What follows belongs to an exercise in optimizing a design on an open flow for small area; a production flow would make more cautious choices.
RTL that was checked went through simulation tests only; none was proved equivalent to the original.
Some runs may be left out. An edit can pass the tests and still lose a function that they never use.
No functional check of the RTL was part of runs 11 to 13.

$ cat design.v
module OverZero
(
	input  [15:0] datain,
	input  [15:0] zero,
	output        flag
);
	assign flag = (datain > zero);
endmodule
module ADS8688
(
input wire rst_n,
input CLK_50M,
output clk_100,
output reg CS,
output wire SCLK,
output reg SDI,
input SDO,
output reg RST,
output reg [15:0] rddat7,rddat6,rddat5,rddat0,rddat4,rddat3,outRMS,
input [11:0] dataAddr,
input RDdata
);
reg [6:0] cnt;
reg [3:0] order;
reg [15:0] PRC;      
reg [15:0] ch_sel;		 
reg [15:0] rddat;
reg [1:0] ph;
wire spi_rise = (ph == 2'd2);
wire spi_fall = (ph == 2'd1);
always@(posedge CLK_50M or negedge rst_n)
begin
	if(!rst_n)
		ph <= 2'd0;
	else if(ph == 2'd2)
		ph <= 2'd0;
	else
		ph <= ph + 2'd1;
end
assign SCLK=~CS&(ph != 2'd2);
always@(posedge CLK_50M or negedge rst_n)
begin
	if(!rst_n)
		outRMS <= 0;
	else if(RDdata)
	begin
		case(dataAddr[7:0])				 
		8'd0:outRMS <= Power_7[47:32];
		8'd1:outRMS <= Power_7[31:16];
		8'd2:outRMS <= Power_7[15:0];
		8'd3:outRMS <= Power_6[47:32];
		8'd4:outRMS <= Power_6[31:16];
		8'd5:outRMS <= Power_6[15:0];
		8'd6:outRMS <= Power_5[47:32];
		8'd7:outRMS <= Power_5[31:16];
		8'd8:outRMS <= Power_5[15:0];
		8'd9:outRMS <= Power_0[47:32];
		8'd10:outRMS <= Power_0[31:16];
		8'd11:outRMS <= Power_0[15:0];
		8'd12:outRMS <= Power_4[47:32];
		8'd13:outRMS <= Power_4[31:16];
		8'd14:outRMS <= Power_4[15:0];
		8'd15:outRMS <= Power_3[47:32];
		8'd16:outRMS <= Power_3[31:16];
		8'd17:outRMS <= Power_3[15:0];
		8'd18:outRMS <= max_cnt[15:0];
		default: outRMS<=0;
		endcase
	end
end
always@(posedge CLK_50M or negedge rst_n)
begin
	if(!rst_n)
	begin
		cnt <= 1'd0;
		CS <= 1'd0;
		RST <= 0;
		order <= 4'd0;
		PRC <= 16'h0B00;
		ch_sel <= 16'h0000;
		rddat7 <= 16'd0;
		rddat6 <= 16'd0;
		rddat5 <= 16'd0;
		rddat0 <= 16'd0;
		rddat4 <= 16'd0;
		rddat3 <= 16'd0;
	end
	else if(spi_rise)
	begin
		RST<=1'd1;
		if(cnt<7'd50)
		begin
			CS<=1'd1;
			cnt<=cnt+1'd1;
		end
		else if(cnt>=7'd50&&cnt<=7'd82)
		begin
			CS<=0;
			cnt<=cnt+1'd1;
		end
		if(cnt>7'd82)
		begin
			if(order==4'd0)
			begin
				PRC<=16'h1901;					 
				order<=4'd1;
			end
			if(order==4'd1)
			begin
				PRC<=16'h1701;              
				order<=4'd2;
			end
			if(order==4'd2)
			begin
				PRC<=16'h1501;              
				order<=4'd3;
			end
			if(order==4'd3)
			begin
				PRC<=16'h0B01;					 
				order<=4'd4;
			end
			if(order==4'd4)
			begin
				PRC<=16'h1301;              
				order<=4'd5;
			end
			if(order==4'd5)
			begin
				PRC<=16'h1101;              
				order<=4'd6;
			end
			else if(order==4'd6)
			begin
				ch_sel<=16'hDC00;				 
				order<=4'd7;
			end
			else if(order==4'd7)
			begin
				ch_sel<=16'hD800;           
				order<=4'd8;
				rddat3<=rddat;
			end
			else if(order==4'd8)
			begin 
				ch_sel<=16'hD400;           
				order<=4'd9;
				rddat7<=rddat;
			end
			else if(order==4'd9)
			begin
				ch_sel<=16'hC000;           
				order<=4'd10;
				rddat6<=rddat;
			end
			else if(order==4'd10)
			begin 
				ch_sel<=16'hD000;           
				order<=4'd11;
				rddat5<=rddat;
			end
			else if(order==4'd11)
			begin 
				ch_sel<=16'hCC00;           
				order<=4'd12;
				rddat0<=rddat;
			end
			else if(order==4'd12)
			begin
				ch_sel<=16'hDC00;				 
				order<=4'd7;
				rddat4<=rddat;
			end
			CS<=1'd1;
			cnt<=7'd40;
		end
	end
end
always@(posedge CLK_50M or negedge rst_n) 
begin
	if(!rst_n)
	begin
		SDI<=0;
	end
	else if(spi_rise)
	begin
		if(order<=4'd6)
		begin
			case(cnt)
				7'd50:SDI <= PRC[15];
				7'd51:SDI <= PRC[14];
				7'd52:SDI <= PRC[13];
				7'd53:SDI <= PRC[12];
				7'd54:SDI <= PRC[11];
				7'd55:SDI <= PRC[10];
				7'd56:SDI <= PRC[9];
				7'd57:SDI <= PRC[8];
				7'd58:SDI <= PRC[7];
				7'd59:SDI <= PRC[6];
				7'd60:SDI <= PRC[5];
				7'd61:SDI <= PRC[4];
				7'd62:SDI <= PRC[3];
				7'd63:SDI <= PRC[2];
				7'd64:SDI <= PRC[1];
				7'd65:SDI <= PRC[0];
				default:;
			endcase
		end
		else 
		begin
			case(cnt)
				7'd50:SDI <= ch_sel[15];
				7'd51:SDI <= ch_sel[14];
				7'd52:SDI <= ch_sel[13];
				7'd53:SDI <= ch_sel[12];
				7'd54:SDI <= ch_sel[11];
				7'd55:SDI <= ch_sel[10];
				7'd56:SDI <= ch_sel[9];
				7'd57:SDI <= ch_sel[8];
				7'd58:SDI <= ch_sel[7];
				7'd59:SDI <= ch_sel[6];
				7'd60:SDI <= ch_sel[5];
				7'd61:SDI <= ch_sel[4];
				7'd62:SDI <= ch_sel[3];
				7'd63:SDI <= ch_sel[2];
				7'd64:SDI <= ch_sel[1];
				7'd65:SDI <= ch_sel[0];
				default:;
			endcase
		end
	end
end
always@(posedge CLK_50M or negedge rst_n) 
begin
	if(!rst_n)
	begin
		rddat<=0;
	end
	else if(spi_fall && order>4'd6)
	begin
		case(cnt)
			7'd67:rddat[15]<=SDO;
			7'd68:rddat[14]<=SDO;
			7'd69:rddat[13]<=SDO;
			7'd70:rddat[12]<=SDO;
			7'd71:rddat[11]<=SDO;
			7'd72:rddat[10]<=SDO;
			7'd73:rddat[9]<=SDO;
			7'd74:rddat[8]<=SDO;
			7'd75:rddat[7]<=SDO;
			7'd76:rddat[6]<=SDO;
			7'd77:rddat[5]<=SDO;
			7'd78:rddat[4]<=SDO;
			7'd79:rddat[3]<=SDO;
			7'd80:rddat[2]<=SDO;
			7'd81:rddat[1]<=SDO;
			7'd82:rddat[0]<=SDO;
			default:;
		endcase
	end	
end
reg [15:0] cnt50;
reg [47:0] power_7;
reg [47:0] power_6;
reg [47:0] power_5;
reg [47:0] power_0;
reg [47:0] power_4;
reg [47:0] power_3;
reg [47:0] Power_7;
reg [47:0] Power_6;
reg [47:0] Power_5;
reg [47:0] Power_0;
reg [47:0] Power_4;
reg [47:0] Power_3;
reg [15:0] max_cnt;
reg r1,r2;
reg cs_d;
reg [15:0] data7_abs,data6_abs,data5_abs,data0_abs,data4_abs,data3_abs;
	OverZero OverZero_inst
	(
		.datain(rddat6) ,	 
		.zero(16'd32768) ,	 
		.flag(clk_100) 	 
	);
always@(*)
begin
	data7_abs = (rddat7 > 16'd32768)?(rddat7 - 16'd32768):(16'd32768 - rddat7);
	data6_abs = (rddat6 > 16'd32768)?(rddat6 - 16'd32768):(16'd32768 - rddat6);
	data5_abs = (rddat5 > 16'd32768)?(rddat5 - 16'd32768):(16'd32768 - rddat5);
	data0_abs = (rddat0 > 16'd32768)?(rddat0 - 16'd32768):(16'd32768 - rddat0);
	data4_abs = (rddat4 > 16'd32768)?(rddat4 - 16'd32768):(16'd32768 - rddat4);
	data3_abs = (rddat3 > 16'd32768)?(rddat3 - 16'd32768):(16'd32768 - rddat3);
end
always@(posedge CLK_50M or negedge rst_n)
begin
	if(!rst_n)
		cs_d <= 1'b0;
	else
		cs_d <= CS;
end
always@(posedge CLK_50M or negedge rst_n)
begin
	if(!rst_n)
	begin
		r1 <= 1'b0;
		r2 <= 1'b0;
		cnt50 <= 16'd0;
		max_cnt <= 16'd0;
		power_7 <= 0;
		power_6 <= 0;
		power_5 <= 0;
		power_0 <= 0;
		power_4 <= 0;
		power_3 <= 0;
		Power_7 <= 0;
		Power_6 <= 0;
		Power_5 <= 0;
		Power_0 <= 0;
		Power_4 <= 0;
		Power_3 <= 0;
	end
	else if(CS & ~cs_d)
	begin
		r1 <= clk_100;
		r2 <= r1; 
		if(r1==1&&r2==0&&cnt50>7'd100)									 
		begin
			Power_7 <= power_7;
			Power_6 <= power_6;
			Power_5 <= power_5;
			Power_0 <= power_0;
			Power_4 <= power_4;
			Power_3 <= power_3;
			power_7 <= 0;
			power_6 <= 0;
			power_5 <= 0;
			power_0 <= 0;
			power_4 <= 0;
			power_3 <= 0;
			max_cnt <= cnt50;
			cnt50 <= 0;
		end
		else
		begin
			power_7 <= power_7 + data7_abs * data7_abs;
			power_6 <= power_6 + data6_abs * data6_abs;
			power_5 <= power_5 + data5_abs * data5_abs;
			power_0 <= power_0 + data0_abs * data0_abs;
			power_4 <= power_4 + data4_abs * data4_abs;
			power_3 <= power_3 + data3_abs * data3_abs;
			cnt50 <= cnt50 + 1'b1;
		end
	end
end
endmodule
$ cat run.sh
#!/bin/bash
# synth_recipe.tcl (not shown) runs the flow's synth.tcl, then flattens the netlist and writes it again
# the make line also repeats each setting of config.mk as NAME=value (left out here)
make -C /OpenROAD-flow-scripts/flow DESIGN_CONFIG=/design/flow/config.mk WORK_HOME=/design/flow/orfs CLKGATE_MAP_FILE= SYNTH_SCRIPT=/design/flow/synth_recipe.tcl finish
$ cat config.mk
export PLATFORM = sky130hd
export DESIGN_NAME = ADS8688
export DESIGN_NICKNAME = ADS8688
export VERILOG_FILES = /design/flow/design.v
export SDC_FILE = /design/flow/constraint.sdc
export NUM_CORES = 4
export LEC_CHECK = 0
export CAP_MARGIN = 20
export CORE_MARGIN = 2
export CORE_UTILIZATION = 40
export PLACE_DENSITY = 0.6
export SLEW_MARGIN = 20
$ cat constraint.sdc
create_clock -name core_clock -period 10.0 [get_ports {CLK_50M}]
set_input_delay 2.0000 -clock core_clock [delete_from_list [all_inputs] [get_ports {CLK_50M}]]
set_output_delay 2.0000 -clock core_clock [all_outputs]
set_load 0.01 [all_outputs]
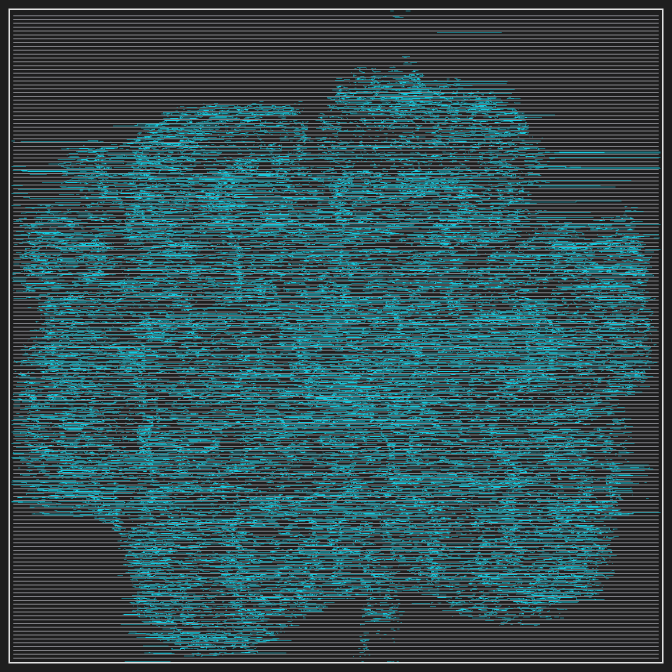
Figure 1: run 1, M1 wires.
Supply wires on this layer in grey.
main direction: horizontal
share of all routed wire: 44%
nets with wire on the layer: 10746
wire length on this layer: 107 mm
global-route met1 utilization: 31.90%
vias: 63676

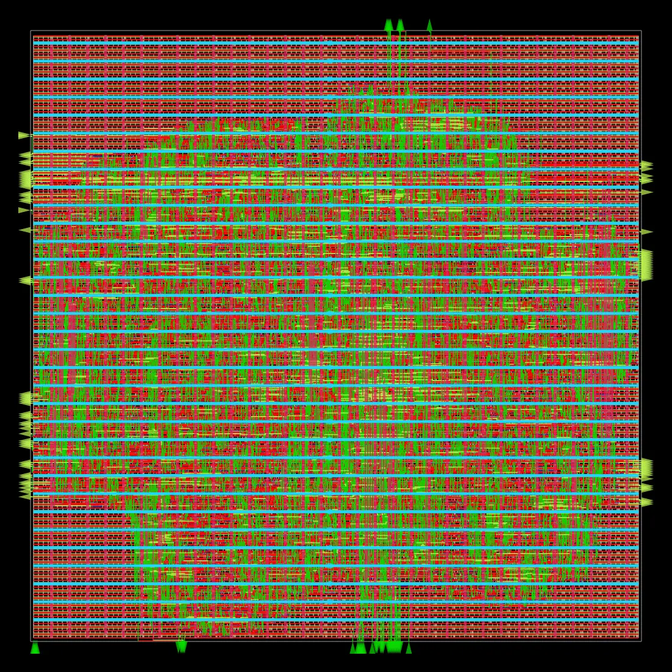
Figure 2: run 1, final layout.
Layout Utilization: 44.06%
Post-Layout Inst Area: 91330 um2
# IOs: 133
Rows: 167

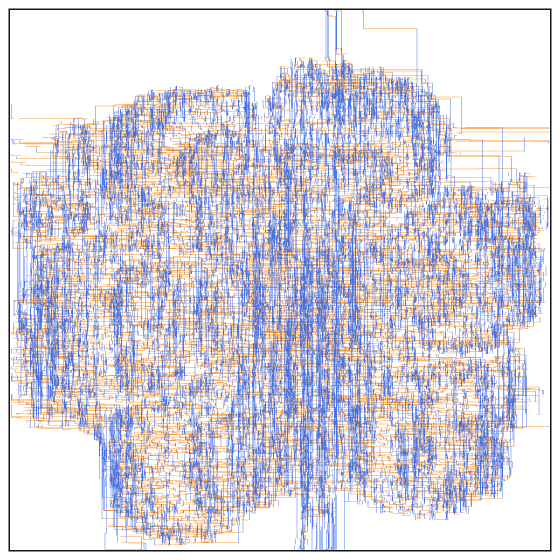
Figure 3: run 1, routed metal, one colour a layer.
Only two layers are drawn.
legend:
  metal 1:
    colour: orange
    wire_length: 107 mm
  metal 2:
    colour: blue
    wire_length: 109 mm

==> flow_metrics.env, run 1 <==
export IMPL_cts_resized=0
export IMPL_cts_setup_buffers=0
export IMPL_met1Wirelength_um=107300
export IMPL_rsz0062_at_grt="false"
export IMPL_fmax_ghz=0.1070
export IMPL_io_buffers=128
export IMPL_n_all_inverters=2152
export IMPL_synth_edf_count=0
export IMPL_whs_ps=455.6
export IMPL_syn_avg_cell_area_um2=8.862
export IMPL_maxSlewHeadroom_pct=23.81
export IMPL_finalNetCount=11293
export IMPL_clk_insertion_delay_late_ps=720
export IMPL_worst_setup_path_type="flip-flop to flip-flop"
export IMPL_routed_wl_um=241400
export IMPL_drt_iter0_markers=5098
export IMPL_fin_setup_tns_ps=0
export IMPL_met3_length_um=14260
export IMPL_endpoint="power_4[47]$_DFFE_PN0P_"
export IMPL_via_per_inst=5.165
export IMPL_final_cell_count_no_fill=12328
export IMPL_synthXorXnorAreaFrac_pct=3.200
export IMPL_track_usage_pct=23.08
export IMPL_tightest_slew_ps=1139
export IMPL_first_global_vias=66370
export IMPL_nonClkBufAreaFrac_pct=2.962
export IMPL_yosys_warnings=1
export IMPL_path_delay_family="adder cells"
export IMPL_cts_max_level=3
export IMPL_dieHeight_um=461.0
export IMPL_wl_met2_um=109400
export IMPL_synth_simple_gate_area_share_pct=13.38
export IMPL_status="complete, no violations"
export IMPL_top_usage_layer="met2"
Figure 4. Close-up of the layout (run 1).
Window x 218 to 243, y 126 to 151 um. Cells in grey, sequential cells in the stronger grey; small squares are vias.
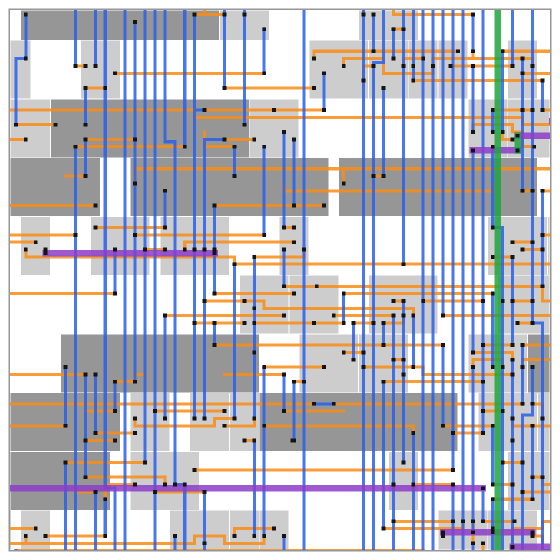

## Run 2: files that changed since run 1, shown whole
==> design.v <==
module OverZero
(
	input  [15:0] datain,
	input  [15:0] zero,
	output        flag
);
	assign flag = (datain > zero);
endmodule
module ADS8688
(
input wire rst_n,
input CLK_50M,
output clk_100,
output reg CS,
output wire SCLK,
output reg SDI,
input SDO,
output reg RST,
output reg [15:0] rddat7,rddat6,rddat5,rddat0,rddat4,rddat3,outRMS,
input [11:0] dataAddr,
input RDdata
);
reg [1:0] ph;
wire spi_rise = (ph == 2'd2);
wire spi_fall = (ph == 2'd1);
always @(posedge CLK_50M or negedge rst_n)
	if (!rst_n)
		ph <= 2'd0;
	else if (ph == 2'd2)
		ph <= 2'd0;
	else
		ph <= ph + 2'd1;
assign SCLK = ~CS & (ph != 2'd2);
reg [6:0] cnt;
reg [3:0] order;
reg [15:0] rddat;
wire frame_end = (cnt > 7'd82);
reg [15:0] cmd;
always @(*)
	case (order)
	4'd0:  cmd = 16'h0B00;
	4'd1:  cmd = 16'h1901;
	4'd2:  cmd = 16'h1701;
	4'd3:  cmd = 16'h1501;
	4'd4:  cmd = 16'h0B01;
	4'd5:  cmd = 16'h1301;
	4'd6:  cmd = 16'h1101;
	4'd7:  cmd = 16'hDC00;
	4'd8:  cmd = 16'hD800;
	4'd9:  cmd = 16'hD400;
	4'd10: cmd = 16'hC000;
	4'd11: cmd = 16'hD000;
	4'd12: cmd = 16'hCC00;
	default: cmd = 16'hCC00;
	endcase
always @(posedge CLK_50M or negedge rst_n)
	if (!rst_n) begin
		cnt <= 7'd0;
		CS <= 1'b0;
		RST <= 1'b0;
		order <= 4'd0;
		SDI <= 1'b0;
	end else if (spi_rise) begin
		RST <= 1'b1;
		if (frame_end) begin
			CS <= 1'b1;
			cnt <= 7'd40;
			order <= (order == 4'd12) ? 4'd7 : order + 4'd1;
		end else begin
			CS <= (cnt < 7'd50);
			cnt <= cnt + 7'd1;
		end
		if (cnt >= 7'd50 && cnt <= 7'd65)
			SDI <= cmd[4'd15 - cnt[3:0] + 4'd2];
	end
always @(posedge CLK_50M)
	if (spi_fall && order > 4'd6 && cnt >= 7'd67 && cnt <= 7'd82)
		rddat <= {rddat[14:0], SDO};
always @(posedge CLK_50M or negedge rst_n)
	if (!rst_n) begin
		rddat7 <= 16'd0;
		rddat6 <= 16'd0;
		rddat5 <= 16'd0;
		rddat0 <= 16'd0;
		rddat4 <= 16'd0;
		rddat3 <= 16'd0;
	end else if (spi_rise && frame_end) begin
		if (order == 4'd7)  rddat3 <= rddat;
		if (order == 4'd8)  rddat7 <= rddat;
		if (order == 4'd9)  rddat6 <= rddat;
		if (order == 4'd10) rddat5 <= rddat;
		if (order == 4'd11) rddat0 <= rddat;
		if (order == 4'd12) rddat4 <= rddat;
	end
OverZero OverZero_inst
(
	.datain(rddat6),
	.zero(16'd32768),
	.flag(clk_100)
);
reg cs_d;
always @(posedge CLK_50M or negedge rst_n)
	if (!rst_n)
		cs_d <= 1'b0;
	else
		cs_d <= CS;
wire evt = CS & ~cs_d;
reg r1, r2;
reg [15:0] cnt50;
reg [15:0] max_cnt;
reg pvalid;       
reg accp;         
reg zf;           
wire latch = r1 & ~r2 & (cnt50 > 16'd100);
always @(posedge CLK_50M or negedge rst_n)
	if (!rst_n) begin
		r1 <= 1'b0;
		r2 <= 1'b0;
		cnt50 <= 16'd0;
		pvalid <= 1'b0;
		accp <= 1'b0;
	end else if (evt) begin
		r1 <= clk_100;
		r2 <= r1;
		cnt50 <= latch ? 16'd0 : cnt50 + 16'd1;
		accp <= ~latch;
		if (latch)
			pvalid <= 1'b1;
	end
wire t0 = (cnt[1:0] == 2'd0) && (ph == 2'd0);
wire win = (cnt >= 7'd44) && (cnt <= 7'd67);
wire [2:0] p = cnt[4:2] - 3'd3;    
wire win_end = (cnt == 7'd67) && (ph == 2'd2);
always @(posedge CLK_50M or negedge rst_n)
	if (!rst_n)
		zf <= 1'b1;
	else if (evt && latch)
		zf <= 1'b1;
	else if (win_end && accp)
		zf <= 1'b0;
reg [47:0] ring7, ring6, ring5, ring0, ring4, ring3;
reg [47:0] Power_7, Power_6, Power_5, Power_0, Power_4, Power_3;
reg [15:0] x;
reg [3:0] rsel;
always @(*)
	case (p)
	3'd0: begin x = rddat7; rsel = ring7[3:0]; end
	3'd1: begin x = rddat6; rsel = ring6[3:0]; end
	3'd2: begin x = rddat5; rsel = ring5[3:0]; end
	3'd3: begin x = rddat0; rsel = ring0[3:0]; end
	3'd4: begin x = rddat4; rsel = ring4[3:0]; end
	default: begin x = rddat3; rsel = ring3[3:0]; end
	endcase
wire c = ~x[15];
wire [14:0] v = x[14:0] ^ {15{c}};
reg [3:0] m;
always @(*)
	case ({cnt[1:0], ph})
	4'b0000: m = v[3:0];
	4'b0001: m = v[7:4];
	4'b0010: m = v[11:8];
	4'b0100: m = {1'b0, v[14:12]};
	default: m = 4'd0;
	endcase
reg [15:0] acc;
wire [15:0] acc_in = t0 ? (c ? {v, 1'b1} : 16'd0) : acc;
wire [19:0] s = acc_in + v * m;
always @(posedge CLK_50M)
	acc <= s[19:4];
reg cy;
wire [4:0] sum = (zf ? 4'd0 : rsel) + s[3:0] + (t0 ? 1'b0 : cy);
always @(posedge CLK_50M)
	cy <= sum[4];
wire act = win & accp;
always @(posedge CLK_50M) begin
	ring7 <= {(act && p == 3'd0) ? sum[3:0] : ring7[3:0], ring7[47:4]};
	ring6 <= {(act && p == 3'd1) ? sum[3:0] : ring6[3:0], ring6[47:4]};
	ring5 <= {(act && p == 3'd2) ? sum[3:0] : ring5[3:0], ring5[47:4]};
	ring0 <= {(act && p == 3'd3) ? sum[3:0] : ring0[3:0], ring0[47:4]};
	ring4 <= {(act && p == 3'd4) ? sum[3:0] : ring4[3:0], ring4[47:4]};
	ring3 <= {(act && p == 3'd5) ? sum[3:0] : ring3[3:0], ring3[47:4]};
end
always @(posedge CLK_50M)
	if (evt && latch) begin
		Power_7 <= ring7;
		Power_6 <= ring6;
		Power_5 <= ring5;
		Power_0 <= ring0;
		Power_4 <= ring4;
		Power_3 <= ring3;
		max_cnt <= cnt50;
	end
always @(posedge CLK_50M or negedge rst_n)
	if (!rst_n)
		outRMS <= 16'd0;
	else if (RDdata) begin
		if (!pvalid)
			outRMS <= 16'd0;
		else
			case (dataAddr[7:0])
			8'd0:  outRMS <= Power_7[47:32];
			8'd1:  outRMS <= Power_7[31:16];
			8'd2:  outRMS <= Power_7[15:0];
			8'd3:  outRMS <= Power_6[47:32];
			8'd4:  outRMS <= Power_6[31:16];
			8'd5:  outRMS <= Power_6[15:0];
			8'd6:  outRMS <= Power_5[47:32];
			8'd7:  outRMS <= Power_5[31:16];
			8'd8:  outRMS <= Power_5[15:0];
			8'd9:  outRMS <= Power_0[47:32];
			8'd10: outRMS <= Power_0[31:16];
			8'd11: outRMS <= Power_0[15:0];
			8'd12: outRMS <= Power_4[47:32];
			8'd13: outRMS <= Power_4[31:16];
			8'd14: outRMS <= Power_4[15:0];
			8'd15: outRMS <= Power_3[47:32];
			8'd16: outRMS <= Power_3[31:16];
			8'd17: outRMS <= Power_3[15:0];
			8'd18: outRMS <= max_cnt;
			default: outRMS <= 16'd0;
			endcase
	end
endmodule
==> config.mk <==
export PLATFORM = sky130hd
export DESIGN_NAME = ADS8688
export DESIGN_NICKNAME = ADS8688
export VERILOG_FILES = /design/flow/design.v
export SDC_FILE = /design/flow/constraint.sdc
export NUM_CORES = 4
export LEC_CHECK = 0
export CAP_MARGIN = 20
export CORE_MARGIN = 2
export CORE_UTILIZATION = 60
export CTS_BUF_LIST = sky130_fd_sc_hd__clkbuf_2 sky130_fd_sc_hd__clkbuf_4 sky130_fd_sc_hd__clkbuf_8
export PLACE_DENSITY = 0.7
export SLEW_MARGIN = 20
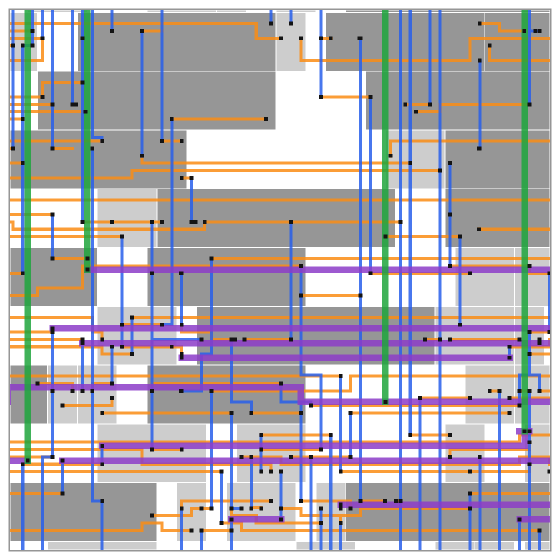
Figure 5: run 2, close-up of the layout.
Window x 99 to 124, y 54 to 79 um. Cells in grey, sequential cells in the stronger grey; small squares are vias.
legend:
  metal 4:
    colour: green
  metal 2:
    colour: blue
  metal 1:
    colour: orange
  metal 3:
    colour: purple
cells with their middle in the window: 32
most frequent: edfxtp_1 (5), dfxtp_1 (5)
sequential cells in the window: 13
netlist names of flops here include: ring3 (5), max_cnt (3), Power_3 (2)

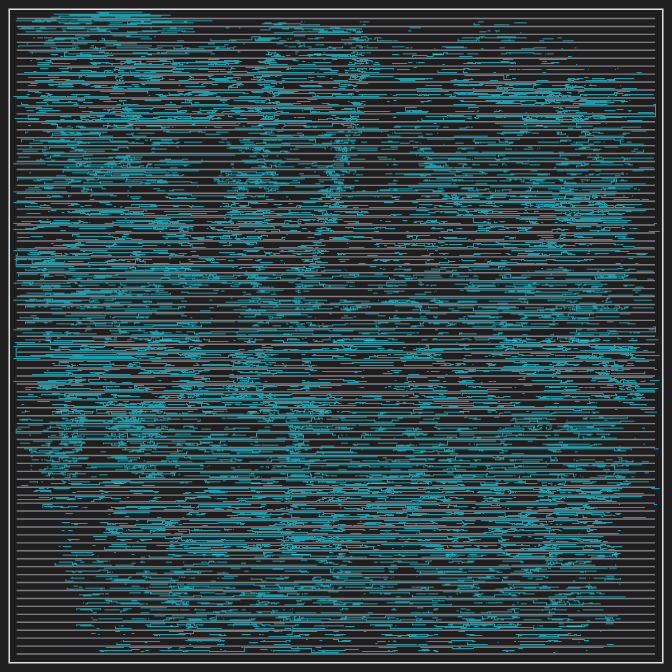
Figure 6: run 2, M1 wires.
Supply wires on this layer in grey.
vias: 17348
global-route met1 utilization: 39.47%
final WL: 68620 um

==> run 2 against run 1 <==
Global-route usage rose by 4.9 points. Non-clock buffer count shrank 153. First-iteration DRC count fell by 69%. Worst hold slack worse by 130 ps. Routed wire length fell by 72%.
==> flow_metrics.env, run 2 <==
export IMPL_first_global_vias=17706
export IMPL_cts_max_level=3
export IMPL_cts_setup_buffers=0
export IMPL_syn_avg_cell_area_um2=14.12
export IMPL_n_all_inverters=66
export IMPL_worst_setup_path_type="flip-flop to flip-flop"
export IMPL_path_delay_family="adder cells"
export IMPL_yosys_warnings=1
export IMPL_dieHeight_um=223.2
export IMPL_fmax_ghz=0.1391
export IMPL_utilization_pct=69.91
export IMPL_status="complete, no violations"
export IMPL_whs_ps=328.7
export IMPL_postLayoutCellArea_um2=33240
export IMPL_met3_length_um=5523
export IMPL_cts_resized=0
export IMPL_final_cell_count_no_fill=2949
export IMPL_num_rows=80
export IMPL_rsz0062_at_grt="false"
export IMPL_io_buffers=128
export IMPL_nonClkBufAreaFrac_pct=4.453
export IMPL_maxSlewHeadroom_pct=26.56
export IMPL_top_usage_layer="met2"
export IMPL_synthXorXnorAreaFrac_pct=0.6985
export IMPL_io_pins=133
export IMPL_synth_simple_gate_area_share_pct=6.547
export IMPL_drt_iter0_markers=1569
export IMPL_fin_setup_tns_ps=0
export IMPL_finalNetCount=2350
export IMPL_track_usage_pct=28.00
export IMPL_met1Wirelength_um=29760
Figure 7. Routed metal, one colour a layer (run 2).
Only two layers are drawn.
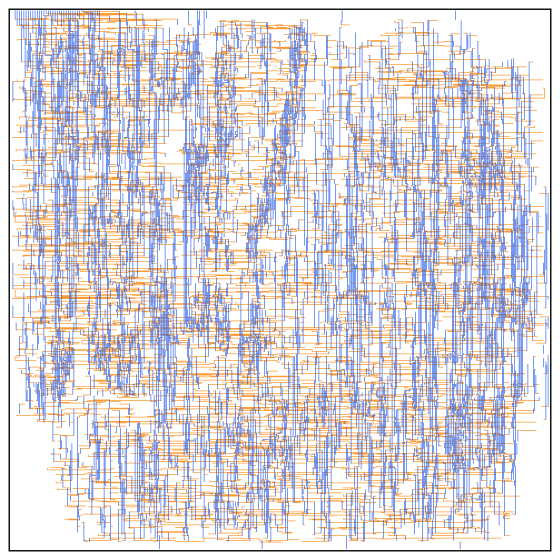

==> run 3, diff against run 2 <==
==> config.mk (replaced) <==
export PLATFORM = sky130hd
export DESIGN_NAME = ADS8688
export DESIGN_NICKNAME = ADS8688
export VERILOG_FILES = /design/flow/design.v
export SDC_FILE = /design/flow/constraint.sdc
export NUM_CORES = 4
export LEC_CHECK = 0
export CAP_MARGIN = 20
export CORE_MARGIN = 2
export CORE_UTILIZATION = 70
export CTS_BUF_LIST = sky130_fd_sc_hd__clkbuf_4
export PLACE_DENSITY = 0.75
export SLEW_MARGIN = 20
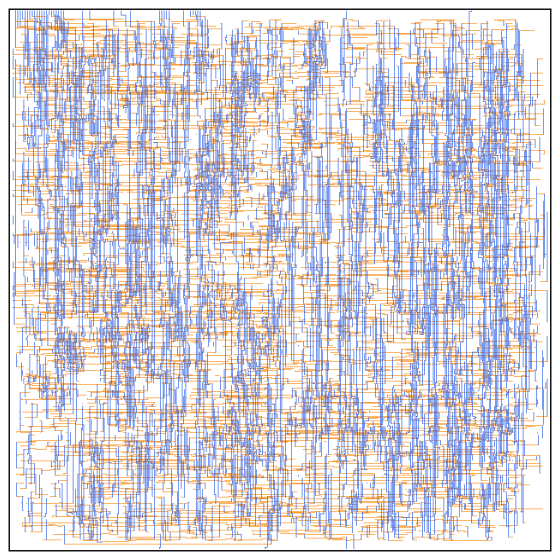
Figure 8: run 3, routed metal, one colour a layer.
Only two layers are drawn.
legend:
  metal 2:
    colour: blue
    wire_length: 32.6 mm
  metal 1:
    colour: orange
    wire_length: 28.2 mm
GRT Resource Usage Total: 33.30%
final WL: 69090 um
vias: 18103
DR WL/cell: 23.19 um

==> run 3 against run 2 <==
Clock skew is 14 ps higher. Worst hold slack worse by 40 ps. Routed wire length up 0.69%. Synthesized cell count stayed put. Critical path depth grew 1. Area after synthesis stayed put. Sequential cell count unchanged. Largest cell class unchanged.
==> flow_metrics.env, run 3 <==
export IMPL_status="complete, no violations"
export IMPL_drv_cap=0
export IMPL_nonClkBufAreaFrac_pct=4.465
export IMPL_path_delay_family="compound AO/OA/AOI/OAI gates"
export IMPL_synth_simple_gate_area_share_pct=6.547
export IMPL_worst_setup_path_type="flip-flop to flip-flop"
export IMPL_io_buffers=128
export IMPL_finalNetCount=2413
export IMPL_place_gp_congestion=0.8798
export IMPL_hold_class="flip-flop to flip-flop"
export IMPL_grt_use_met1_pct=45.08
export IMPL_io_pins=133
export IMPL_ctsHoldBuffers=0
export IMPL_cts_setup_buffers=0
export IMPL_fmax_ghz=0.1328
export IMPL_final_cell_count_no_fill=2980
export IMPL_met1Wirelength_um=28240
export IMPL_cts_max_level=4
export IMPL_drt_iter0_markers=1786
export IMPL_nWellTaps=532
export IMPL_n_all_buffers=156
export IMPL_yosys_warnings=1
export IMPL_synthTopCellsByCount="edfxtp_1, dfxtp_1, dfrtp_1, mux2_2, nand2_1"
export IMPL_fin_setup_tns_ps=0
export IMPL_ys_types=73
export IMPL_rsz0062_at_grt="false"
export IMPL_clk_insertion_delay_late_ps=980
export IMPL_highest_layer="met4"
export IMPL_n_all_inverters=66
export IMPL_synthXorXnorAreaFrac_pct=0.6985
export IMPL_area_growth_pct=14.36
export IMPL_first_global_vias=18504
export IMPL_cts_resized=0
export IMPL_maxSlewHeadroom_pct=26.04
export IMPL_top_usage_layer="met2"
export IMPL_whs_ps=289.0
export IMPL_met3_length_um=6526
export IMPL_syn_avg_cell_area_um2=14.12
export IMPL_layout_drive_gt1_share_pct=21.25
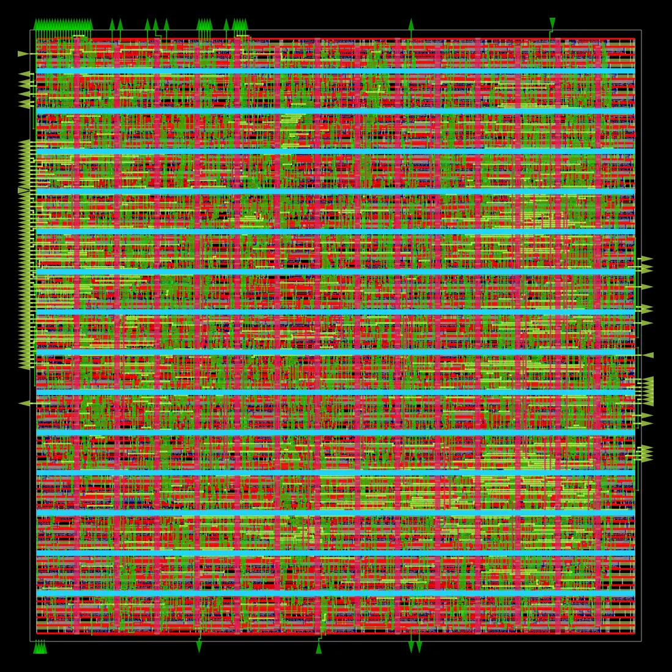
Figure 9: run 3, final layout.
Rows: 74
height of the die: 207.0 um
DIE AREA: 42840 um2
Layout Utilization: 80.95%
Post-Layout Inst Area: 32980 um2

Figure 10. Close-up of the layout (run 3).
Window x 91 to 116, y 50 to 75 um. Cells in grey, sequential cells in the stronger grey; small squares are vias.
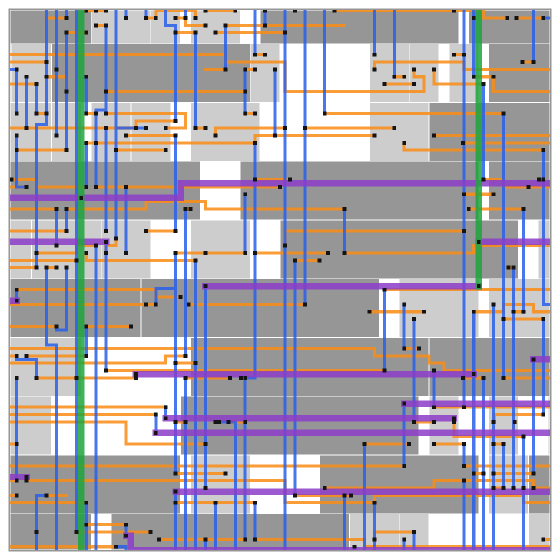

==> run 4, diff against run 3 <==
--- a/config.mk
+++ b/config.mk
@@ -8,6 +8,8 @@
 export CAP_MARGIN = 20
 export CORE_MARGIN = 2
 export CORE_UTILIZATION = 70
-export CTS_BUF_LIST = sky130_fd_sc_hd__clkbuf_4
+export CTS_BUF_LIST = sky130_fd_sc_hd__clkbuf_8
+export CTS_CLUSTER_DIAMETER = 50
+export CTS_CLUSTER_SIZE = 16
 export PLACE_DENSITY = 0.75
 export SLEW_MARGIN = 20
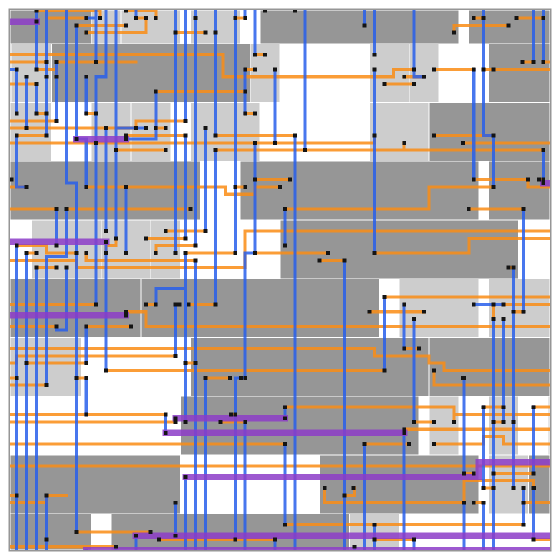
Figure 11: run 4, close-up of the layout.
Window x 91 to 116, y 50 to 75 um. Cells in grey, sequential cells in the stronger grey; small squares are vias.

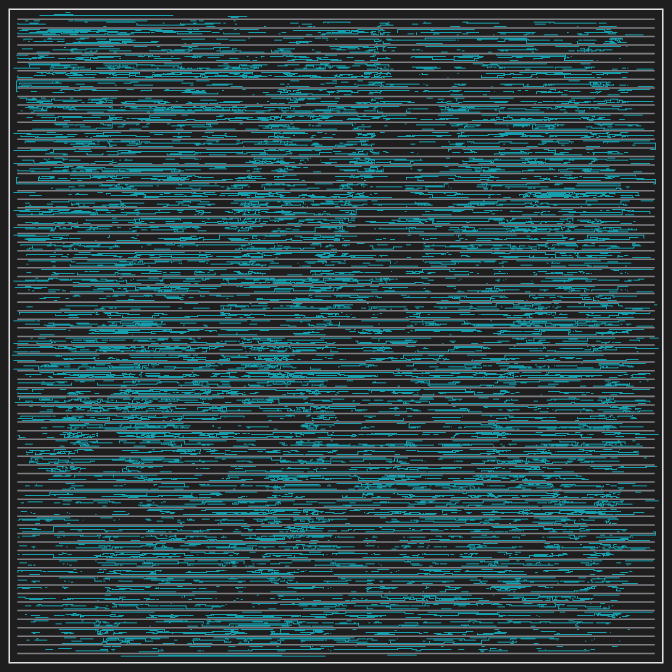
Figure 12: run 4, M1 wires.
Supply wires on this layer in grey.
wire length on this layer: 27.6 mm
main direction: horizontal
share of all routed wire: 41%
nets with wire on the layer: 2166
vias: 17278
final WL: 66800 um

==> run 4 against run 3 <==
Via count down 4.6%. Sequential cell count is the same. Area after synthesis did not move. Clock skew down 29 ps. Still clean on timing, DRC and antenna. Register-to-register slack about the same. Routed wire length shrank 3.3%. Global-route usage is 1.6 points lower.
==> flow_metrics.env, run 4 <==
export IMPL_fin_setup_tns_ps=0
export IMPL_clk_insertion_delay_late_ps=700
export IMPL_top_usage_layer="met2"
export IMPL_synthXorXnorAreaFrac_pct=0.6985
export IMPL_die_area_um2=42840
export IMPL_met3_length_um=6042
export IMPL_nWellTaps=532
export IMPL_post_drt_wl_per_cell_um=24.27
export IMPL_whs_ps=344.1
export IMPL_fmax_ghz=0.1326
export IMPL_postLayoutCellArea_um2=31730
export IMPL_ys_types=73
export IMPL_io_pins=133
export IMPL_n_all_inverters=66
export IMPL_io_buffers=128
export IMPL_nonClkBufAreaFrac_pct=4.641
export IMPL_cts_max_level=2
export IMPL_area_growth_pct=10.04
export IMPL_final_cell_count_no_fill=2753
export IMPL_place_gp_congestion=0.8798
export IMPL_drv_cap=0
export IMPL_maxSlewHeadroom_pct=26.31
export IMPL_path_delay_family="adder cells"
export IMPL_num_rows=74
export IMPL_ctsHoldBuffers=0
export IMPL_synthTopCellsByCount="edfxtp_1, dfxtp_1, dfrtp_1, mux2_2, nand2_1"
export IMPL_grt_use_met1_pct=45.20
export IMPL_rsz0062_at_grt="false"
export IMPL_n_all_buffers=156
export IMPL_cts_resized=0
export IMPL_drt_iter0_markers=1569
export IMPL_status="complete, no violations"
export IMPL_synth_simple_gate_area_share_pct=6.547
export IMPL_dieHeight_um=207.0
Figure 13. Placed cells, one colour a class (run 4).
Fill, decap, tap and diode cells in grey.
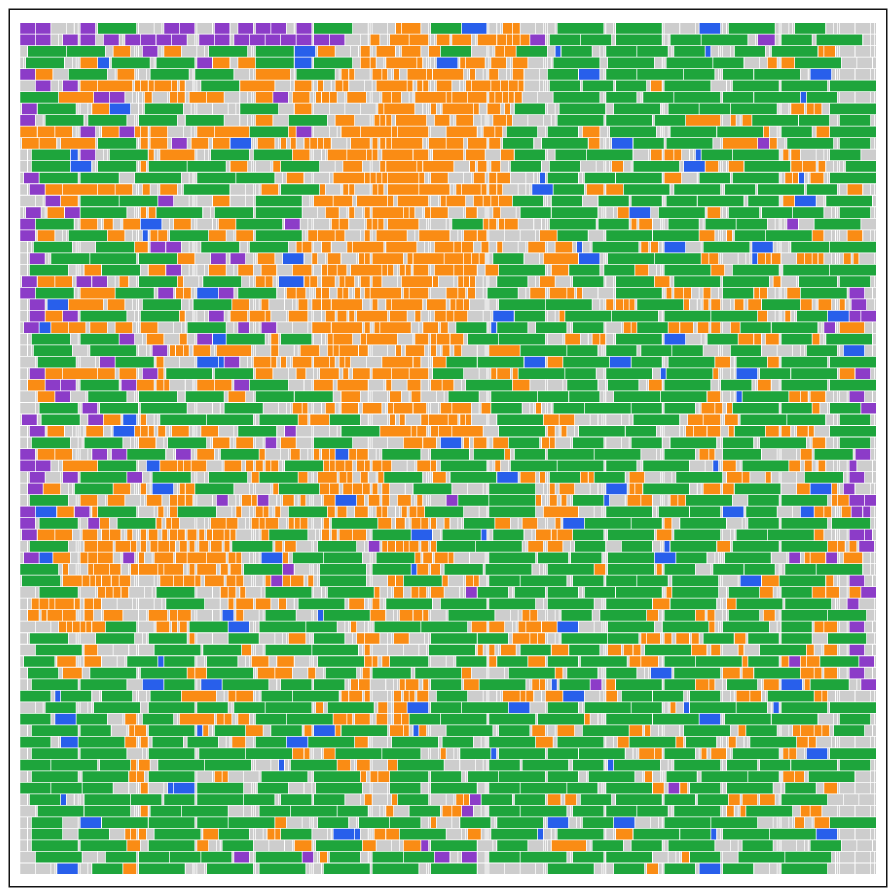

==> run 5, diff against run 4 <==
--- a/config.mk
+++ b/config.mk
@@ -8,8 +8,8 @@
 export CAP_MARGIN = 20
 export CORE_MARGIN = 2
 export CORE_UTILIZATION = 70
-export CTS_BUF_LIST = sky130_fd_sc_hd__clkbuf_8
-export CTS_CLUSTER_DIAMETER = 50
-export CTS_CLUSTER_SIZE = 16
+export CTS_BUF_LIST = sky130_fd_sc_hd__clkbuf_16
+export CTS_CLUSTER_DIAMETER = 60
+export CTS_CLUSTER_SIZE = 28
 export PLACE_DENSITY = 0.75
 export SLEW_MARGIN = 20
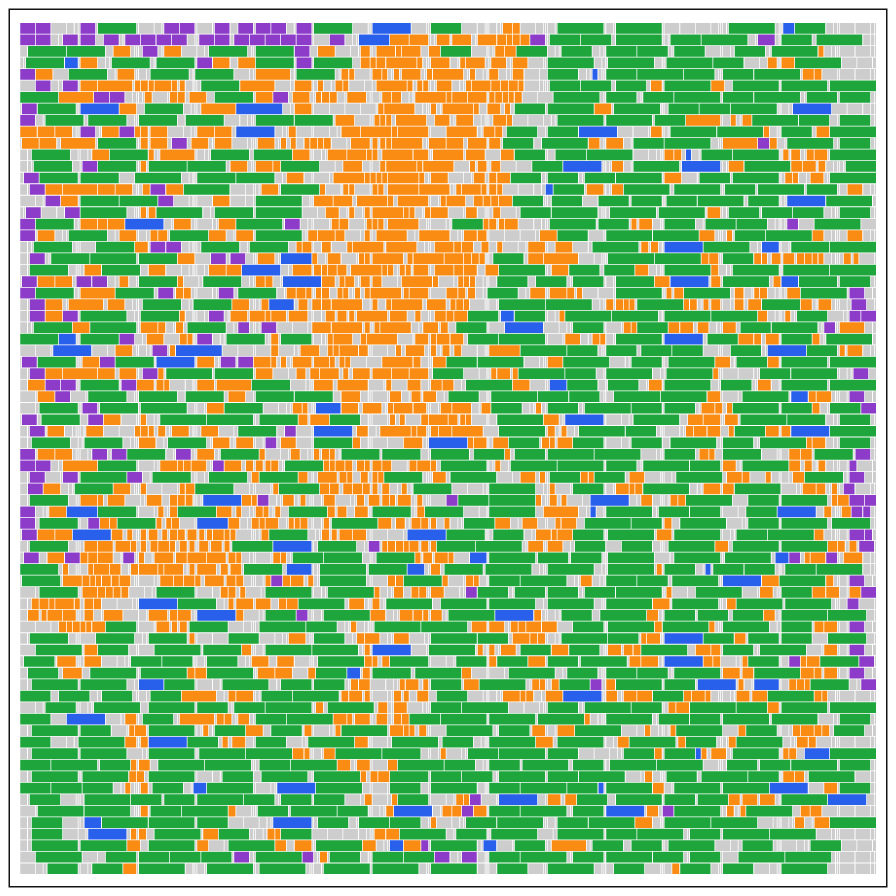
Figure 14: run 5, placed cells, one colour a class.
Fill, decap, tap and diode cells in grey.
legend:
  flops:
    colour: green
    cells: 775
    share_of_their_area: 62%
  clock drivers and dummy loads:
    colour: blue
    cells: 82
    share_of_their_area: 5.1%
  other buffers and delay cells:
    colour: purple
    cells: 156
    share_of_their_area: 4.7%
  combinational and other logic:
    colour: orange
    cells: 1178
    share_of_their_area: 28%
sequential cell area share: 60.49%
Layout Utilization: 79.01%
core area: 40740 um2

==> run 5 against run 4 <==
Clock skew down 4.2 ps. Setup slack worse by 23 ps. Highest routed layer unchanged. Still clean. Area after synthesis unchanged. Register-to-register slack worse by 20 ps. Largest cell class unchanged. Global-route usage up 0.31 points.
==> flow_metrics.env, run 5 <==
export IMPL_routed_wl_um=67520
export IMPL_nWellTaps=532
export IMPL_nonClkBufAreaFrac_pct=4.575
export IMPL_die_area_um2=42840
export IMPL_synth_top_family_by_area="multiplexers"
export IMPL_fin_setup_tns_ps=0
export IMPL_synthXorXnorAreaFrac_pct=0.6985
export IMPL_worstPathCellList="buf_4 > mux2_2 > nand2_1 > a21oi_1 > o22ai_1 > buf_4 > ha_1 > mux2_2 > o22ai_1 > nand2_1 > or2_2 > fa_1 > fa_1 > inv_1 > fa_1 > ha_1 > nor2b_1 > o2111ai_1 > a21oi_1 > o21ai_0 > nand2_1 > a311o_1 > a21o_1"
export IMPL_post_drt_wl_per_cell_um=24.80
export IMPL_whs_ps=336.9
export IMPL_rsz0062_at_grt="false"
export IMPL_drv_cap=0
export IMPL_grt_first_pass_wirelength_um=101500
export IMPL_ys_types=73
export IMPL_drt_iter0_markers=1854
export IMPL_area_growth_pct=11.62
export IMPL_worst_setup_path_type="flip-flop to flip-flop"
export IMPL_postLayoutCellArea_um2=32190
export IMPL_dieHeight_um=207.0
export IMPL_synth_simple_gate_area_share_pct=6.547
export IMPL_dominant_cells="sequential cells"
export IMPL_syn_avg_cell_area_um2=14.12
export IMPL_hpwl_um=45160
export IMPL_num_rows=74
export IMPL_ctsHoldBuffers=0
export IMPL_path_delay_family="adder cells"
export IMPL_synthTopCellsByCount="edfxtp_1, dfxtp_1, dfrtp_1, mux2_2, nand2_1"
export IMPL_io_buffers=128
export IMPL_multi_input_area_um2=8732
export IMPL_vias=17188
export IMPL_reg2reg_slack_ps=2430
export IMPL_clk_insertion_delay_late_ps=610
export IMPL_met3_length_um=5937
export IMPL_n_all_buffers=156
export IMPL_io_pins=133
export IMPL_cts_resized=0
export IMPL_fmax_ghz=0.1322
export IMPL_tightest_slew_ps=1074
export IMPL_critPathMaxStageDelay_ps=900
export IMPL_status="complete, no violations"
export IMPL_path_depth=23
export IMPL_async_reset_ff_share_pct=19.35
export IMPL_final_cell_count_no_fill=2723
export IMPL_cts_sinks=775
export IMPL_place_gp_congestion=0.8798
export IMPL_top_usage_layer="met2"
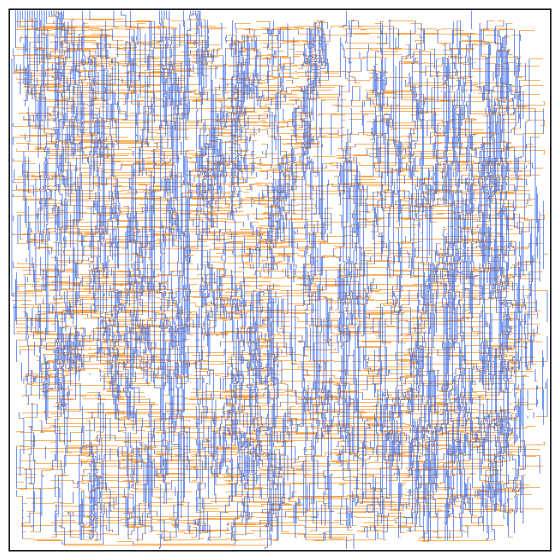
Figure 15: run 5, routed metal, one colour a layer.
Only two layers are drawn.
legend:
  metal 2:
    colour: blue
    wire_length: 31.8 mm
  metal 1:
    colour: orange
    wire_length: 27.9 mm

Figure 16. Final layout (run 5).
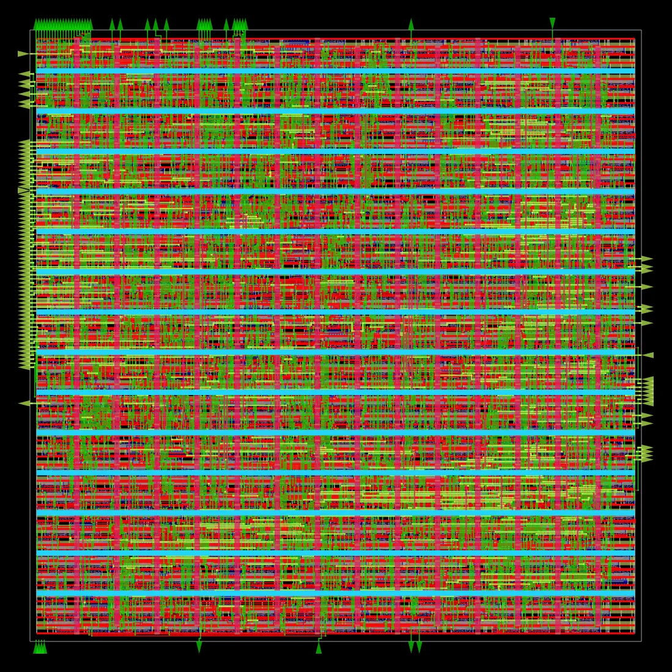

==> run 6, diff against run 5 <==
==> config.mk (replaced) <==
export PLATFORM = sky130hd
export DESIGN_NAME = ADS8688
export DESIGN_NICKNAME = ADS8688
export VERILOG_FILES = /design/flow/design.v
export SDC_FILE = /design/flow/constraint.sdc
export NUM_CORES = 4
export LEC_CHECK = 0
export CAP_MARGIN = 20
export CORE_MARGIN = 2
export CORE_UTILIZATION = 40
export PLACE_DENSITY = 0.6
export SLEW_MARGIN = 20
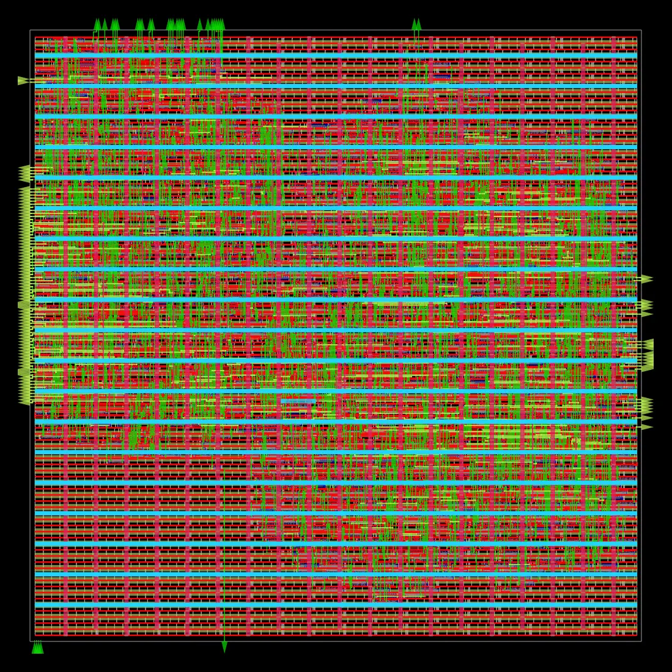
Figure 17: run 6, final layout.
Non-Filler Instances: 3207
DIE AREA: 74260 um2

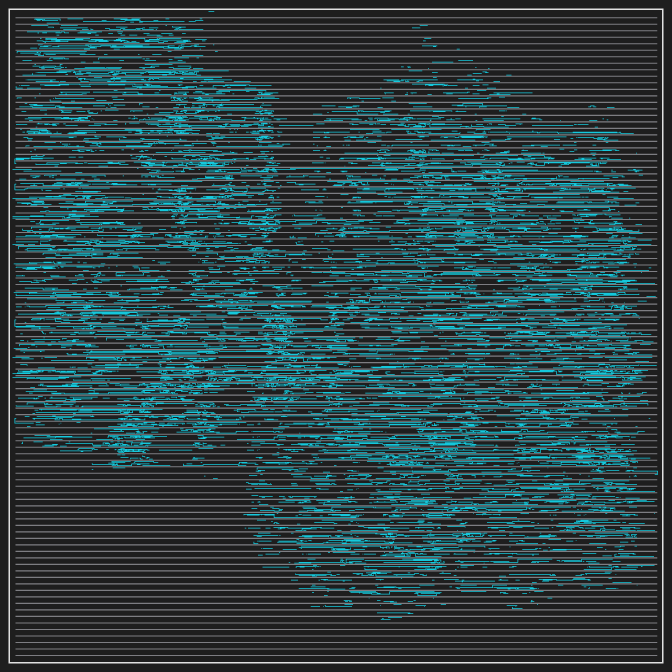
Figure 18: run 6, M1 wires.
Supply wires on this layer in grey.
main direction: horizontal
longest straight run: 62.5 um
nets with wire on the layer: 2153

==> run 6 against run 5 <==
Synthesized cell count is the same. Critical endpoint unchanged. Cell count up 18%. Largest cell class unchanged. Utilization decreased by 32 points. Count of clock-buffer cells in the layout up 62. Via count fell by 1.2%. Highest routed layer is now met5. Fmax up 4.5%.
==> flow_metrics.env, run 6 <==
export IMPL_status="complete, no violations"
export IMPL_met3_length_um=5609
export IMPL_fin_setup_tns_ps=0
export IMPL_dominant_cells="sequential cells"
export IMPL_routed_wl_um=71070
export IMPL_drv_cap=0
export IMPL_io_pins=133
export IMPL_path_depth=23
export IMPL_worst_setup_path_type="flip-flop to flip-flop"
export IMPL_top_usage_layer="met2"
export IMPL_clk_insertion_delay_late_ps=640
export IMPL_postLayoutCellArea_um2=33690
export IMPL_whs_ps=336.6
export IMPL_num_rows=98
export IMPL_hpwl_um=46580
export IMPL_utilization_pct=47.13
export IMPL_tightest_slew_ps=1137
export IMPL_synth_simple_gate_area_share_pct=6.547
export IMPL_area_growth_pct=16.82
export IMPL_grt_first_pass_wirelength_um=107900
export IMPL_ys_types=73
export IMPL_place_gp_congestion=0.8248
export IMPL_core_area_um2=71490
export IMPL_ctsHoldBuffers=0
export IMPL_syn_avg_cell_area_um2=14.12
export IMPL_vias=16986
export IMPL_multi_input_area_um2=8727
export IMPL_seq_share_pct=57.80
export IMPL_n_all_buffers=159
export IMPL_drt_iter0_markers=1379
export IMPL_nonClkBufAreaFrac_pct=4.487
export IMPL_nWellTaps=950
export IMPL_synth_top_family_by_area="multiplexers"
export IMPL_cts_resized=0
export IMPL_fmax_ghz=0.1382
export IMPL_worstPathCellList="inv_1 > nor2_2 > buf_4 > nand2_1 > a21oi_1 > a21oi_1 > ha_1 > mux2_2 > o22ai_1 > nand2_1 > or2_2 > fa_1 > fa_1 > inv_1 > fa_1 > ha_1 > nor2b_1 > o2111ai_1 > a21oi_1 > o21ai_0 > nand2_1 > a311o_1 > a21o_1"
export IMPL_synthXorXnorAreaFrac_pct=0.6985
export IMPL_async_reset_ff_share_pct=19.35
export IMPL_dieHeight_um=272.5
==> run 7, diff against run 6 <==
==> flow/run.sh (new file) <==
#!/bin/bash
# The standard layout (standard.sh), changed in three ways:
#  - synthesis maps the logic with an area-oriented ABC script (flow/area.abc)
#    instead of ORFS's speed script; everything else in synthesis is the standard flow's own
#    synth_recipe.tcl, so the registers are the standard synthesis's;
#  - port buffers are sky130_fd_sc_hd__buf_1 (every port still gets one);
#  - CTS inserts no dummy loads.
# make's output goes to flow.log; ORFS writes each step's log under orfs/logs.
set -euo pipefail
W=$PWD
F=$W/flow
{
  echo "proc abc {args} { set i \[lsearch -exact \$args -script\]; if {\$i >= 0} { lset args \[expr {\$i + 1}\] $F/area.abc }; yosys abc {*}\$args }"
  cat "$W/synth_recipe.tcl"
} > "$W/area_synth.tcl"
sed -e "s#SYNTH_SCRIPT=[^ ]*#SYNTH_SCRIPT=$W/area_synth.tcl#" "$W/standard.sh" > "$W/area_standard.sh"
grep -q "SYNTH_SCRIPT=$W/area_synth.tcl" "$W/area_standard.sh"
export BUFFER_PORTS_ARGS="-buffer_cell sky130_fd_sc_hd__buf_1"
export CTS_ARGS="-sink_clustering_enable -repair_clock_nets -sink_clustering_size 16 -sink_clustering_max_diameter 50 -buf_list sky130_fd_sc_hd__clkbuf_8 -dont_use_dummy_load"
bash "$W/area_standard.sh" > "$W/flow.log" 2>&1
==> flow/area.abc (new file) <==
&get -n
&st
&dch -f
&nf -p -a -R 1000
&put
topo
==> standard.sh (new file) <==
#!/bin/bash
# synth_recipe.tcl (not shown) runs the flow's synth.tcl, then flattens the netlist and writes it again
# the make line also repeats each setting of config.mk as NAME=value (left out here)
make -C /OpenROAD-flow-scripts/flow DESIGN_CONFIG=/design/flow/config.mk WORK_HOME=/design/flow/orfs CLKGATE_MAP_FILE= SYNTH_SCRIPT=/design/flow/synth_recipe.tcl "${@:-finish}"
--- a/config.mk
+++ b/config.mk
@@ -7,6 +7,9 @@
 export LEC_CHECK = 0
 export CAP_MARGIN = 20
 export CORE_MARGIN = 2
-export CORE_UTILIZATION = 40
-export PLACE_DENSITY = 0.6
+export CORE_UTILIZATION = 70
+export CTS_BUF_LIST = sky130_fd_sc_hd__clkbuf_8
+export CTS_CLUSTER_DIAMETER = 50
+export CTS_CLUSTER_SIZE = 16
+export PLACE_DENSITY = 0.75
 export SLEW_MARGIN = 20
removed: run.sh
==> run 7 against run 6 <==
The run now fails in synthesis.
==> flow_metrics.env, run 7 <==
export IMPL_flow_stopped_at="synthesis"
export IMPL_firstError="ERROR: TCL interpreter returned an error: wrong # args: should be \"set varName ?newValue?\""
export IMPL_status="aborted with a tool error"
export IMPL_yosys_warnings=1
==> run 8, diff against run 7 <==
==> flow/area.abc (replaced) <==
strash
dch -f
amap
topo
==> run 8 against run 7 <==
The run again fails in synthesis.
==> flow_metrics.env, run 8 <==
export IMPL_status="aborted with a tool error"
export IMPL_flow_stopped_at="synthesis"
export IMPL_firstError="ERROR: TCL interpreter returned an error: wrong # args: should be \"set varName ?newValue?\""
export IMPL_yosys_warnings=1
==> run 9, diff against run 8 <==
--- a/flow/run.sh
+++ b/flow/run.sh
@@ -10,7 +10,8 @@
 W=$PWD
 F=$W/flow
 {
-  echo "proc abc {args} { set i \[lsearch -exact \$args -script\]; if {\$i >= 0} { lset args \[expr {\$i + 1}\] $F/area.abc }; yosys abc {*}\$args }"
+  echo "set ::area_abc_script $F/area.abc"
+  echo "source $F/abc_proc.tcl"
   cat "$W/synth_recipe.tcl"
 } > "$W/area_synth.tcl"
 sed -e "s#SYNTH_SCRIPT=[^ ]*#SYNTH_SCRIPT=$W/area_synth.tcl#" "$W/standard.sh" > "$W/area_standard.sh"
==> flow/abc_proc.tcl (new file) <==
# Point yosys's abc call at the area-oriented script; all other arguments stay.
proc abc {args} {
  set i [lsearch -exact $args -script]
  if {$i >= 0} { lset args [expr {$i + 1}] $::area_abc_script }
  yosys abc {*}$args
}
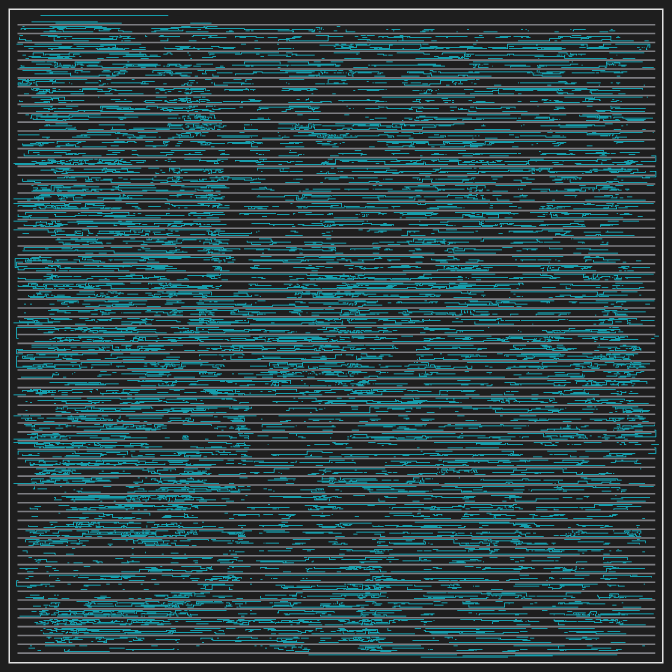
Figure 19: run 9, M1 wires.
Supply wires on this layer in grey.
global-route met1 utilization: 42.43%
vias: 16894
final WL: 63540 um

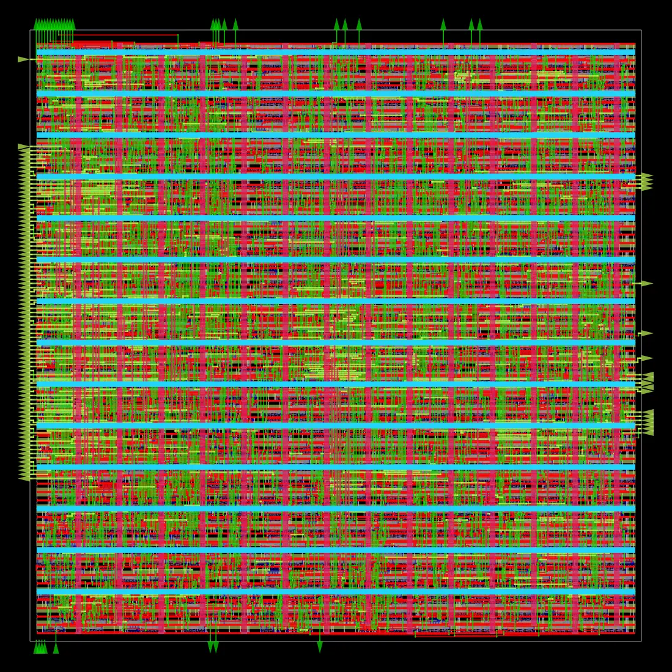
Figure 20: run 9, final layout.
Rows: 71
height of the die: 200.4 um
die width: 200.4 um

==> run 9 against run 8 <==
The run now finishes clean.
==> flow_metrics.env, run 9 <==
export IMPL_via_per_inst=6.409
export IMPL_final_cell_count_no_fill=2636
export IMPL_slew_viol_final=0
export IMPL_path_buf_inv=9
export IMPL_met3_length_um=5632
export IMPL_antenna_found_initial=0
export IMPL_ys_types=47
export IMPL_overflow=0
export IMPL_final_cell_mix="edfxtp_1, dfxtp_1, nor2_1, dfrtp_1, clkinv_1"
export IMPL_syn_avg_cell_area_um2=14.19
export IMPL_dominant_cells="sequential cells"
export IMPL_worst_setup_path_type="flip-flop to flip-flop"
export IMPL_nonClkBufAreaFrac_pct=2.603
export IMPL_drc=0
export IMPL_yosysSeqAreaShare_pct=72.13
export IMPL_status="complete, no violations"
export IMPL_layout_drive_gt1_share_pct=5.129
export IMPL_first_pass_iters=6
export IMPL_cts_sinks=775
export IMPL_yosys_warnings=1
export IMPL_synth_edf_count=320
export IMPL_path_delay_family="adder cells"
export IMPL_min_delay_start="ring5[39]$_DFF_P_"
export IMPL_nWellTaps=511
export IMPL_reg2reg_slack_ps=1490
export IMPL_crit_path_start="cnt[3]$_DFFE_PN0P_"
export IMPL_hold_viol=0
export IMPL_ctsHoldBuffers=0
export IMPL_worstReg2RegEnd="acc[14]$_DFF_P_"
export IMPL_post_drt_wl_per_cell_um=24.10
export IMPL_reg2reg_from="cnt[3]$_DFFE_PN0P_"
export IMPL_maxSlewHeadroom_pct=22.08
export IMPL_cts_root_buf="clkbuf_8"
export IMPL_cp_common_cell="clkinv_1"
export IMPL_startpoint_type="flip-flop"
export IMPL_clk_pin_slew_ps=100
export IMPL_synth_simple_gate_area_share_pct=7.189
export IMPL_period_needed_ps=8508
export IMPL_skew_ps=97.24
export IMPL_n_all_buffers=165
export IMPL_rsz0062_at_grt="false"
Figure 21. Placed cells, one colour a class (run 9).
Fill, decap, tap and diode cells in grey.
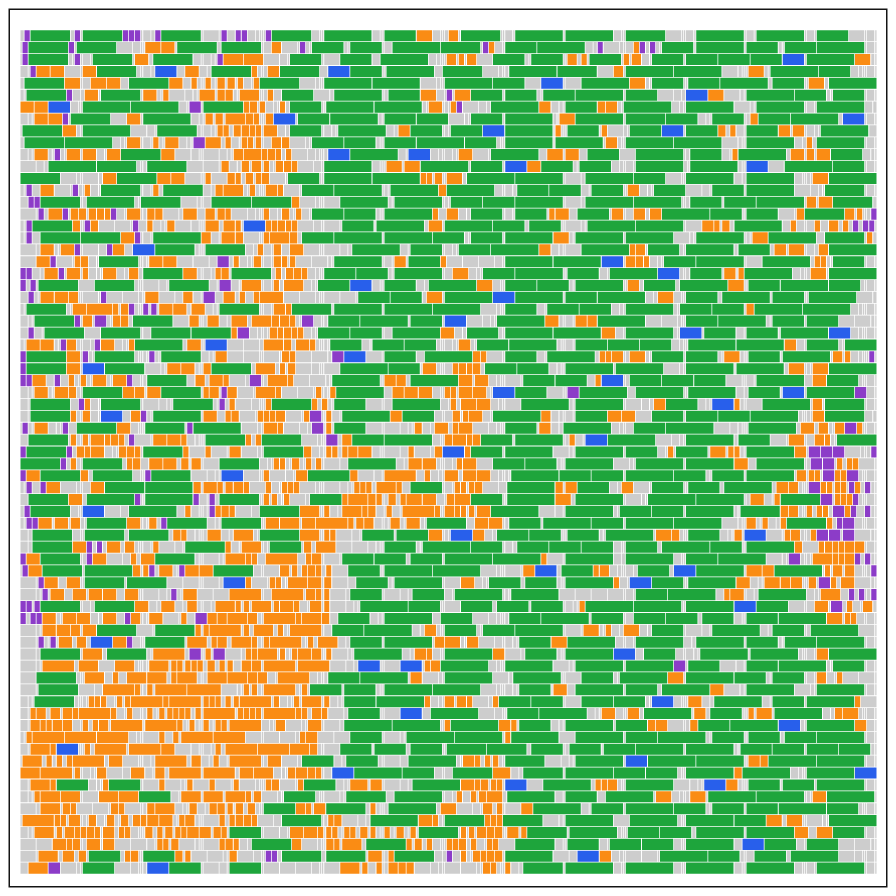

==> run 10, diff against run 9 <==
==> flow/area.abc (replaced) <==
&get -n
&st
&dch -f
&nf -p -a -R 1000
&put
topo
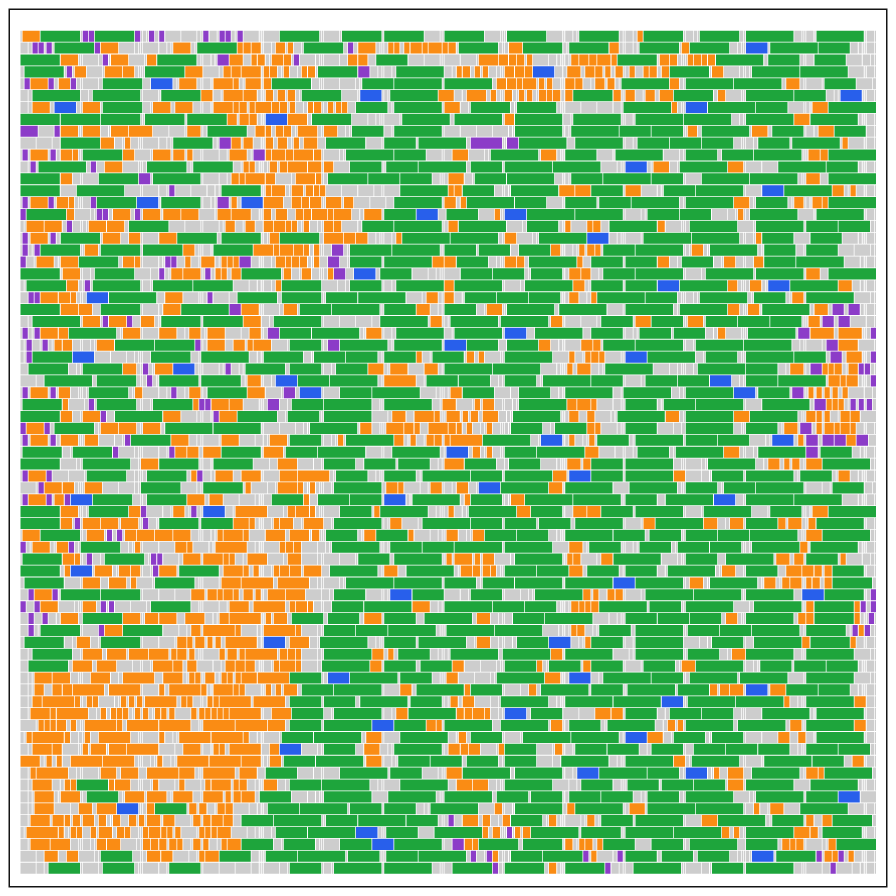
Figure 22: run 10, placed cells, one colour a class.
Fill, decap, tap and diode cells in grey.
legend:
  other buffers and delay cells:
    colour: purple
    cells: 162
    share_of_their_area: 2.6%
  clock drivers:
    colour: blue
    cells: 58
    share_of_their_area: 2.8%
  flops:
    colour: green
    cells: 775
    share_of_their_area: 68%
  combinational and other logic:
    colour: orange
    cells: 1019
    share_of_their_area: 27%
Layout Utilization: 77.35%
core area: 37840 um2

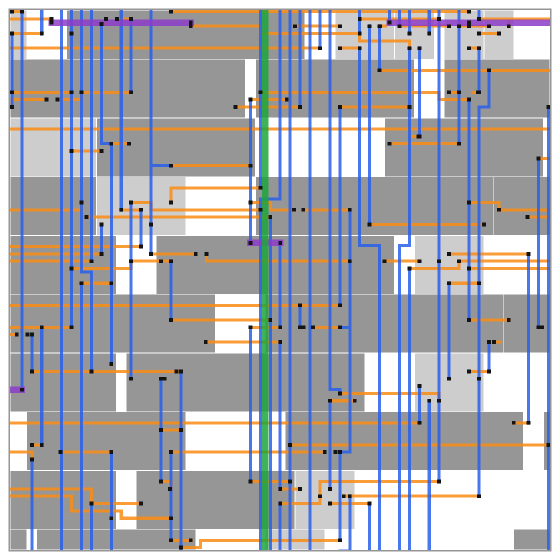
Figure 23: run 10, close-up of the layout.
Window x 88 to 113, y 48 to 73 um. Cells in grey, sequential cells in the stronger grey; small squares are vias.
legend:
  metal 3:
    colour: purple
  metal 2:
    colour: blue
  metal 4:
    colour: green
  metal 1:
    colour: orange
most frequent: dfxtp_1 (9), edfxtp_1 (8)
netlist names of flops here include: Power_7 (7), ring7 (7)
sequential cells in the window: 17
cells with their middle in the window: 26

==> run 10 against run 9 <==
Clock skew down 27 ps. Global-route usage down 3.2 points. Setup slack better by 1100 ps. Via count down 7.7%. Sequential cell count unchanged. Non-clock buffer count down 3. Register-to-register slack better by 1100 ps.
==> flow_metrics.env, run 10 <==
export IMPL_rsz0062_at_grt="false"
export IMPL_startpoint_type="flip-flop"
export IMPL_yosys_warnings=1
export IMPL_nonClkBufAreaFrac_pct=2.582
export IMPL_post_drt_wl_per_cell_um=22.61
export IMPL_drc=0
export IMPL_antenna_found_initial=0
export IMPL_nWellTaps=511
export IMPL_period_needed_ps=7417
export IMPL_vias=15600
export IMPL_overflow=0
export IMPL_reg2reg_from="cnt[3]$_DFFE_PN0P_"
export IMPL_cts_sinks=775
export IMPL_final_cell_count_no_fill=2525
export IMPL_crit_path_start="cnt[3]$_DFFE_PN0P_"
export IMPL_cts_root_buf="clkbuf_8"
export IMPL_skew_ps=70.28
export IMPL_path_buf_inv=2
export IMPL_via_per_inst=6.178
export IMPL_first_pass_iters=7
export IMPL_hold_viol=0
export IMPL_maxSlewHeadroom_pct=27.03
export IMPL_reg2reg_slack_ps=2580
export IMPL_synth_edf_count=320
export IMPL_dominant_cells="sequential cells"
export IMPL_num_rows=71
export IMPL_yosysSeqAreaShare_pct=72.05
export IMPL_n_all_buffers=162
export IMPL_layout_drive_gt1_share_pct=5.362
export IMPL_status="complete, no violations"
export IMPL_dieHeight_um=200.5
export IMPL_min_delay_start="ring5[15]$_DFF_P_"
export IMPL_routed_wl_um=57080
export IMPL_final_cell_mix="edfxtp_1, dfxtp_1, dfrtp_1, buf_1, mux2_1"
export IMPL_synth_simple_gate_area_share_pct=6.394
export IMPL_worst_setup_path_type="flip-flop to flip-flop"
export IMPL_die_w_um=200.5
Figure 24. M1 wires (run 10).
Supply wires on this layer in grey.
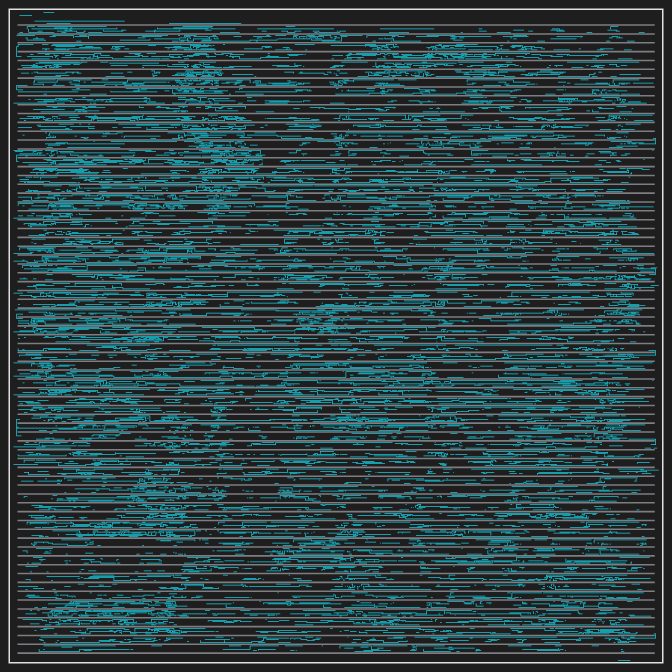

==> run 11, diff against run 10 <==
--- a/design.v
+++ b/design.v
@@ -164,11 +164,41 @@
 	endcase
 reg [15:0] acc;
 wire [15:0] acc_in = t0 ? (c ? {v, 1'b1} : 16'd0) : acc;
-wire [19:0] s = acc_in + v * m;
+wire [19:0] pp0 = {5'd0, v & {15{m[0]}}};
+wire [19:0] pp1 = {4'd0, v & {15{m[1]}}, 1'b0};
+wire [19:0] pp2 = {3'd0, v & {15{m[2]}}, 2'b0};
+wire [19:0] pp3 = {2'd0, v & {15{m[3]}}, 3'b0};
+wire [19:0] a0 = {4'd0, acc_in};
+wire [19:0] s1 = a0 ^ pp0 ^ pp1;
+wire [19:0] c1 = {(a0[18:0] & pp0[18:0]) | (a0[18:0] & pp1[18:0]) | (pp0[18:0] & pp1[18:0]), 1'b0};
+wire [19:0] s2 = s1 ^ c1 ^ pp2;
+wire [19:0] c2 = {(s1[18:0] & c1[18:0]) | (s1[18:0] & pp2[18:0]) | (c1[18:0] & pp2[18:0]), 1'b0};
+wire [19:0] s3 = s2 ^ c2 ^ pp3;
+wire [19:0] c3 = {(s2[18:0] & c2[18:0]) | (s2[18:0] & pp3[18:0]) | (c2[18:0] & pp3[18:0]), 1'b0};
+wire [20:0] rc;
+wire [19:0] s;
+assign rc[0] = 1'b0;
+genvar gi;
+generate
+	for (gi = 0; gi < 20; gi = gi + 1) begin : g_rca
+		assign s[gi] = s3[gi] ^ c3[gi] ^ rc[gi];
+		assign rc[gi+1] = (s3[gi] & c3[gi]) | (s3[gi] & rc[gi]) | (c3[gi] & rc[gi]);
+	end
+endgenerate
 always @(posedge CLK_50M)
 	acc <= s[19:4];
 reg cy;
-wire [4:0] sum = (zf ? 4'd0 : rsel) + s[3:0] + (t0 ? 1'b0 : cy);
+wire [3:0] rb = zf ? 4'd0 : rsel;
+wire [4:0] dc;
+wire [4:0] sum;
+assign dc[0] = t0 ? 1'b0 : cy;
+generate
+	for (gi = 0; gi < 4; gi = gi + 1) begin : g_dig
+		assign sum[gi] = rb[gi] ^ s[gi] ^ dc[gi];
+		assign dc[gi+1] = (rb[gi] & s[gi]) | (rb[gi] & dc[gi]) | (s[gi] & dc[gi]);
+	end
+endgenerate
+assign sum[4] = dc[4];
 always @(posedge CLK_50M)
 	cy <= sum[4];
 wire act = win & accp;
--- a/config.mk
+++ b/config.mk
@@ -7,9 +7,9 @@
 export LEC_CHECK = 0
 export CAP_MARGIN = 20
 export CORE_MARGIN = 2
-export CORE_UTILIZATION = 70
+export CORE_UTILIZATION = 74
 export CTS_BUF_LIST = sky130_fd_sc_hd__clkbuf_8
 export CTS_CLUSTER_DIAMETER = 50
 export CTS_CLUSTER_SIZE = 16
-export PLACE_DENSITY = 0.75
+export PLACE_DENSITY = 0.8
 export SLEW_MARGIN = 20
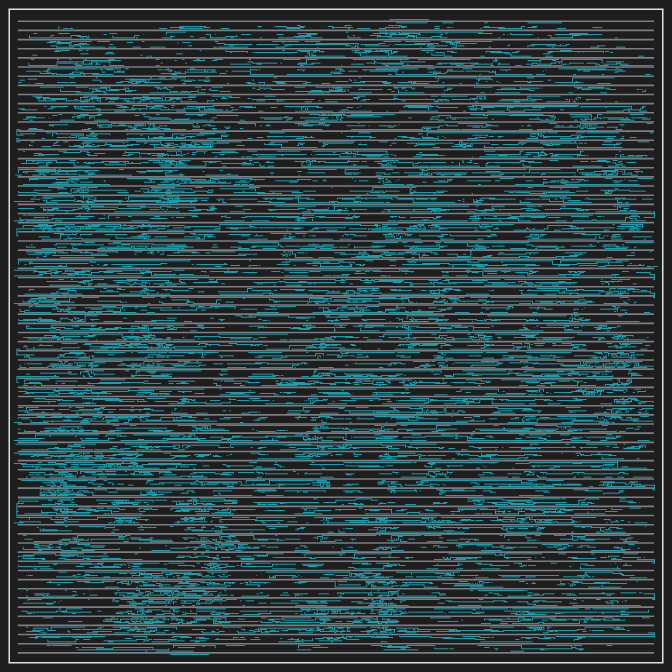
Figure 25: run 11, M1 wires.
Supply wires on this layer in grey.
global-route met1 utilization: 41.04%
final WL: 57460 um
vias: 15479

==> run 11 against run 10 <==
Global-route usage is 2.2 points higher. Utilization is 5.6 points higher. Still clean on timing, DRC and antenna. Cell area is 0.59% higher. Routed wire length is 0.67% higher. Critical endpoint is now acc[14]$_DFF_P_. Cell count is 2.4% lower. Via count is 0.78% lower. First-iteration DRC count is 0.86% lower. Sequential share of layout area is 0.37 points lower. Critical path depth is 9 higher. Count of clock-buffer cells in the layout stayed put.
==> flow_metrics.env, run 11 <==
export IMPL_cts_resized=1
export IMPL_synth_edf_count=320
export IMPL_cp_data_arrival_time_ps=10260
export IMPL_num_rows=69
export IMPL_syn_avg_cell_area_um2=15.36
export IMPL_async_reset_ff_share_pct=19.35
export IMPL_setup_viol_count_final=0
export IMPL_drc=0
export IMPL_place_gp_congestion=0.9022
export IMPL_cts_sinks=775
export IMPL_utilization_pct=82.98
export IMPL_grt_first_pass_wirelength_um=89640
export IMPL_dpl_cell_area_um2=28420
export IMPL_cts_buffer_depth=3
export IMPL_dieHeight_um=193.8
export IMPL_worst_setup_path_type="flip-flop to flip-flop"
export IMPL_overflow=0
export IMPL_skew_ps=66.15
export IMPL_status="complete, no violations"
export IMPL_crit_required_ps=10550
export IMPL_first_pass_iters=5
export IMPL_path_max_fanout=8
export IMPL_ys_seq_elements=775
export IMPL_synth_mux_area_share_pct=4.480
export IMPL_nonClkBufAreaFrac_pct=3.901
export IMPL_die_w_um=193.8
export IMPL_antenna_found_initial=0
export IMPL_syn_num_nets=1837
export IMPL_yosys_warnings=1
export IMPL_post_drt_wl_per_cell_um=23.32
export IMPL_hold_viol=0
export IMPL_reg2reg_from="cnt[3]$_DFFE_PN0P_"
export IMPL_startpoint_type="flip-flop"
export IMPL_min_delay_start="ring3[16]$_DFF_P_"
export IMPL_core_area_um2=35480
export IMPL_maxSlewHeadroom_pct=25.68
export IMPL_crit_path_start="cnt[3]$_DFFE_PN0P_"
export IMPL_final_cell_count_no_fill=2464
export IMPL_n_all_buffers=210
export IMPL_path_buf_inv=6
export IMPL_path_depth=33
export IMPL_via_per_inst=6.282
export IMPL_period_needed_ps=9711
export IMPL_drv_cap=0
export IMPL_yosysSeqAreaShare_pct=73.07
export IMPL_dominant_cells="sequential cells"
export IMPL_antenna_cells=0
export IMPL_cts_root_buf="clkbuf_8"
export IMPL_final_cell_mix="edfxtp_1, dfxtp_1, dfrtp_1, buf_1, nand2_1"
export IMPL_layout_drive_gt1_share_pct=9.286
export IMPL_nWellTaps=461
export IMPL_synth_simple_gate_area_share_pct=6.513
export IMPL_reg2reg_slack_ps=290
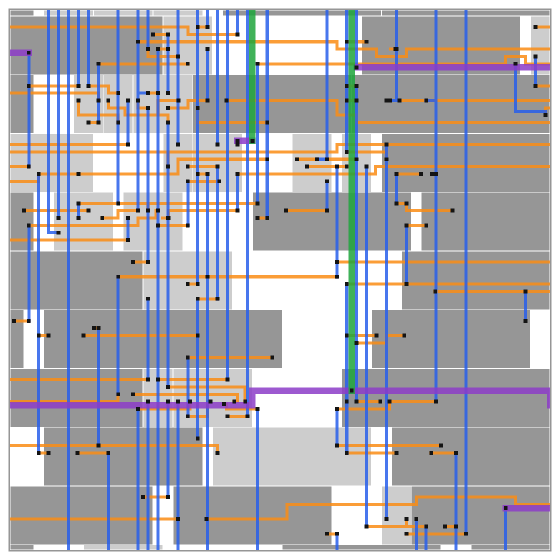
Figure 26: run 11, close-up of the layout.
Window x 84 to 109, y 46 to 71 um. Cells in grey, sequential cells in the stronger grey; small squares are vias.
legend:
  metal 2:
    colour: blue
  metal 3:
    colour: purple
  metal 4:
    colour: green
  metal 1:
    colour: orange
most frequent: edfxtp_1 (9), dfxtp_1 (9), nand2_1 (6)
netlist names of flops here include: ring3 (8), Power_3 (7), Power_4 (2)
cells with their middle in the window: 34
sequential cells in the window: 18

Figure 27. Routed metal, one colour a layer (run 11).
Only two layers are drawn.
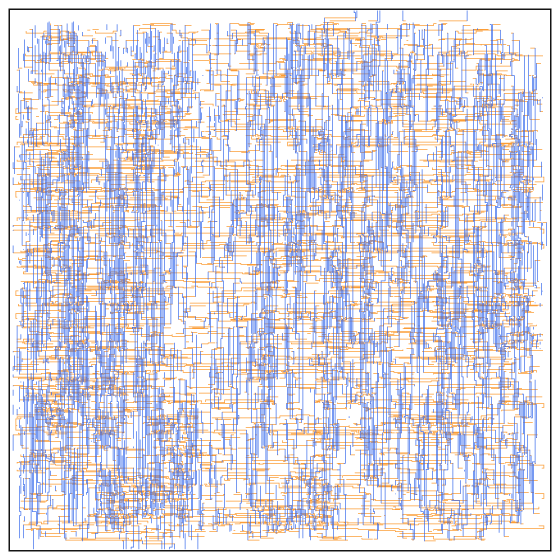

==> run 12, diff against run 11 <==
--- a/flow/run.sh
+++ b/flow/run.sh
@@ -17,5 +17,5 @@
 sed -e "s#SYNTH_SCRIPT=[^ ]*#SYNTH_SCRIPT=$W/area_synth.tcl#" "$W/standard.sh" > "$W/area_standard.sh"
 grep -q "SYNTH_SCRIPT=$W/area_synth.tcl" "$W/area_standard.sh"
 export BUFFER_PORTS_ARGS="-buffer_cell sky130_fd_sc_hd__buf_1"
-export CTS_ARGS="-sink_clustering_enable -repair_clock_nets -sink_clustering_size 16 -sink_clustering_max_diameter 50 -buf_list sky130_fd_sc_hd__clkbuf_8 -dont_use_dummy_load"
+export CTS_ARGS="-sink_clustering_enable -repair_clock_nets -sink_clustering_size 18 -sink_clustering_max_diameter 55 -buf_list sky130_fd_sc_hd__clkbuf_8 -dont_use_dummy_load"
 bash "$W/area_standard.sh" > "$W/flow.log" 2>&1
--- a/config.mk
+++ b/config.mk
@@ -7,9 +7,9 @@
 export LEC_CHECK = 0
 export CAP_MARGIN = 20
 export CORE_MARGIN = 2
-export CORE_UTILIZATION = 74
+export CORE_UTILIZATION = 78
 export CTS_BUF_LIST = sky130_fd_sc_hd__clkbuf_8
-export CTS_CLUSTER_DIAMETER = 50
-export CTS_CLUSTER_SIZE = 16
-export PLACE_DENSITY = 0.8
+export CTS_CLUSTER_DIAMETER = 55
+export CTS_CLUSTER_SIZE = 18
+export PLACE_DENSITY = 0.85
 export SLEW_MARGIN = 20
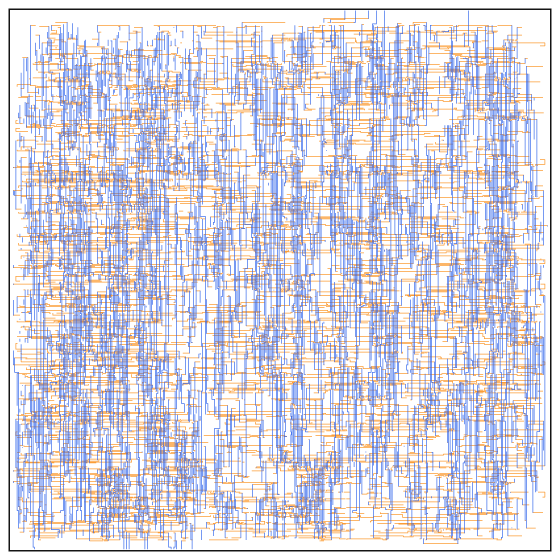
Figure 28: run 12, routed metal, one colour a layer.
Only two layers are drawn.
legend:
  metal 2:
    colour: blue
    wire_length: 28.9 mm
  metal 1:
    colour: orange
    wire_length: 22.2 mm

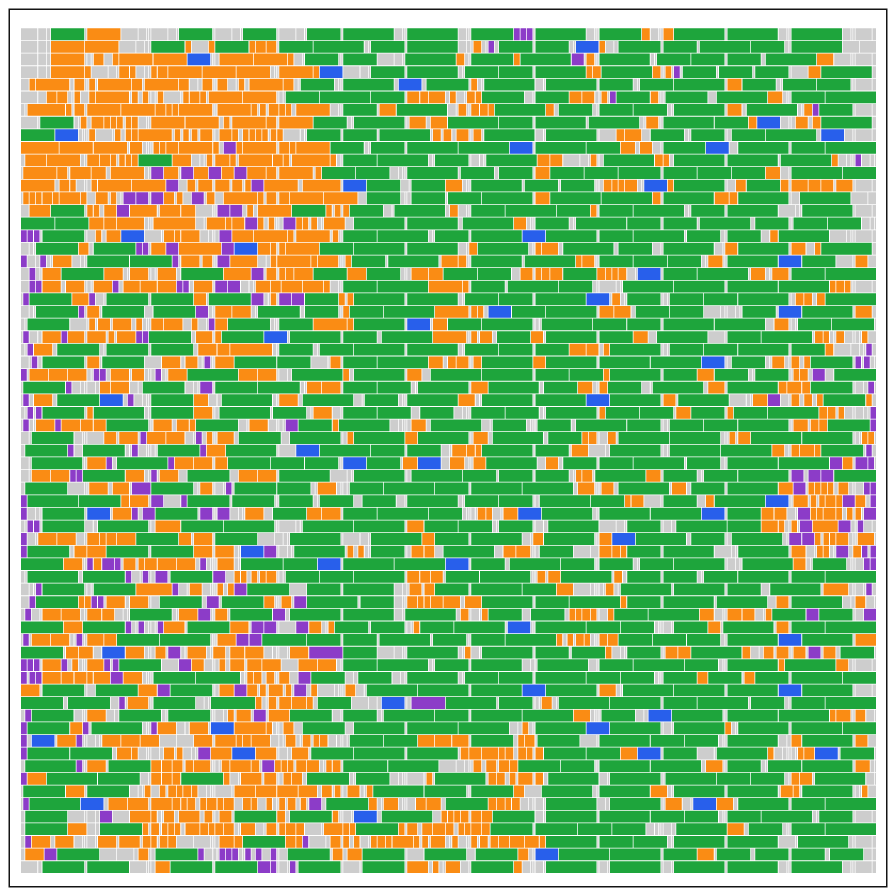
Figure 29: run 12, placed cells, one colour a class.
Fill, decap, tap and diode cells in grey.
legend:
  flops:
    colour: green
    cells: 775
    share_of_their_area: 68%
  combinational and other logic:
    colour: orange
    cells: 961
    share_of_their_area: 26%
  clock drivers:
    colour: blue
    cells: 52
    share_of_their_area: 2.5%
  other buffers and delay cells:
    colour: purple
    cells: 211
    share_of_their_area: 4.0%

==> run 12 against run 11 <==
First-iteration DRC count up 47%. Sequential cell count unchanged. Register-to-register slack lost 20 ps. Critical path depth stayed put. Area after synthesis is the same. Critical path type unchanged. Utilization up 4.2 points. Fmax fell by 0.22%. Setup slack got worse by 22 ps. Die area is 5.0% lower. Non-clock buffer count rose by 1.
==> flow_metrics.env, run 12 <==
export IMPL_status="complete, no violations"
export IMPL_path_max_fanout=7
export IMPL_crit_required_ps=10500
export IMPL_post_drt_wl_per_cell_um=24.31
export IMPL_num_rows=67
export IMPL_reg2reg_slack_ps=270
export IMPL_place_gp_congestion=0.8825
export IMPL_startpoint_type="flip-flop"
export IMPL_synth_simple_gate_area_share_pct=6.513
export IMPL_path_depth=33
export IMPL_antenna_cells=0
export IMPL_maxSlewHeadroom_pct=27.55
export IMPL_overflow=0
export IMPL_min_delay_start="ring3[43]$_DFF_P_"
export IMPL_worst_setup_path_type="flip-flop to flip-flop"
export IMPL_utilization_pct=87.21
export IMPL_n_all_buffers=211
export IMPL_ys_seq_elements=775
export IMPL_cts_root_buf="clkbuf_8"
export IMPL_setup_viol_count_final=0
export IMPL_core_area_um2=33620
export IMPL_cp_data_arrival_time_ps=10240
export IMPL_syn_avg_cell_area_um2=15.36
export IMPL_final_cell_count_no_fill=2447
export IMPL_layout_drive_gt1_share_pct=9.055
export IMPL_nWellTaps=448
export IMPL_dieHeight_um=188.8
export IMPL_routed_wl_um=59480
export IMPL_dpl_cell_area_um2=28380
export IMPL_first_pass_iters=8
export IMPL_final_cell_mix="edfxtp_1, dfxtp_1, dfrtp_1, buf_1, nand2_1"
export IMPL_nonClkBufAreaFrac_pct=3.875
export IMPL_cts_sinks=775
export IMPL_async_reset_ff_share_pct=19.35
export IMPL_synth_mux_area_share_pct=4.480
Figure 30. M1 wires (run 12).
Supply wires on this layer in grey.
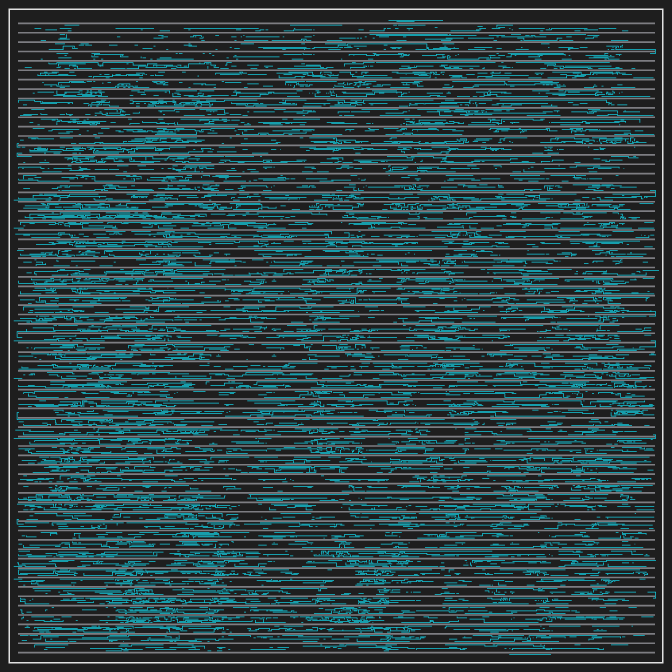

==> run 13, diff against run 12 <==
--- a/design.v
+++ b/design.v
@@ -175,16 +175,8 @@
 wire [19:0] c2 = {(s1[18:0] & c1[18:0]) | (s1[18:0] & pp2[18:0]) | (c1[18:0] & pp2[18:0]), 1'b0};
 wire [19:0] s3 = s2 ^ c2 ^ pp3;
 wire [19:0] c3 = {(s2[18:0] & c2[18:0]) | (s2[18:0] & pp3[18:0]) | (c2[18:0] & pp3[18:0]), 1'b0};
-wire [20:0] rc;
-wire [19:0] s;
-assign rc[0] = 1'b0;
+wire [19:0] s = s3 + c3;
 genvar gi;
-generate
-	for (gi = 0; gi < 20; gi = gi + 1) begin : g_rca
-		assign s[gi] = s3[gi] ^ c3[gi] ^ rc[gi];
-		assign rc[gi+1] = (s3[gi] & c3[gi]) | (s3[gi] & rc[gi]) | (c3[gi] & rc[gi]);
-	end
-endgenerate
 always @(posedge CLK_50M)
 	acc <= s[19:4];
 reg cy;
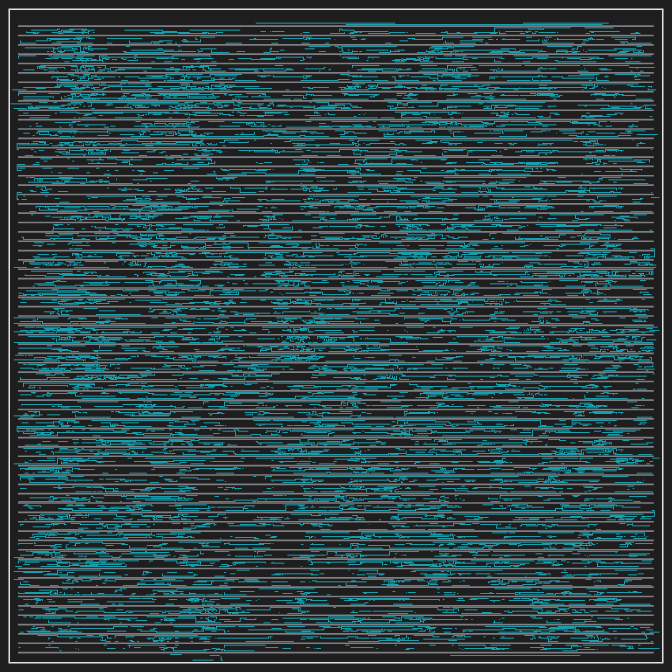
Figure 31: run 13, M1 wires.
Supply wires on this layer in grey.
main direction: horizontal
longest straight run: 74.5 um
share of all routed wire: 35%

==> run 13 against run 12 <==
Synthesized cell count increased by 2.5%. Fmax increased by 17%. Still clean on timing, DRC and antenna. Routed wire length increased by 9.2%. Largest cell class unchanged. Count of clock-buffer cells in the layout stayed put. Register-to-register slack better by 1400 ps. First-iteration DRC count down 6.3%. Utilization fell by 1.2 points. Global-route usage increased by 3.0 points. Area after synthesis up 0.90%.
==> flow_metrics.env, run 13 <==
export IMPL_n_all_buffers=160
export IMPL_drc=0
export IMPL_synth_edf_count=320
export IMPL_dpl_cell_area_um2=28270
export IMPL_post_drt_wl_per_cell_um=26.64
export IMPL_reg2reg_slack_ps=1690
export IMPL_routed_wl_um=64950
export IMPL_crit_required_ps=10510
export IMPL_setup_viol_count_final=0
export IMPL_cpMaxStageDelayCell="a311oi_1"
export IMPL_dieHeight_um=189.7
export IMPL_ctsHoldBuffers=0
export IMPL_utilization_pct=86.00
export IMPL_hold_viol=0
export IMPL_cts_buffer_depth=3
export IMPL_endpoint="acc[15]$_DFF_P_"
export IMPL_met3_length_um=6440
export IMPL_yosys_warnings=1
export IMPL_layout_drive_gt1_share_pct=5.477
export IMPL_vias=16473
export IMPL_clk_insertion_delay_late_ps=680
export IMPL_async_reset_ff_share_pct=19.35
export IMPL_ys_types=55
export IMPL_multi_input_area_share_pct=24.89
export IMPL_met1Wirelength_um=22970
export IMPL_nonClkBufAreaFrac_pct=2.543
export IMPL_cts_root_buf="clkbuf_8"
export IMPL_grt_first_pass_wirelength_um=98930
export IMPL_cts_sinks=775
export IMPL_final_cell_count_no_fill=2438
export IMPL_place_gp_congestion=0.9080
export IMPL_final_cell_mix="edfxtp_1, dfxtp_1, dfrtp_1, buf_1, nand2_1"
export IMPL_synth_mux_area_share_pct=4.812
export IMPL_nClkBuffers=52
export IMPL_cp_data_arrival_time_ps=8820
export IMPL_syn_avg_cell_area_um2=15.12
export IMPL_ys_seq_elements=775
export IMPL_path_max_fanout=16
export IMPL_synth_simple_gate_area_share_pct=6.525
export IMPL_syn_cell_area_um2=26880
export IMPL_path_depth=25
export IMPL_first_pass_iters=6
export IMPL_reg2reg_depth=25
export IMPL_status="complete, no violations"
export IMPL_post_synth_top_count_cell="edfxtp_1"
export IMPL_min_delay_start="ring0[10]$_DFF_P_"
export IMPL_overflow=0
export IMPL_worst_setup_path_type="flip-flop to flip-flop"
export IMPL_startpoint_type="flip-flop"
export IMPL_maxSlewHeadroom_pct=23.26
export IMPL_antenna_cells=0
export IMPL_place_inst=2386
export IMPL_nWellTaps=448
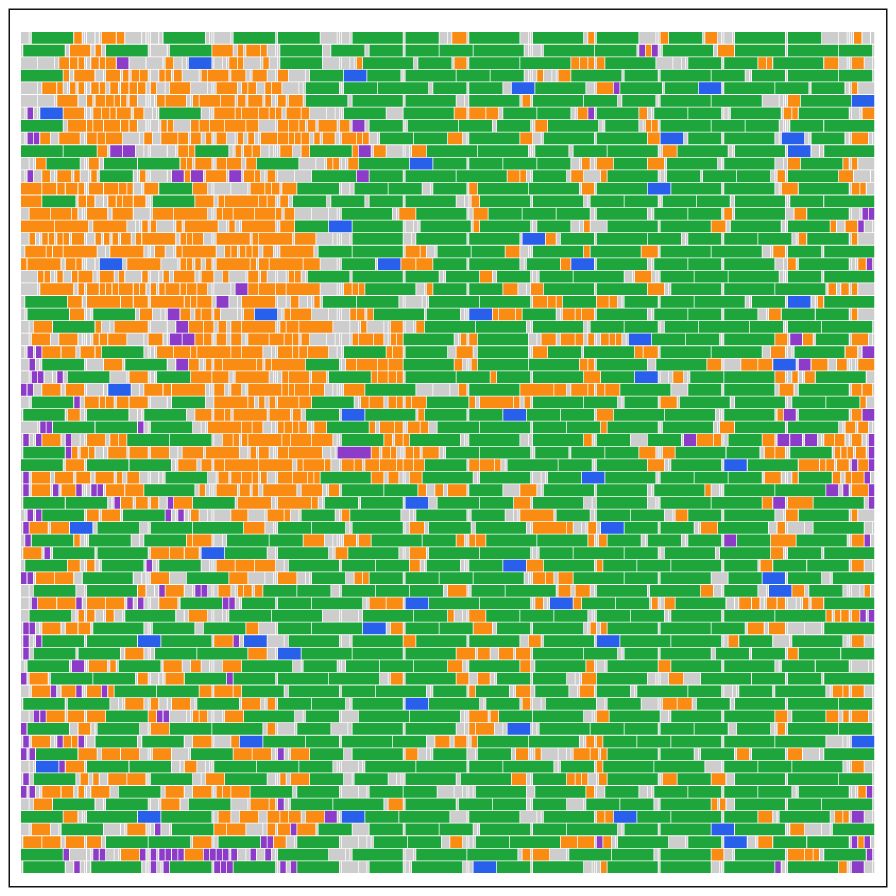
Figure 32: run 13, placed cells, one colour a class.
Fill, decap, tap and diode cells in grey.
legend:
  other buffers and delay cells:
    colour: purple
    cells: 160
    share_of_their_area: 2.6%
  clock drivers:
    colour: blue
    cells: 52
    share_of_their_area: 2.5%
  combinational and other logic:
    colour: orange
    cells: 1003
    share_of_their_area: 26%
  flops:
    colour: green
    cells: 775
    share_of_their_area: 69%
Post-Layout Inst Area: 28980 um2
core area: 33700 um2
sequential cell area share: 67.18%
Rows: 67

Figure 33. Routed metal, one colour a layer (run 13).
Only two layers are drawn.
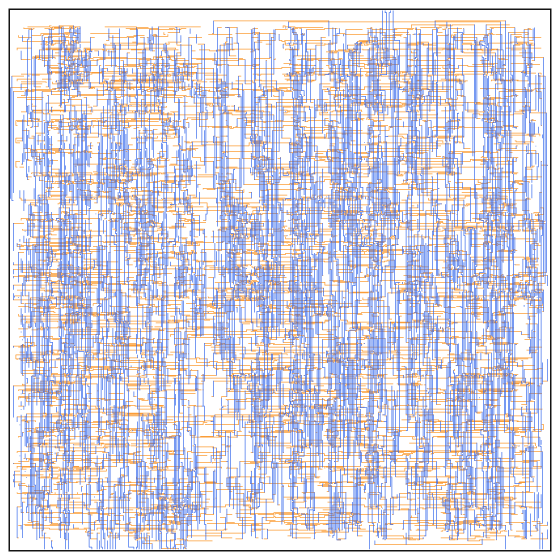

==> run 14, diff against run 13 <==
--- a/design.v
+++ b/design.v
@@ -163,7 +163,9 @@
 	default: m = 4'd0;
 	endcase
 reg [15:0] acc;
+reg [4:1] dq;
 wire [15:0] acc_in = t0 ? (c ? {v, 1'b1} : 16'd0) : acc;
+wire [4:0] dq_in = t0 ? 5'd0 : {1'b0, dq};
 wire [19:0] pp0 = {5'd0, v & {15{m[0]}}};
 wire [19:0] pp1 = {4'd0, v & {15{m[1]}}, 1'b0};
 wire [19:0] pp2 = {3'd0, v & {15{m[2]}}, 2'b0};
@@ -175,10 +177,21 @@
 wire [19:0] c2 = {(s1[18:0] & c1[18:0]) | (s1[18:0] & pp2[18:0]) | (c1[18:0] & pp2[18:0]), 1'b0};
 wire [19:0] s3 = s2 ^ c2 ^ pp3;
 wire [19:0] c3 = {(s2[18:0] & c2[18:0]) | (s2[18:0] & pp3[18:0]) | (c2[18:0] & pp3[18:0]), 1'b0};
-wire [19:0] s = s3 + c3;
+wire [19:0] s;
+wire [20:0] rc;
 genvar gi;
-always @(posedge CLK_50M)
+generate
+	for (gi = 0; gi < 20; gi = gi + 1) begin : g_cpa
+		wire cin = (gi % 4 == 0) ? dq_in[gi / 4] : rc[gi];
+		assign s[gi] = s3[gi] ^ c3[gi] ^ cin;
+		assign rc[gi+1] = (s3[gi] & c3[gi]) | (s3[gi] & cin) | (c3[gi] & cin);
+	end
+endgenerate
+assign rc[0] = 1'b0;
+always @(posedge CLK_50M) begin
 	acc <= s[19:4];
+	dq <= {rc[16], rc[12], rc[8], rc[4]};
+end
 reg cy;
 wire [3:0] rb = zf ? 4'd0 : rsel;
 wire [4:0] dc;
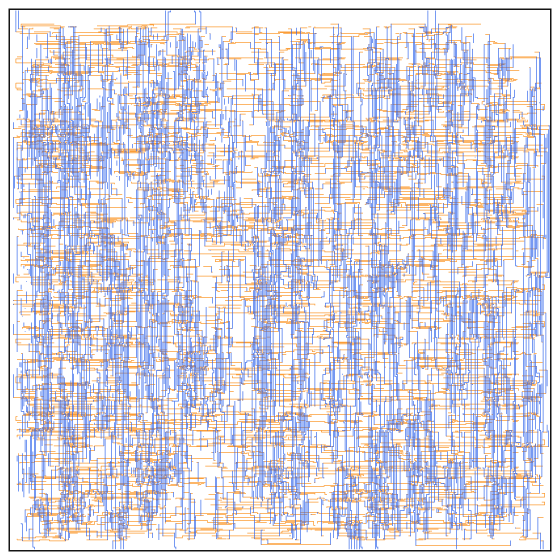
Figure 34: run 14, routed metal, one colour a layer.
Only two layers are drawn.
final WL: 59610 um
DR WL/cell: 24.65 um
vias: 15755
GRT Resource Usage Total: 33.99%

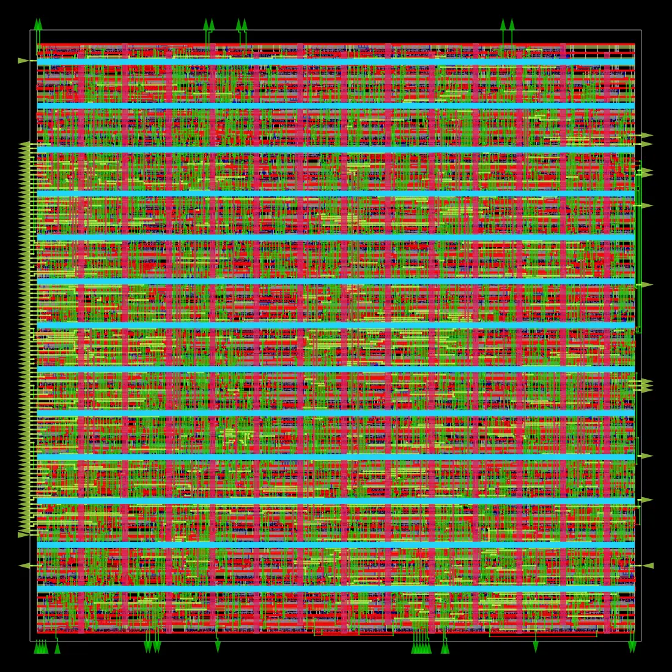
Figure 35: run 14, final layout.
die width: 189.4 um
DIE AREA: 35860 um2
height of the die: 189.4 um

==> run 14 against run 13 <==
Still clean on timing, DRC and antenna. Area after synthesis down 0.31%. Sequential cell count up 4. Non-clock buffer count up 5. Routed wire length down 8.2%. Largest cell class unchanged.
==> flow_metrics.env, run 14 <==
export IMPL_synth_simple_gate_area_share_pct=6.522
export IMPL_utilization_pct=85.86
export IMPL_met3_length_um=5238
export IMPL_post_synth_top_count_cell="edfxtp_1"
export IMPL_layout_drive_gt1_share_pct=5.076
export IMPL_n_all_buffers=165
export IMPL_nWellTaps=448
export IMPL_reg2reg_slack_ps=2350
export IMPL_nonClkBufAreaFrac_pct=2.759
export IMPL_first_pass_iters=8
export IMPL_synth_edf_count=320
export IMPL_multi_input_area_share_pct=24.27
export IMPL_ys_seq_elements=779
export IMPL_cts_buffer_depth=3
export IMPL_cp_data_arrival_time_ps=8140
export IMPL_cts_root_buf="clkbuf_8"
export IMPL_startpoint_type="flip-flop"
export IMPL_clk_insertion_delay_late_ps=650
export IMPL_nClkBuffers=51
export IMPL_grt_first_pass_wirelength_um=91250
export IMPL_met1Wirelength_um=22230
export IMPL_worst_setup_path_type="flip-flop to flip-flop"
export IMPL_syn_avg_cell_area_um2=15.28
export IMPL_ctsHoldBuffers=0
export IMPL_setup_viol_count_final=0
export IMPL_num_rows=67
export IMPL_dpl_cell_area_um2=28200
export IMPL_crit_required_ps=10480
export IMPL_min_delay_start="ring0[11]$_DFF_P_"
export IMPL_core_area_um2=33700
export IMPL_fmax_ghz=0.1306
export IMPL_endpoint="acc[7]$_DFF_P_"
export IMPL_seq_share_pct=67.57
export IMPL_cpMaxStageDelayCell="a311oi_2"
export IMPL_cts_sinks=779
export IMPL_reg2reg_depth=19
export IMPL_place_inst=2366
export IMPL_place_gp_congestion=0.8771
export IMPL_path_max_fanout=23
export IMPL_async_reset_ff_share_pct=19.26
export IMPL_final_cell_mix="edfxtp_1, dfxtp_1, dfrtp_1, nand2_1, buf_1"
export IMPL_maxSlewHeadroom_pct=27.00
export IMPL_overflow=0
export IMPL_status="complete, no violations"
export IMPL_final_cell_count_no_fill=2418
export IMPL_antenna_cells=0
Figure 36. Placed cells, one colour a class (run 14).
Fill, decap, tap and diode cells in grey.
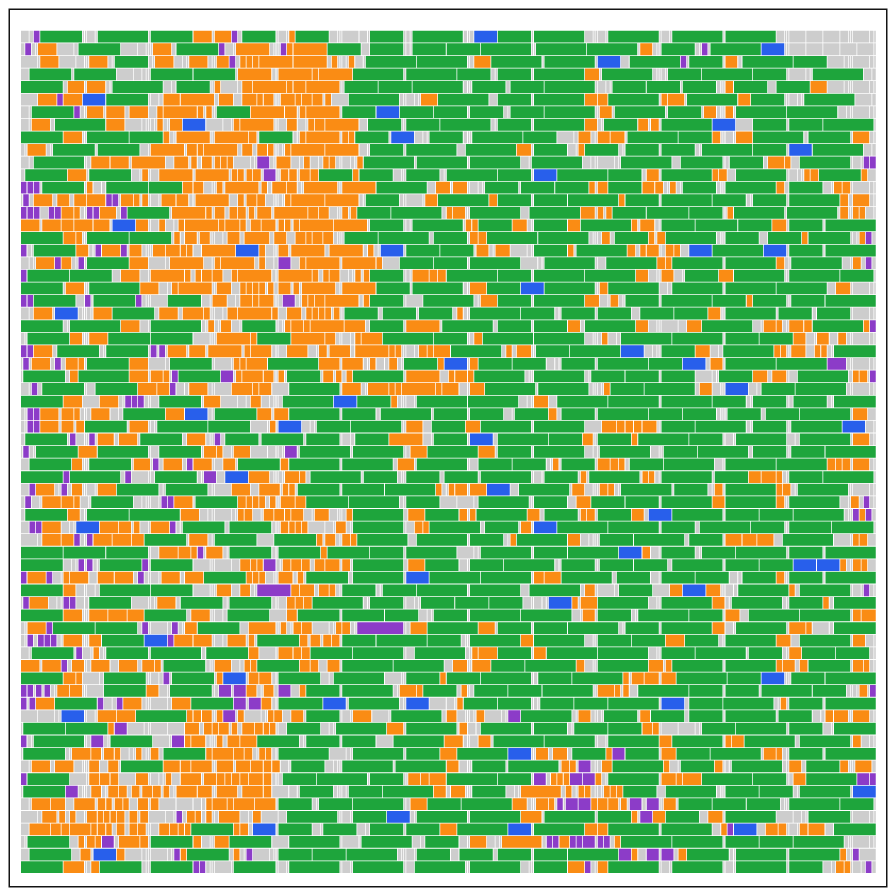

==> run 15, diff against run 14 <==
--- a/config.mk
+++ b/config.mk
@@ -7,9 +7,10 @@
 export LEC_CHECK = 0
 export CAP_MARGIN = 20
 export CORE_MARGIN = 2
-export CORE_UTILIZATION = 78
+export CORE_UTILIZATION = 80
 export CTS_BUF_LIST = sky130_fd_sc_hd__clkbuf_8
 export CTS_CLUSTER_DIAMETER = 55
 export CTS_CLUSTER_SIZE = 18
-export PLACE_DENSITY = 0.85
+export GPL_TIMING_DRIVEN = 0
+export PLACE_DENSITY = 0.88
 export SLEW_MARGIN = 20
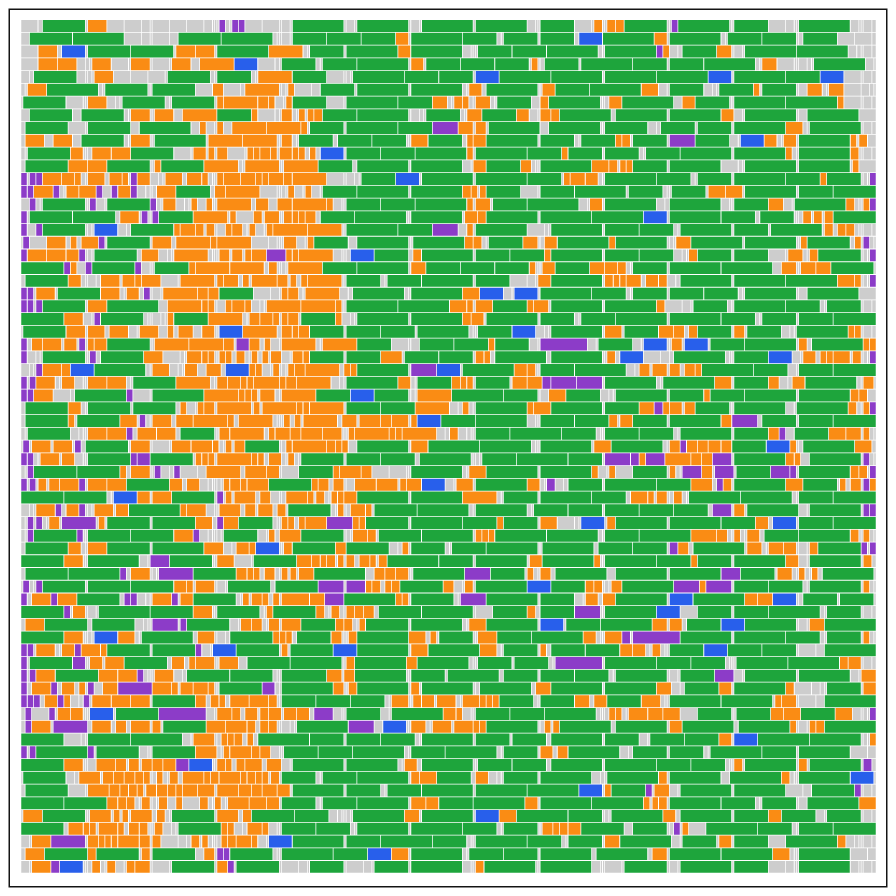
Figure 37: run 15, placed cells, one colour a class.
Fill, decap, tap and diode cells in grey.
Post-Layout Inst Area: 29370 um2
Layout Utilization: 88.24%
sequential cell area share: 66.57%
core area: 33280 um2

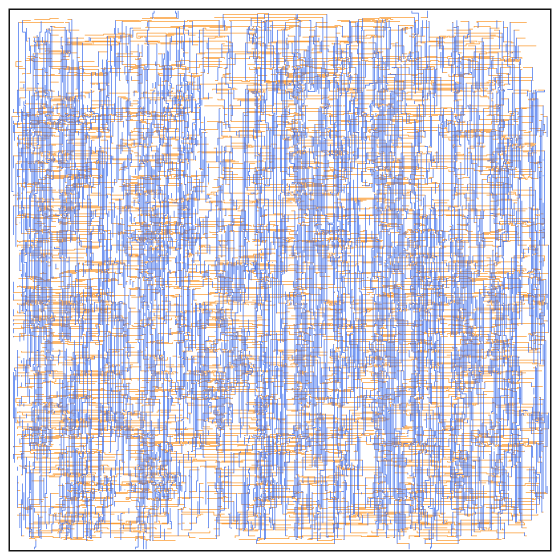
Figure 38: run 15, routed metal, one colour a layer.
Only two layers are drawn.
legend:
  metal 1:
    colour: orange
    wire_length: 23.4 mm
  metal 2:
    colour: blue
    wire_length: 34.3 mm

==> run 15 against run 14 <==
Still clean on timing, DRC and antenna. Sequential cell count is the same. Worst hold slack worse by 3.6 ps. Via count is 6.0% higher. Clock skew shrank 2.1 ps. Routed wire length grew 14%. Synthesized cell count did not move.
==> flow_metrics.env, run 15 <==
export IMPL_path_max_fanout=31
export IMPL_status="complete, no violations"
export IMPL_final_cell_mix="edfxtp_1, dfxtp_1, dfrtp_1, nand2_1, buf_1"
export IMPL_cp_data_arrival_time_ps=7940
export IMPL_dpl_cell_area_um2=28660
export IMPL_reg2reg_depth=18
export IMPL_cts_buffer_depth=3
export IMPL_endpoint="acc[11]$_DFF_P_"
export IMPL_synth_edf_count=320
export IMPL_antenna_found_initial=0
export IMPL_die_w_um=187.0
export IMPL_reg2reg_slack_ps=2530
export IMPL_fmax_ghz=0.1339
export IMPL_nClkBuffers=51
export IMPL_first_pass_iters=6
export IMPL_async_reset_ff_share_pct=19.26
export IMPL_grt_first_pass_wirelength_um=103500
export IMPL_maxSlewHeadroom_pct=22.08
export IMPL_setup_viol_count_final=0
export IMPL_met1Wirelength_um=23370
export IMPL_ctsHoldBuffers=0
export IMPL_met3_usage_pct=7.355
export IMPL_antenna_cells=0
export IMPL_nWellTaps=448
export IMPL_period_needed_ps=7471
export IMPL_overflow=0
export IMPL_post_synth_top_count_cell="edfxtp_1"
export IMPL_post_drt_wl_per_cell_um=27.86
export IMPL_n_all_buffers=178
export IMPL_worst_setup_path_type="flip-flop to flip-flop"
export IMPL_ys_seq_elements=779
export IMPL_syn_cell_area_um2=26800
export IMPL_startpoint_type="flip-flop"
export IMPL_nFillCells=1367
export IMPL_cts_root_buf="clkbuf_8"
export IMPL_clk_insertion_delay_late_ps=650
export IMPL_place_gp_congestion=0.8893
export IMPL_dieHeight_um=187.0
export IMPL_layout_drive_gt1_share_pct=6.959
export IMPL_cpMaxStageDelayCell="nor2_1"
export IMPL_final_cell_count_no_fill=2431
export IMPL_ys_types=51
export IMPL_yosysTopAreaCell="edfxtp_1"
export IMPL_cts_setup_buffers=0
export IMPL_crit_required_ps=10470
export IMPL_routed_wl_um=67730
export IMPL_num_rows=67
export IMPL_vias=16707
export IMPL_nonClkBufAreaFrac_pct=3.958
export IMPL_track_usage_pct=39.66
export IMPL_yosysTopAreaCellShare_pct=35.85
Figure 39. M1 wires (run 15).
Supply wires on this layer in grey.
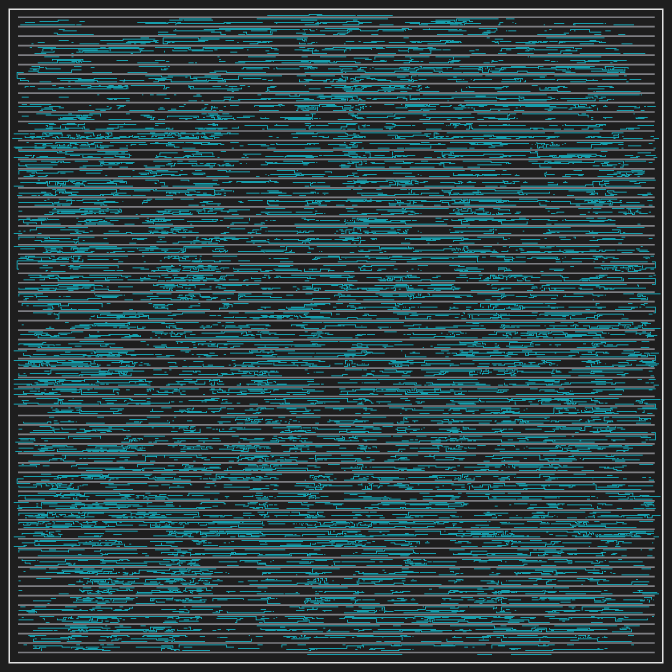

==> run 16, diff against run 15 <==
--- a/design.v
+++ b/design.v
@@ -33,7 +33,6 @@
 assign SCLK = ~CS & (ph != 2'd2);
 reg [6:0] cnt;
 reg [3:0] order;
-reg [15:0] rddat;
 wire frame_end = (cnt > 7'd82);
 reg [15:0] cmd;
 always @(*)
@@ -73,9 +72,7 @@
 		if (cnt >= 7'd50 && cnt <= 7'd65)
 			SDI <= cmd[4'd15 - cnt[3:0] + 4'd2];
 	end
-always @(posedge CLK_50M)
-	if (spi_fall && order > 4'd6 && cnt >= 7'd67 && cnt <= 7'd82)
-		rddat <= {rddat[14:0], SDO};
+wire capture = spi_fall && order > 4'd6 && cnt >= 7'd67 && cnt <= 7'd82;
 always @(posedge CLK_50M or negedge rst_n)
 	if (!rst_n) begin
 		rddat7 <= 16'd0;
@@ -129,6 +126,7 @@
 	end
 wire t0 = (cnt[1:0] == 2'd0) && (ph == 2'd0);
 wire win = (cnt >= 7'd44) && (cnt <= 7'd67);
+wire mac = (cnt >= 7'd44) && (cnt <= 7'd66);
 wire [2:0] p = cnt[4:2] - 3'd3;    
 wire win_end = (cnt == 7'd67) && (ph == 2'd2);
 always @(posedge CLK_50M or negedge rst_n)
@@ -188,19 +186,24 @@
 	end
 endgenerate
 assign rc[0] = 1'b0;
-always @(posedge CLK_50M) begin
-	acc <= s[19:4];
+always @(posedge CLK_50M)
+	if (mac)
+		acc <= s[19:4];
+	else if (capture)
+		acc <= {acc[14:0], SDO};
+wire [15:0] rddat = acc;
+always @(posedge CLK_50M)
 	dq <= {rc[16], rc[12], rc[8], rc[4]};
-end
 reg cy;
 wire [3:0] rb = zf ? 4'd0 : rsel;
 wire [4:0] dc;
 wire [4:0] sum;
+wire [3:0] pd = mac ? s[3:0] : 4'd0;
 assign dc[0] = t0 ? 1'b0 : cy;
 generate
 	for (gi = 0; gi < 4; gi = gi + 1) begin : g_dig
-		assign sum[gi] = rb[gi] ^ s[gi] ^ dc[gi];
-		assign dc[gi+1] = (rb[gi] & s[gi]) | (rb[gi] & dc[gi]) | (s[gi] & dc[gi]);
+		assign sum[gi] = rb[gi] ^ pd[gi] ^ dc[gi];
+		assign dc[gi+1] = (rb[gi] & pd[gi]) | (rb[gi] & dc[gi]) | (pd[gi] & dc[gi]);
 	end
 endgenerate
 assign sum[4] = dc[4];
--- a/config.mk
+++ b/config.mk
@@ -7,10 +7,9 @@
 export LEC_CHECK = 0
 export CAP_MARGIN = 20
 export CORE_MARGIN = 2
-export CORE_UTILIZATION = 80
+export CORE_UTILIZATION = 82
 export CTS_BUF_LIST = sky130_fd_sc_hd__clkbuf_8
 export CTS_CLUSTER_DIAMETER = 55
 export CTS_CLUSTER_SIZE = 18
-export GPL_TIMING_DRIVEN = 0
-export PLACE_DENSITY = 0.88
+export PLACE_DENSITY = 0.9
 export SLEW_MARGIN = 20
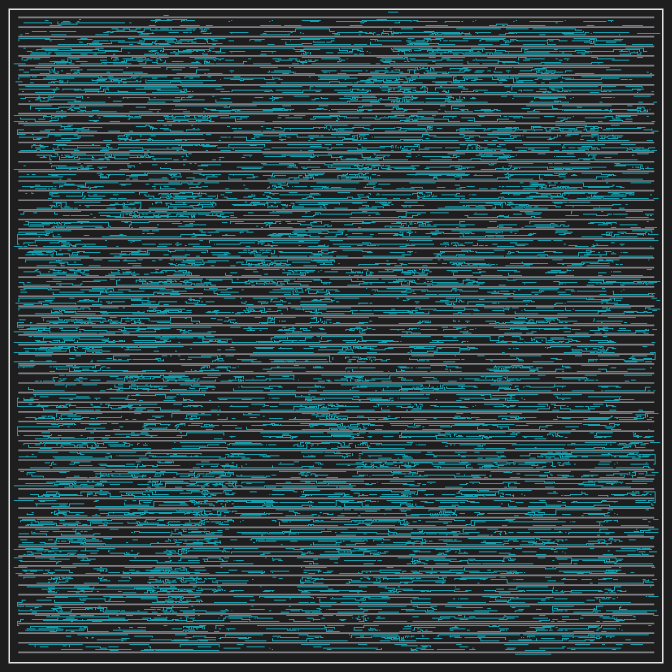
Figure 40: run 16, M1 wires.
Supply wires on this layer in grey.
global-route met1 utilization: 51.21%
vias: 16730
final WL: 67110 um

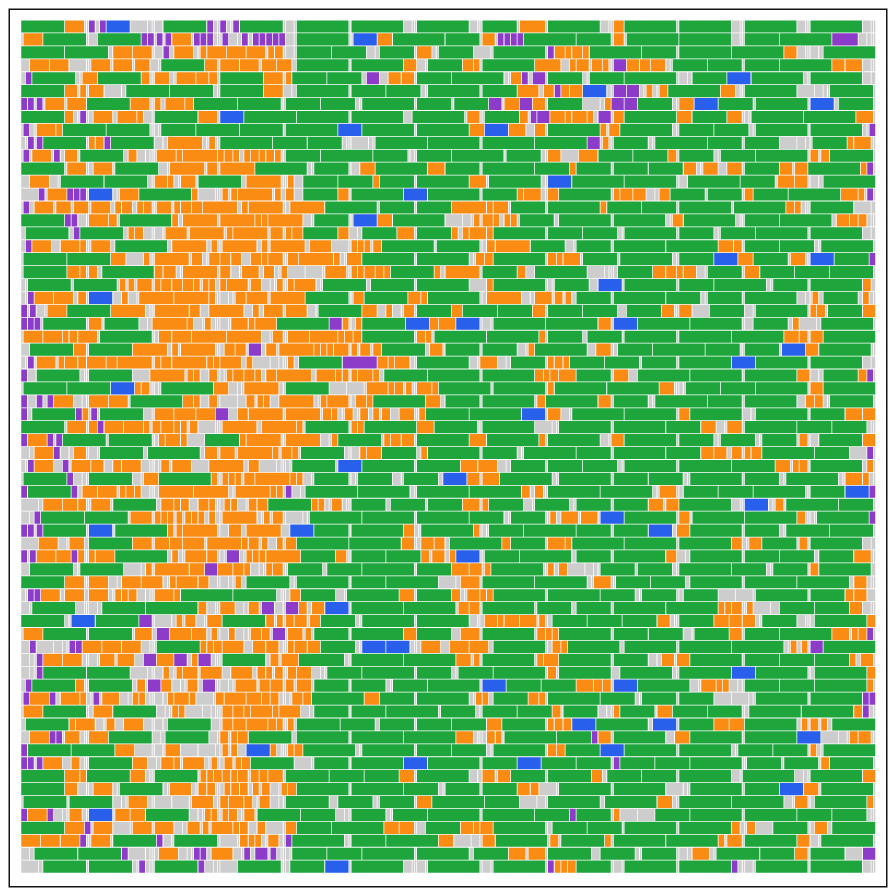
Figure 41: run 16, placed cells, one colour a class.
Fill, decap, tap and diode cells in grey.
legend:
  flops:
    colour: green
    cells: 763
    share_of_their_area: 68%
  combinational and other logic:
    colour: orange
    cells: 1003
    share_of_their_area: 27%
  clock drivers:
    colour: blue
    cells: 50
    share_of_their_area: 2.4%
  other buffers and delay cells:
    colour: purple
    cells: 159
    share_of_their_area: 2.6%
sequential cell area share: 66.92%
Layout Utilization: 89.00%
core area: 32290 um2
Post-Layout Inst Area: 28740 um2
Rows: 66

==> run 16 against run 15 <==
Highest routed layer unchanged. Sequential share of layout area grew 0.34 points. Still clean. Register-to-register slack worse by 830 ps. First-iteration DRC count grew 9.1%.
==> flow_metrics.env, run 16 <==
export IMPL_path_max_fanout=22
export IMPL_final_cell_count_no_fill=2419
export IMPL_nonClkBufAreaFrac_pct=2.565
export IMPL_reg2reg_depth=21
export IMPL_n_all_buffers=159
export IMPL_post_drt_wl_per_cell_um=27.74
export IMPL_endpoint="acc[7]$_DFFE_PP_"
export IMPL_fmax_ghz=0.1205
export IMPL_reg2reg_slack_ps=1700
export IMPL_first_pass_iters=7
export IMPL_cts_buffer_depth=3
export IMPL_post_synth_top_count_cell="edfxtp_1"
export IMPL_antenna_found_initial=0
export IMPL_ys_seq_elements=763
export IMPL_status="complete, no violations"
export IMPL_final_cell_mix="edfxtp_1, dfxtp_1, dfrtp_1, nand2_1, buf_1"
export IMPL_cp_data_arrival_time_ps=8640
export IMPL_syn_cell_area_um2=26670
export IMPL_layout_drive_gt1_share_pct=5.165
export IMPL_synth_edf_count=320
export IMPL_met3_usage_pct=8.733
export IMPL_cts_setup_buffers=0
export IMPL_ys_types=52
export IMPL_nClkBuffers=50

==> layout pictures side by side <==
M1 wires.
Supply wires on this layer in grey.
shot_01.png
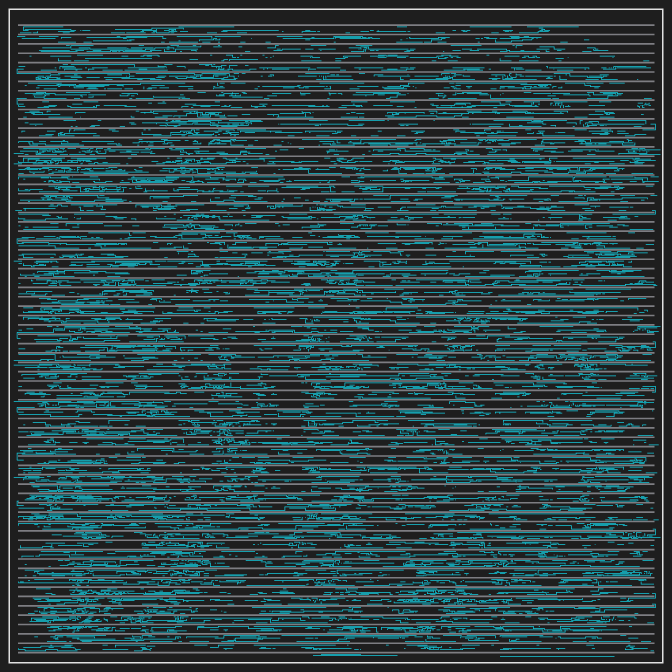
shot_02.png
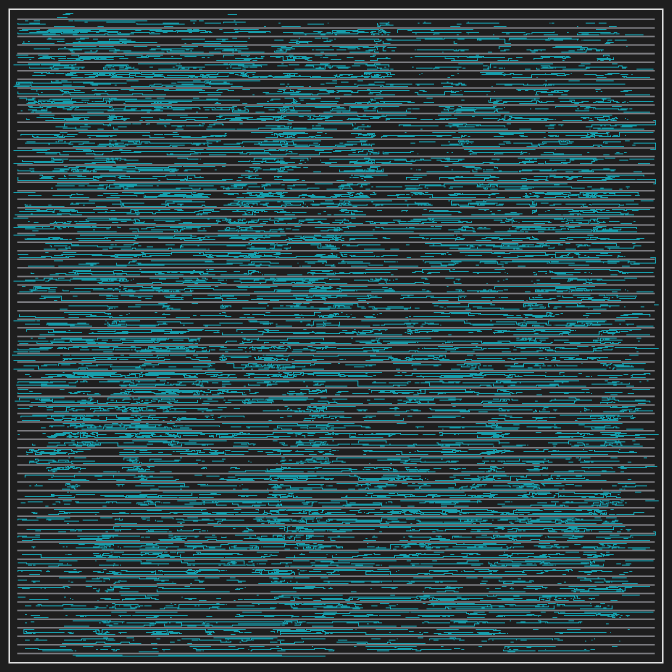
shot_01.png is run 14.
shot_02.png is run 5.

Key to shot_02.png:
longest straight run: 79.1 um
nets with wire on the layer: 2154

## separate check: timing with driven ports
The results above use ideal ports. As a check the final layouts listed here were re-extracted and re-timed, cells and wires unchanged. Step 1 sets driving cells, clkbuf_16 on the clock port and buf_2 on the other inputs (assumed; they add their load-dependent delay and slew). Step 2 also shifts input and output timing later by t, the mid clock arrival at the registers, as if the neighbouring blocks saw the same clock. a / b / c = ideal / step 1 / step 2; a / b = the first two.
run	t, ns	setup WS [ns]	worst slew at a driven data input, ns
run 1	0.798	0.658 / 0.658 / 0.658	0.05
run 2	0.770	2.809 / 2.809 / 2.809	0.04
run 3	1.007	2.470 / 2.470 / 2.470	0.05
run 4	0.736	2.457 / 2.457 / 2.457	0.05
run 5	0.649	2.435 / 2.435 / 2.435	0.05
run 6	0.683	2.763 / 2.763 / 2.763	0.04
run 9	0.708	1.492 / 1.492 / 1.492	0.03
run 10	0.709	2.583 / 2.583 / 2.583	0.05
run 11	0.687	0.289 / 0.289 / 0.289	0.03
run 12	0.675	0.267 / 0.267 / 0.267	0.03
run 13	0.682	1.689 / 1.689 / 1.689	0.03
run 14	0.676	2.345 / 2.345 / 2.345	0.04
run 15	0.671	2.529 / 2.529 / 2.529	0.07
run 16	0.670	1.704 / 1.704 / 1.704	0.05
After both steps setup and hold are still met in every run listed.
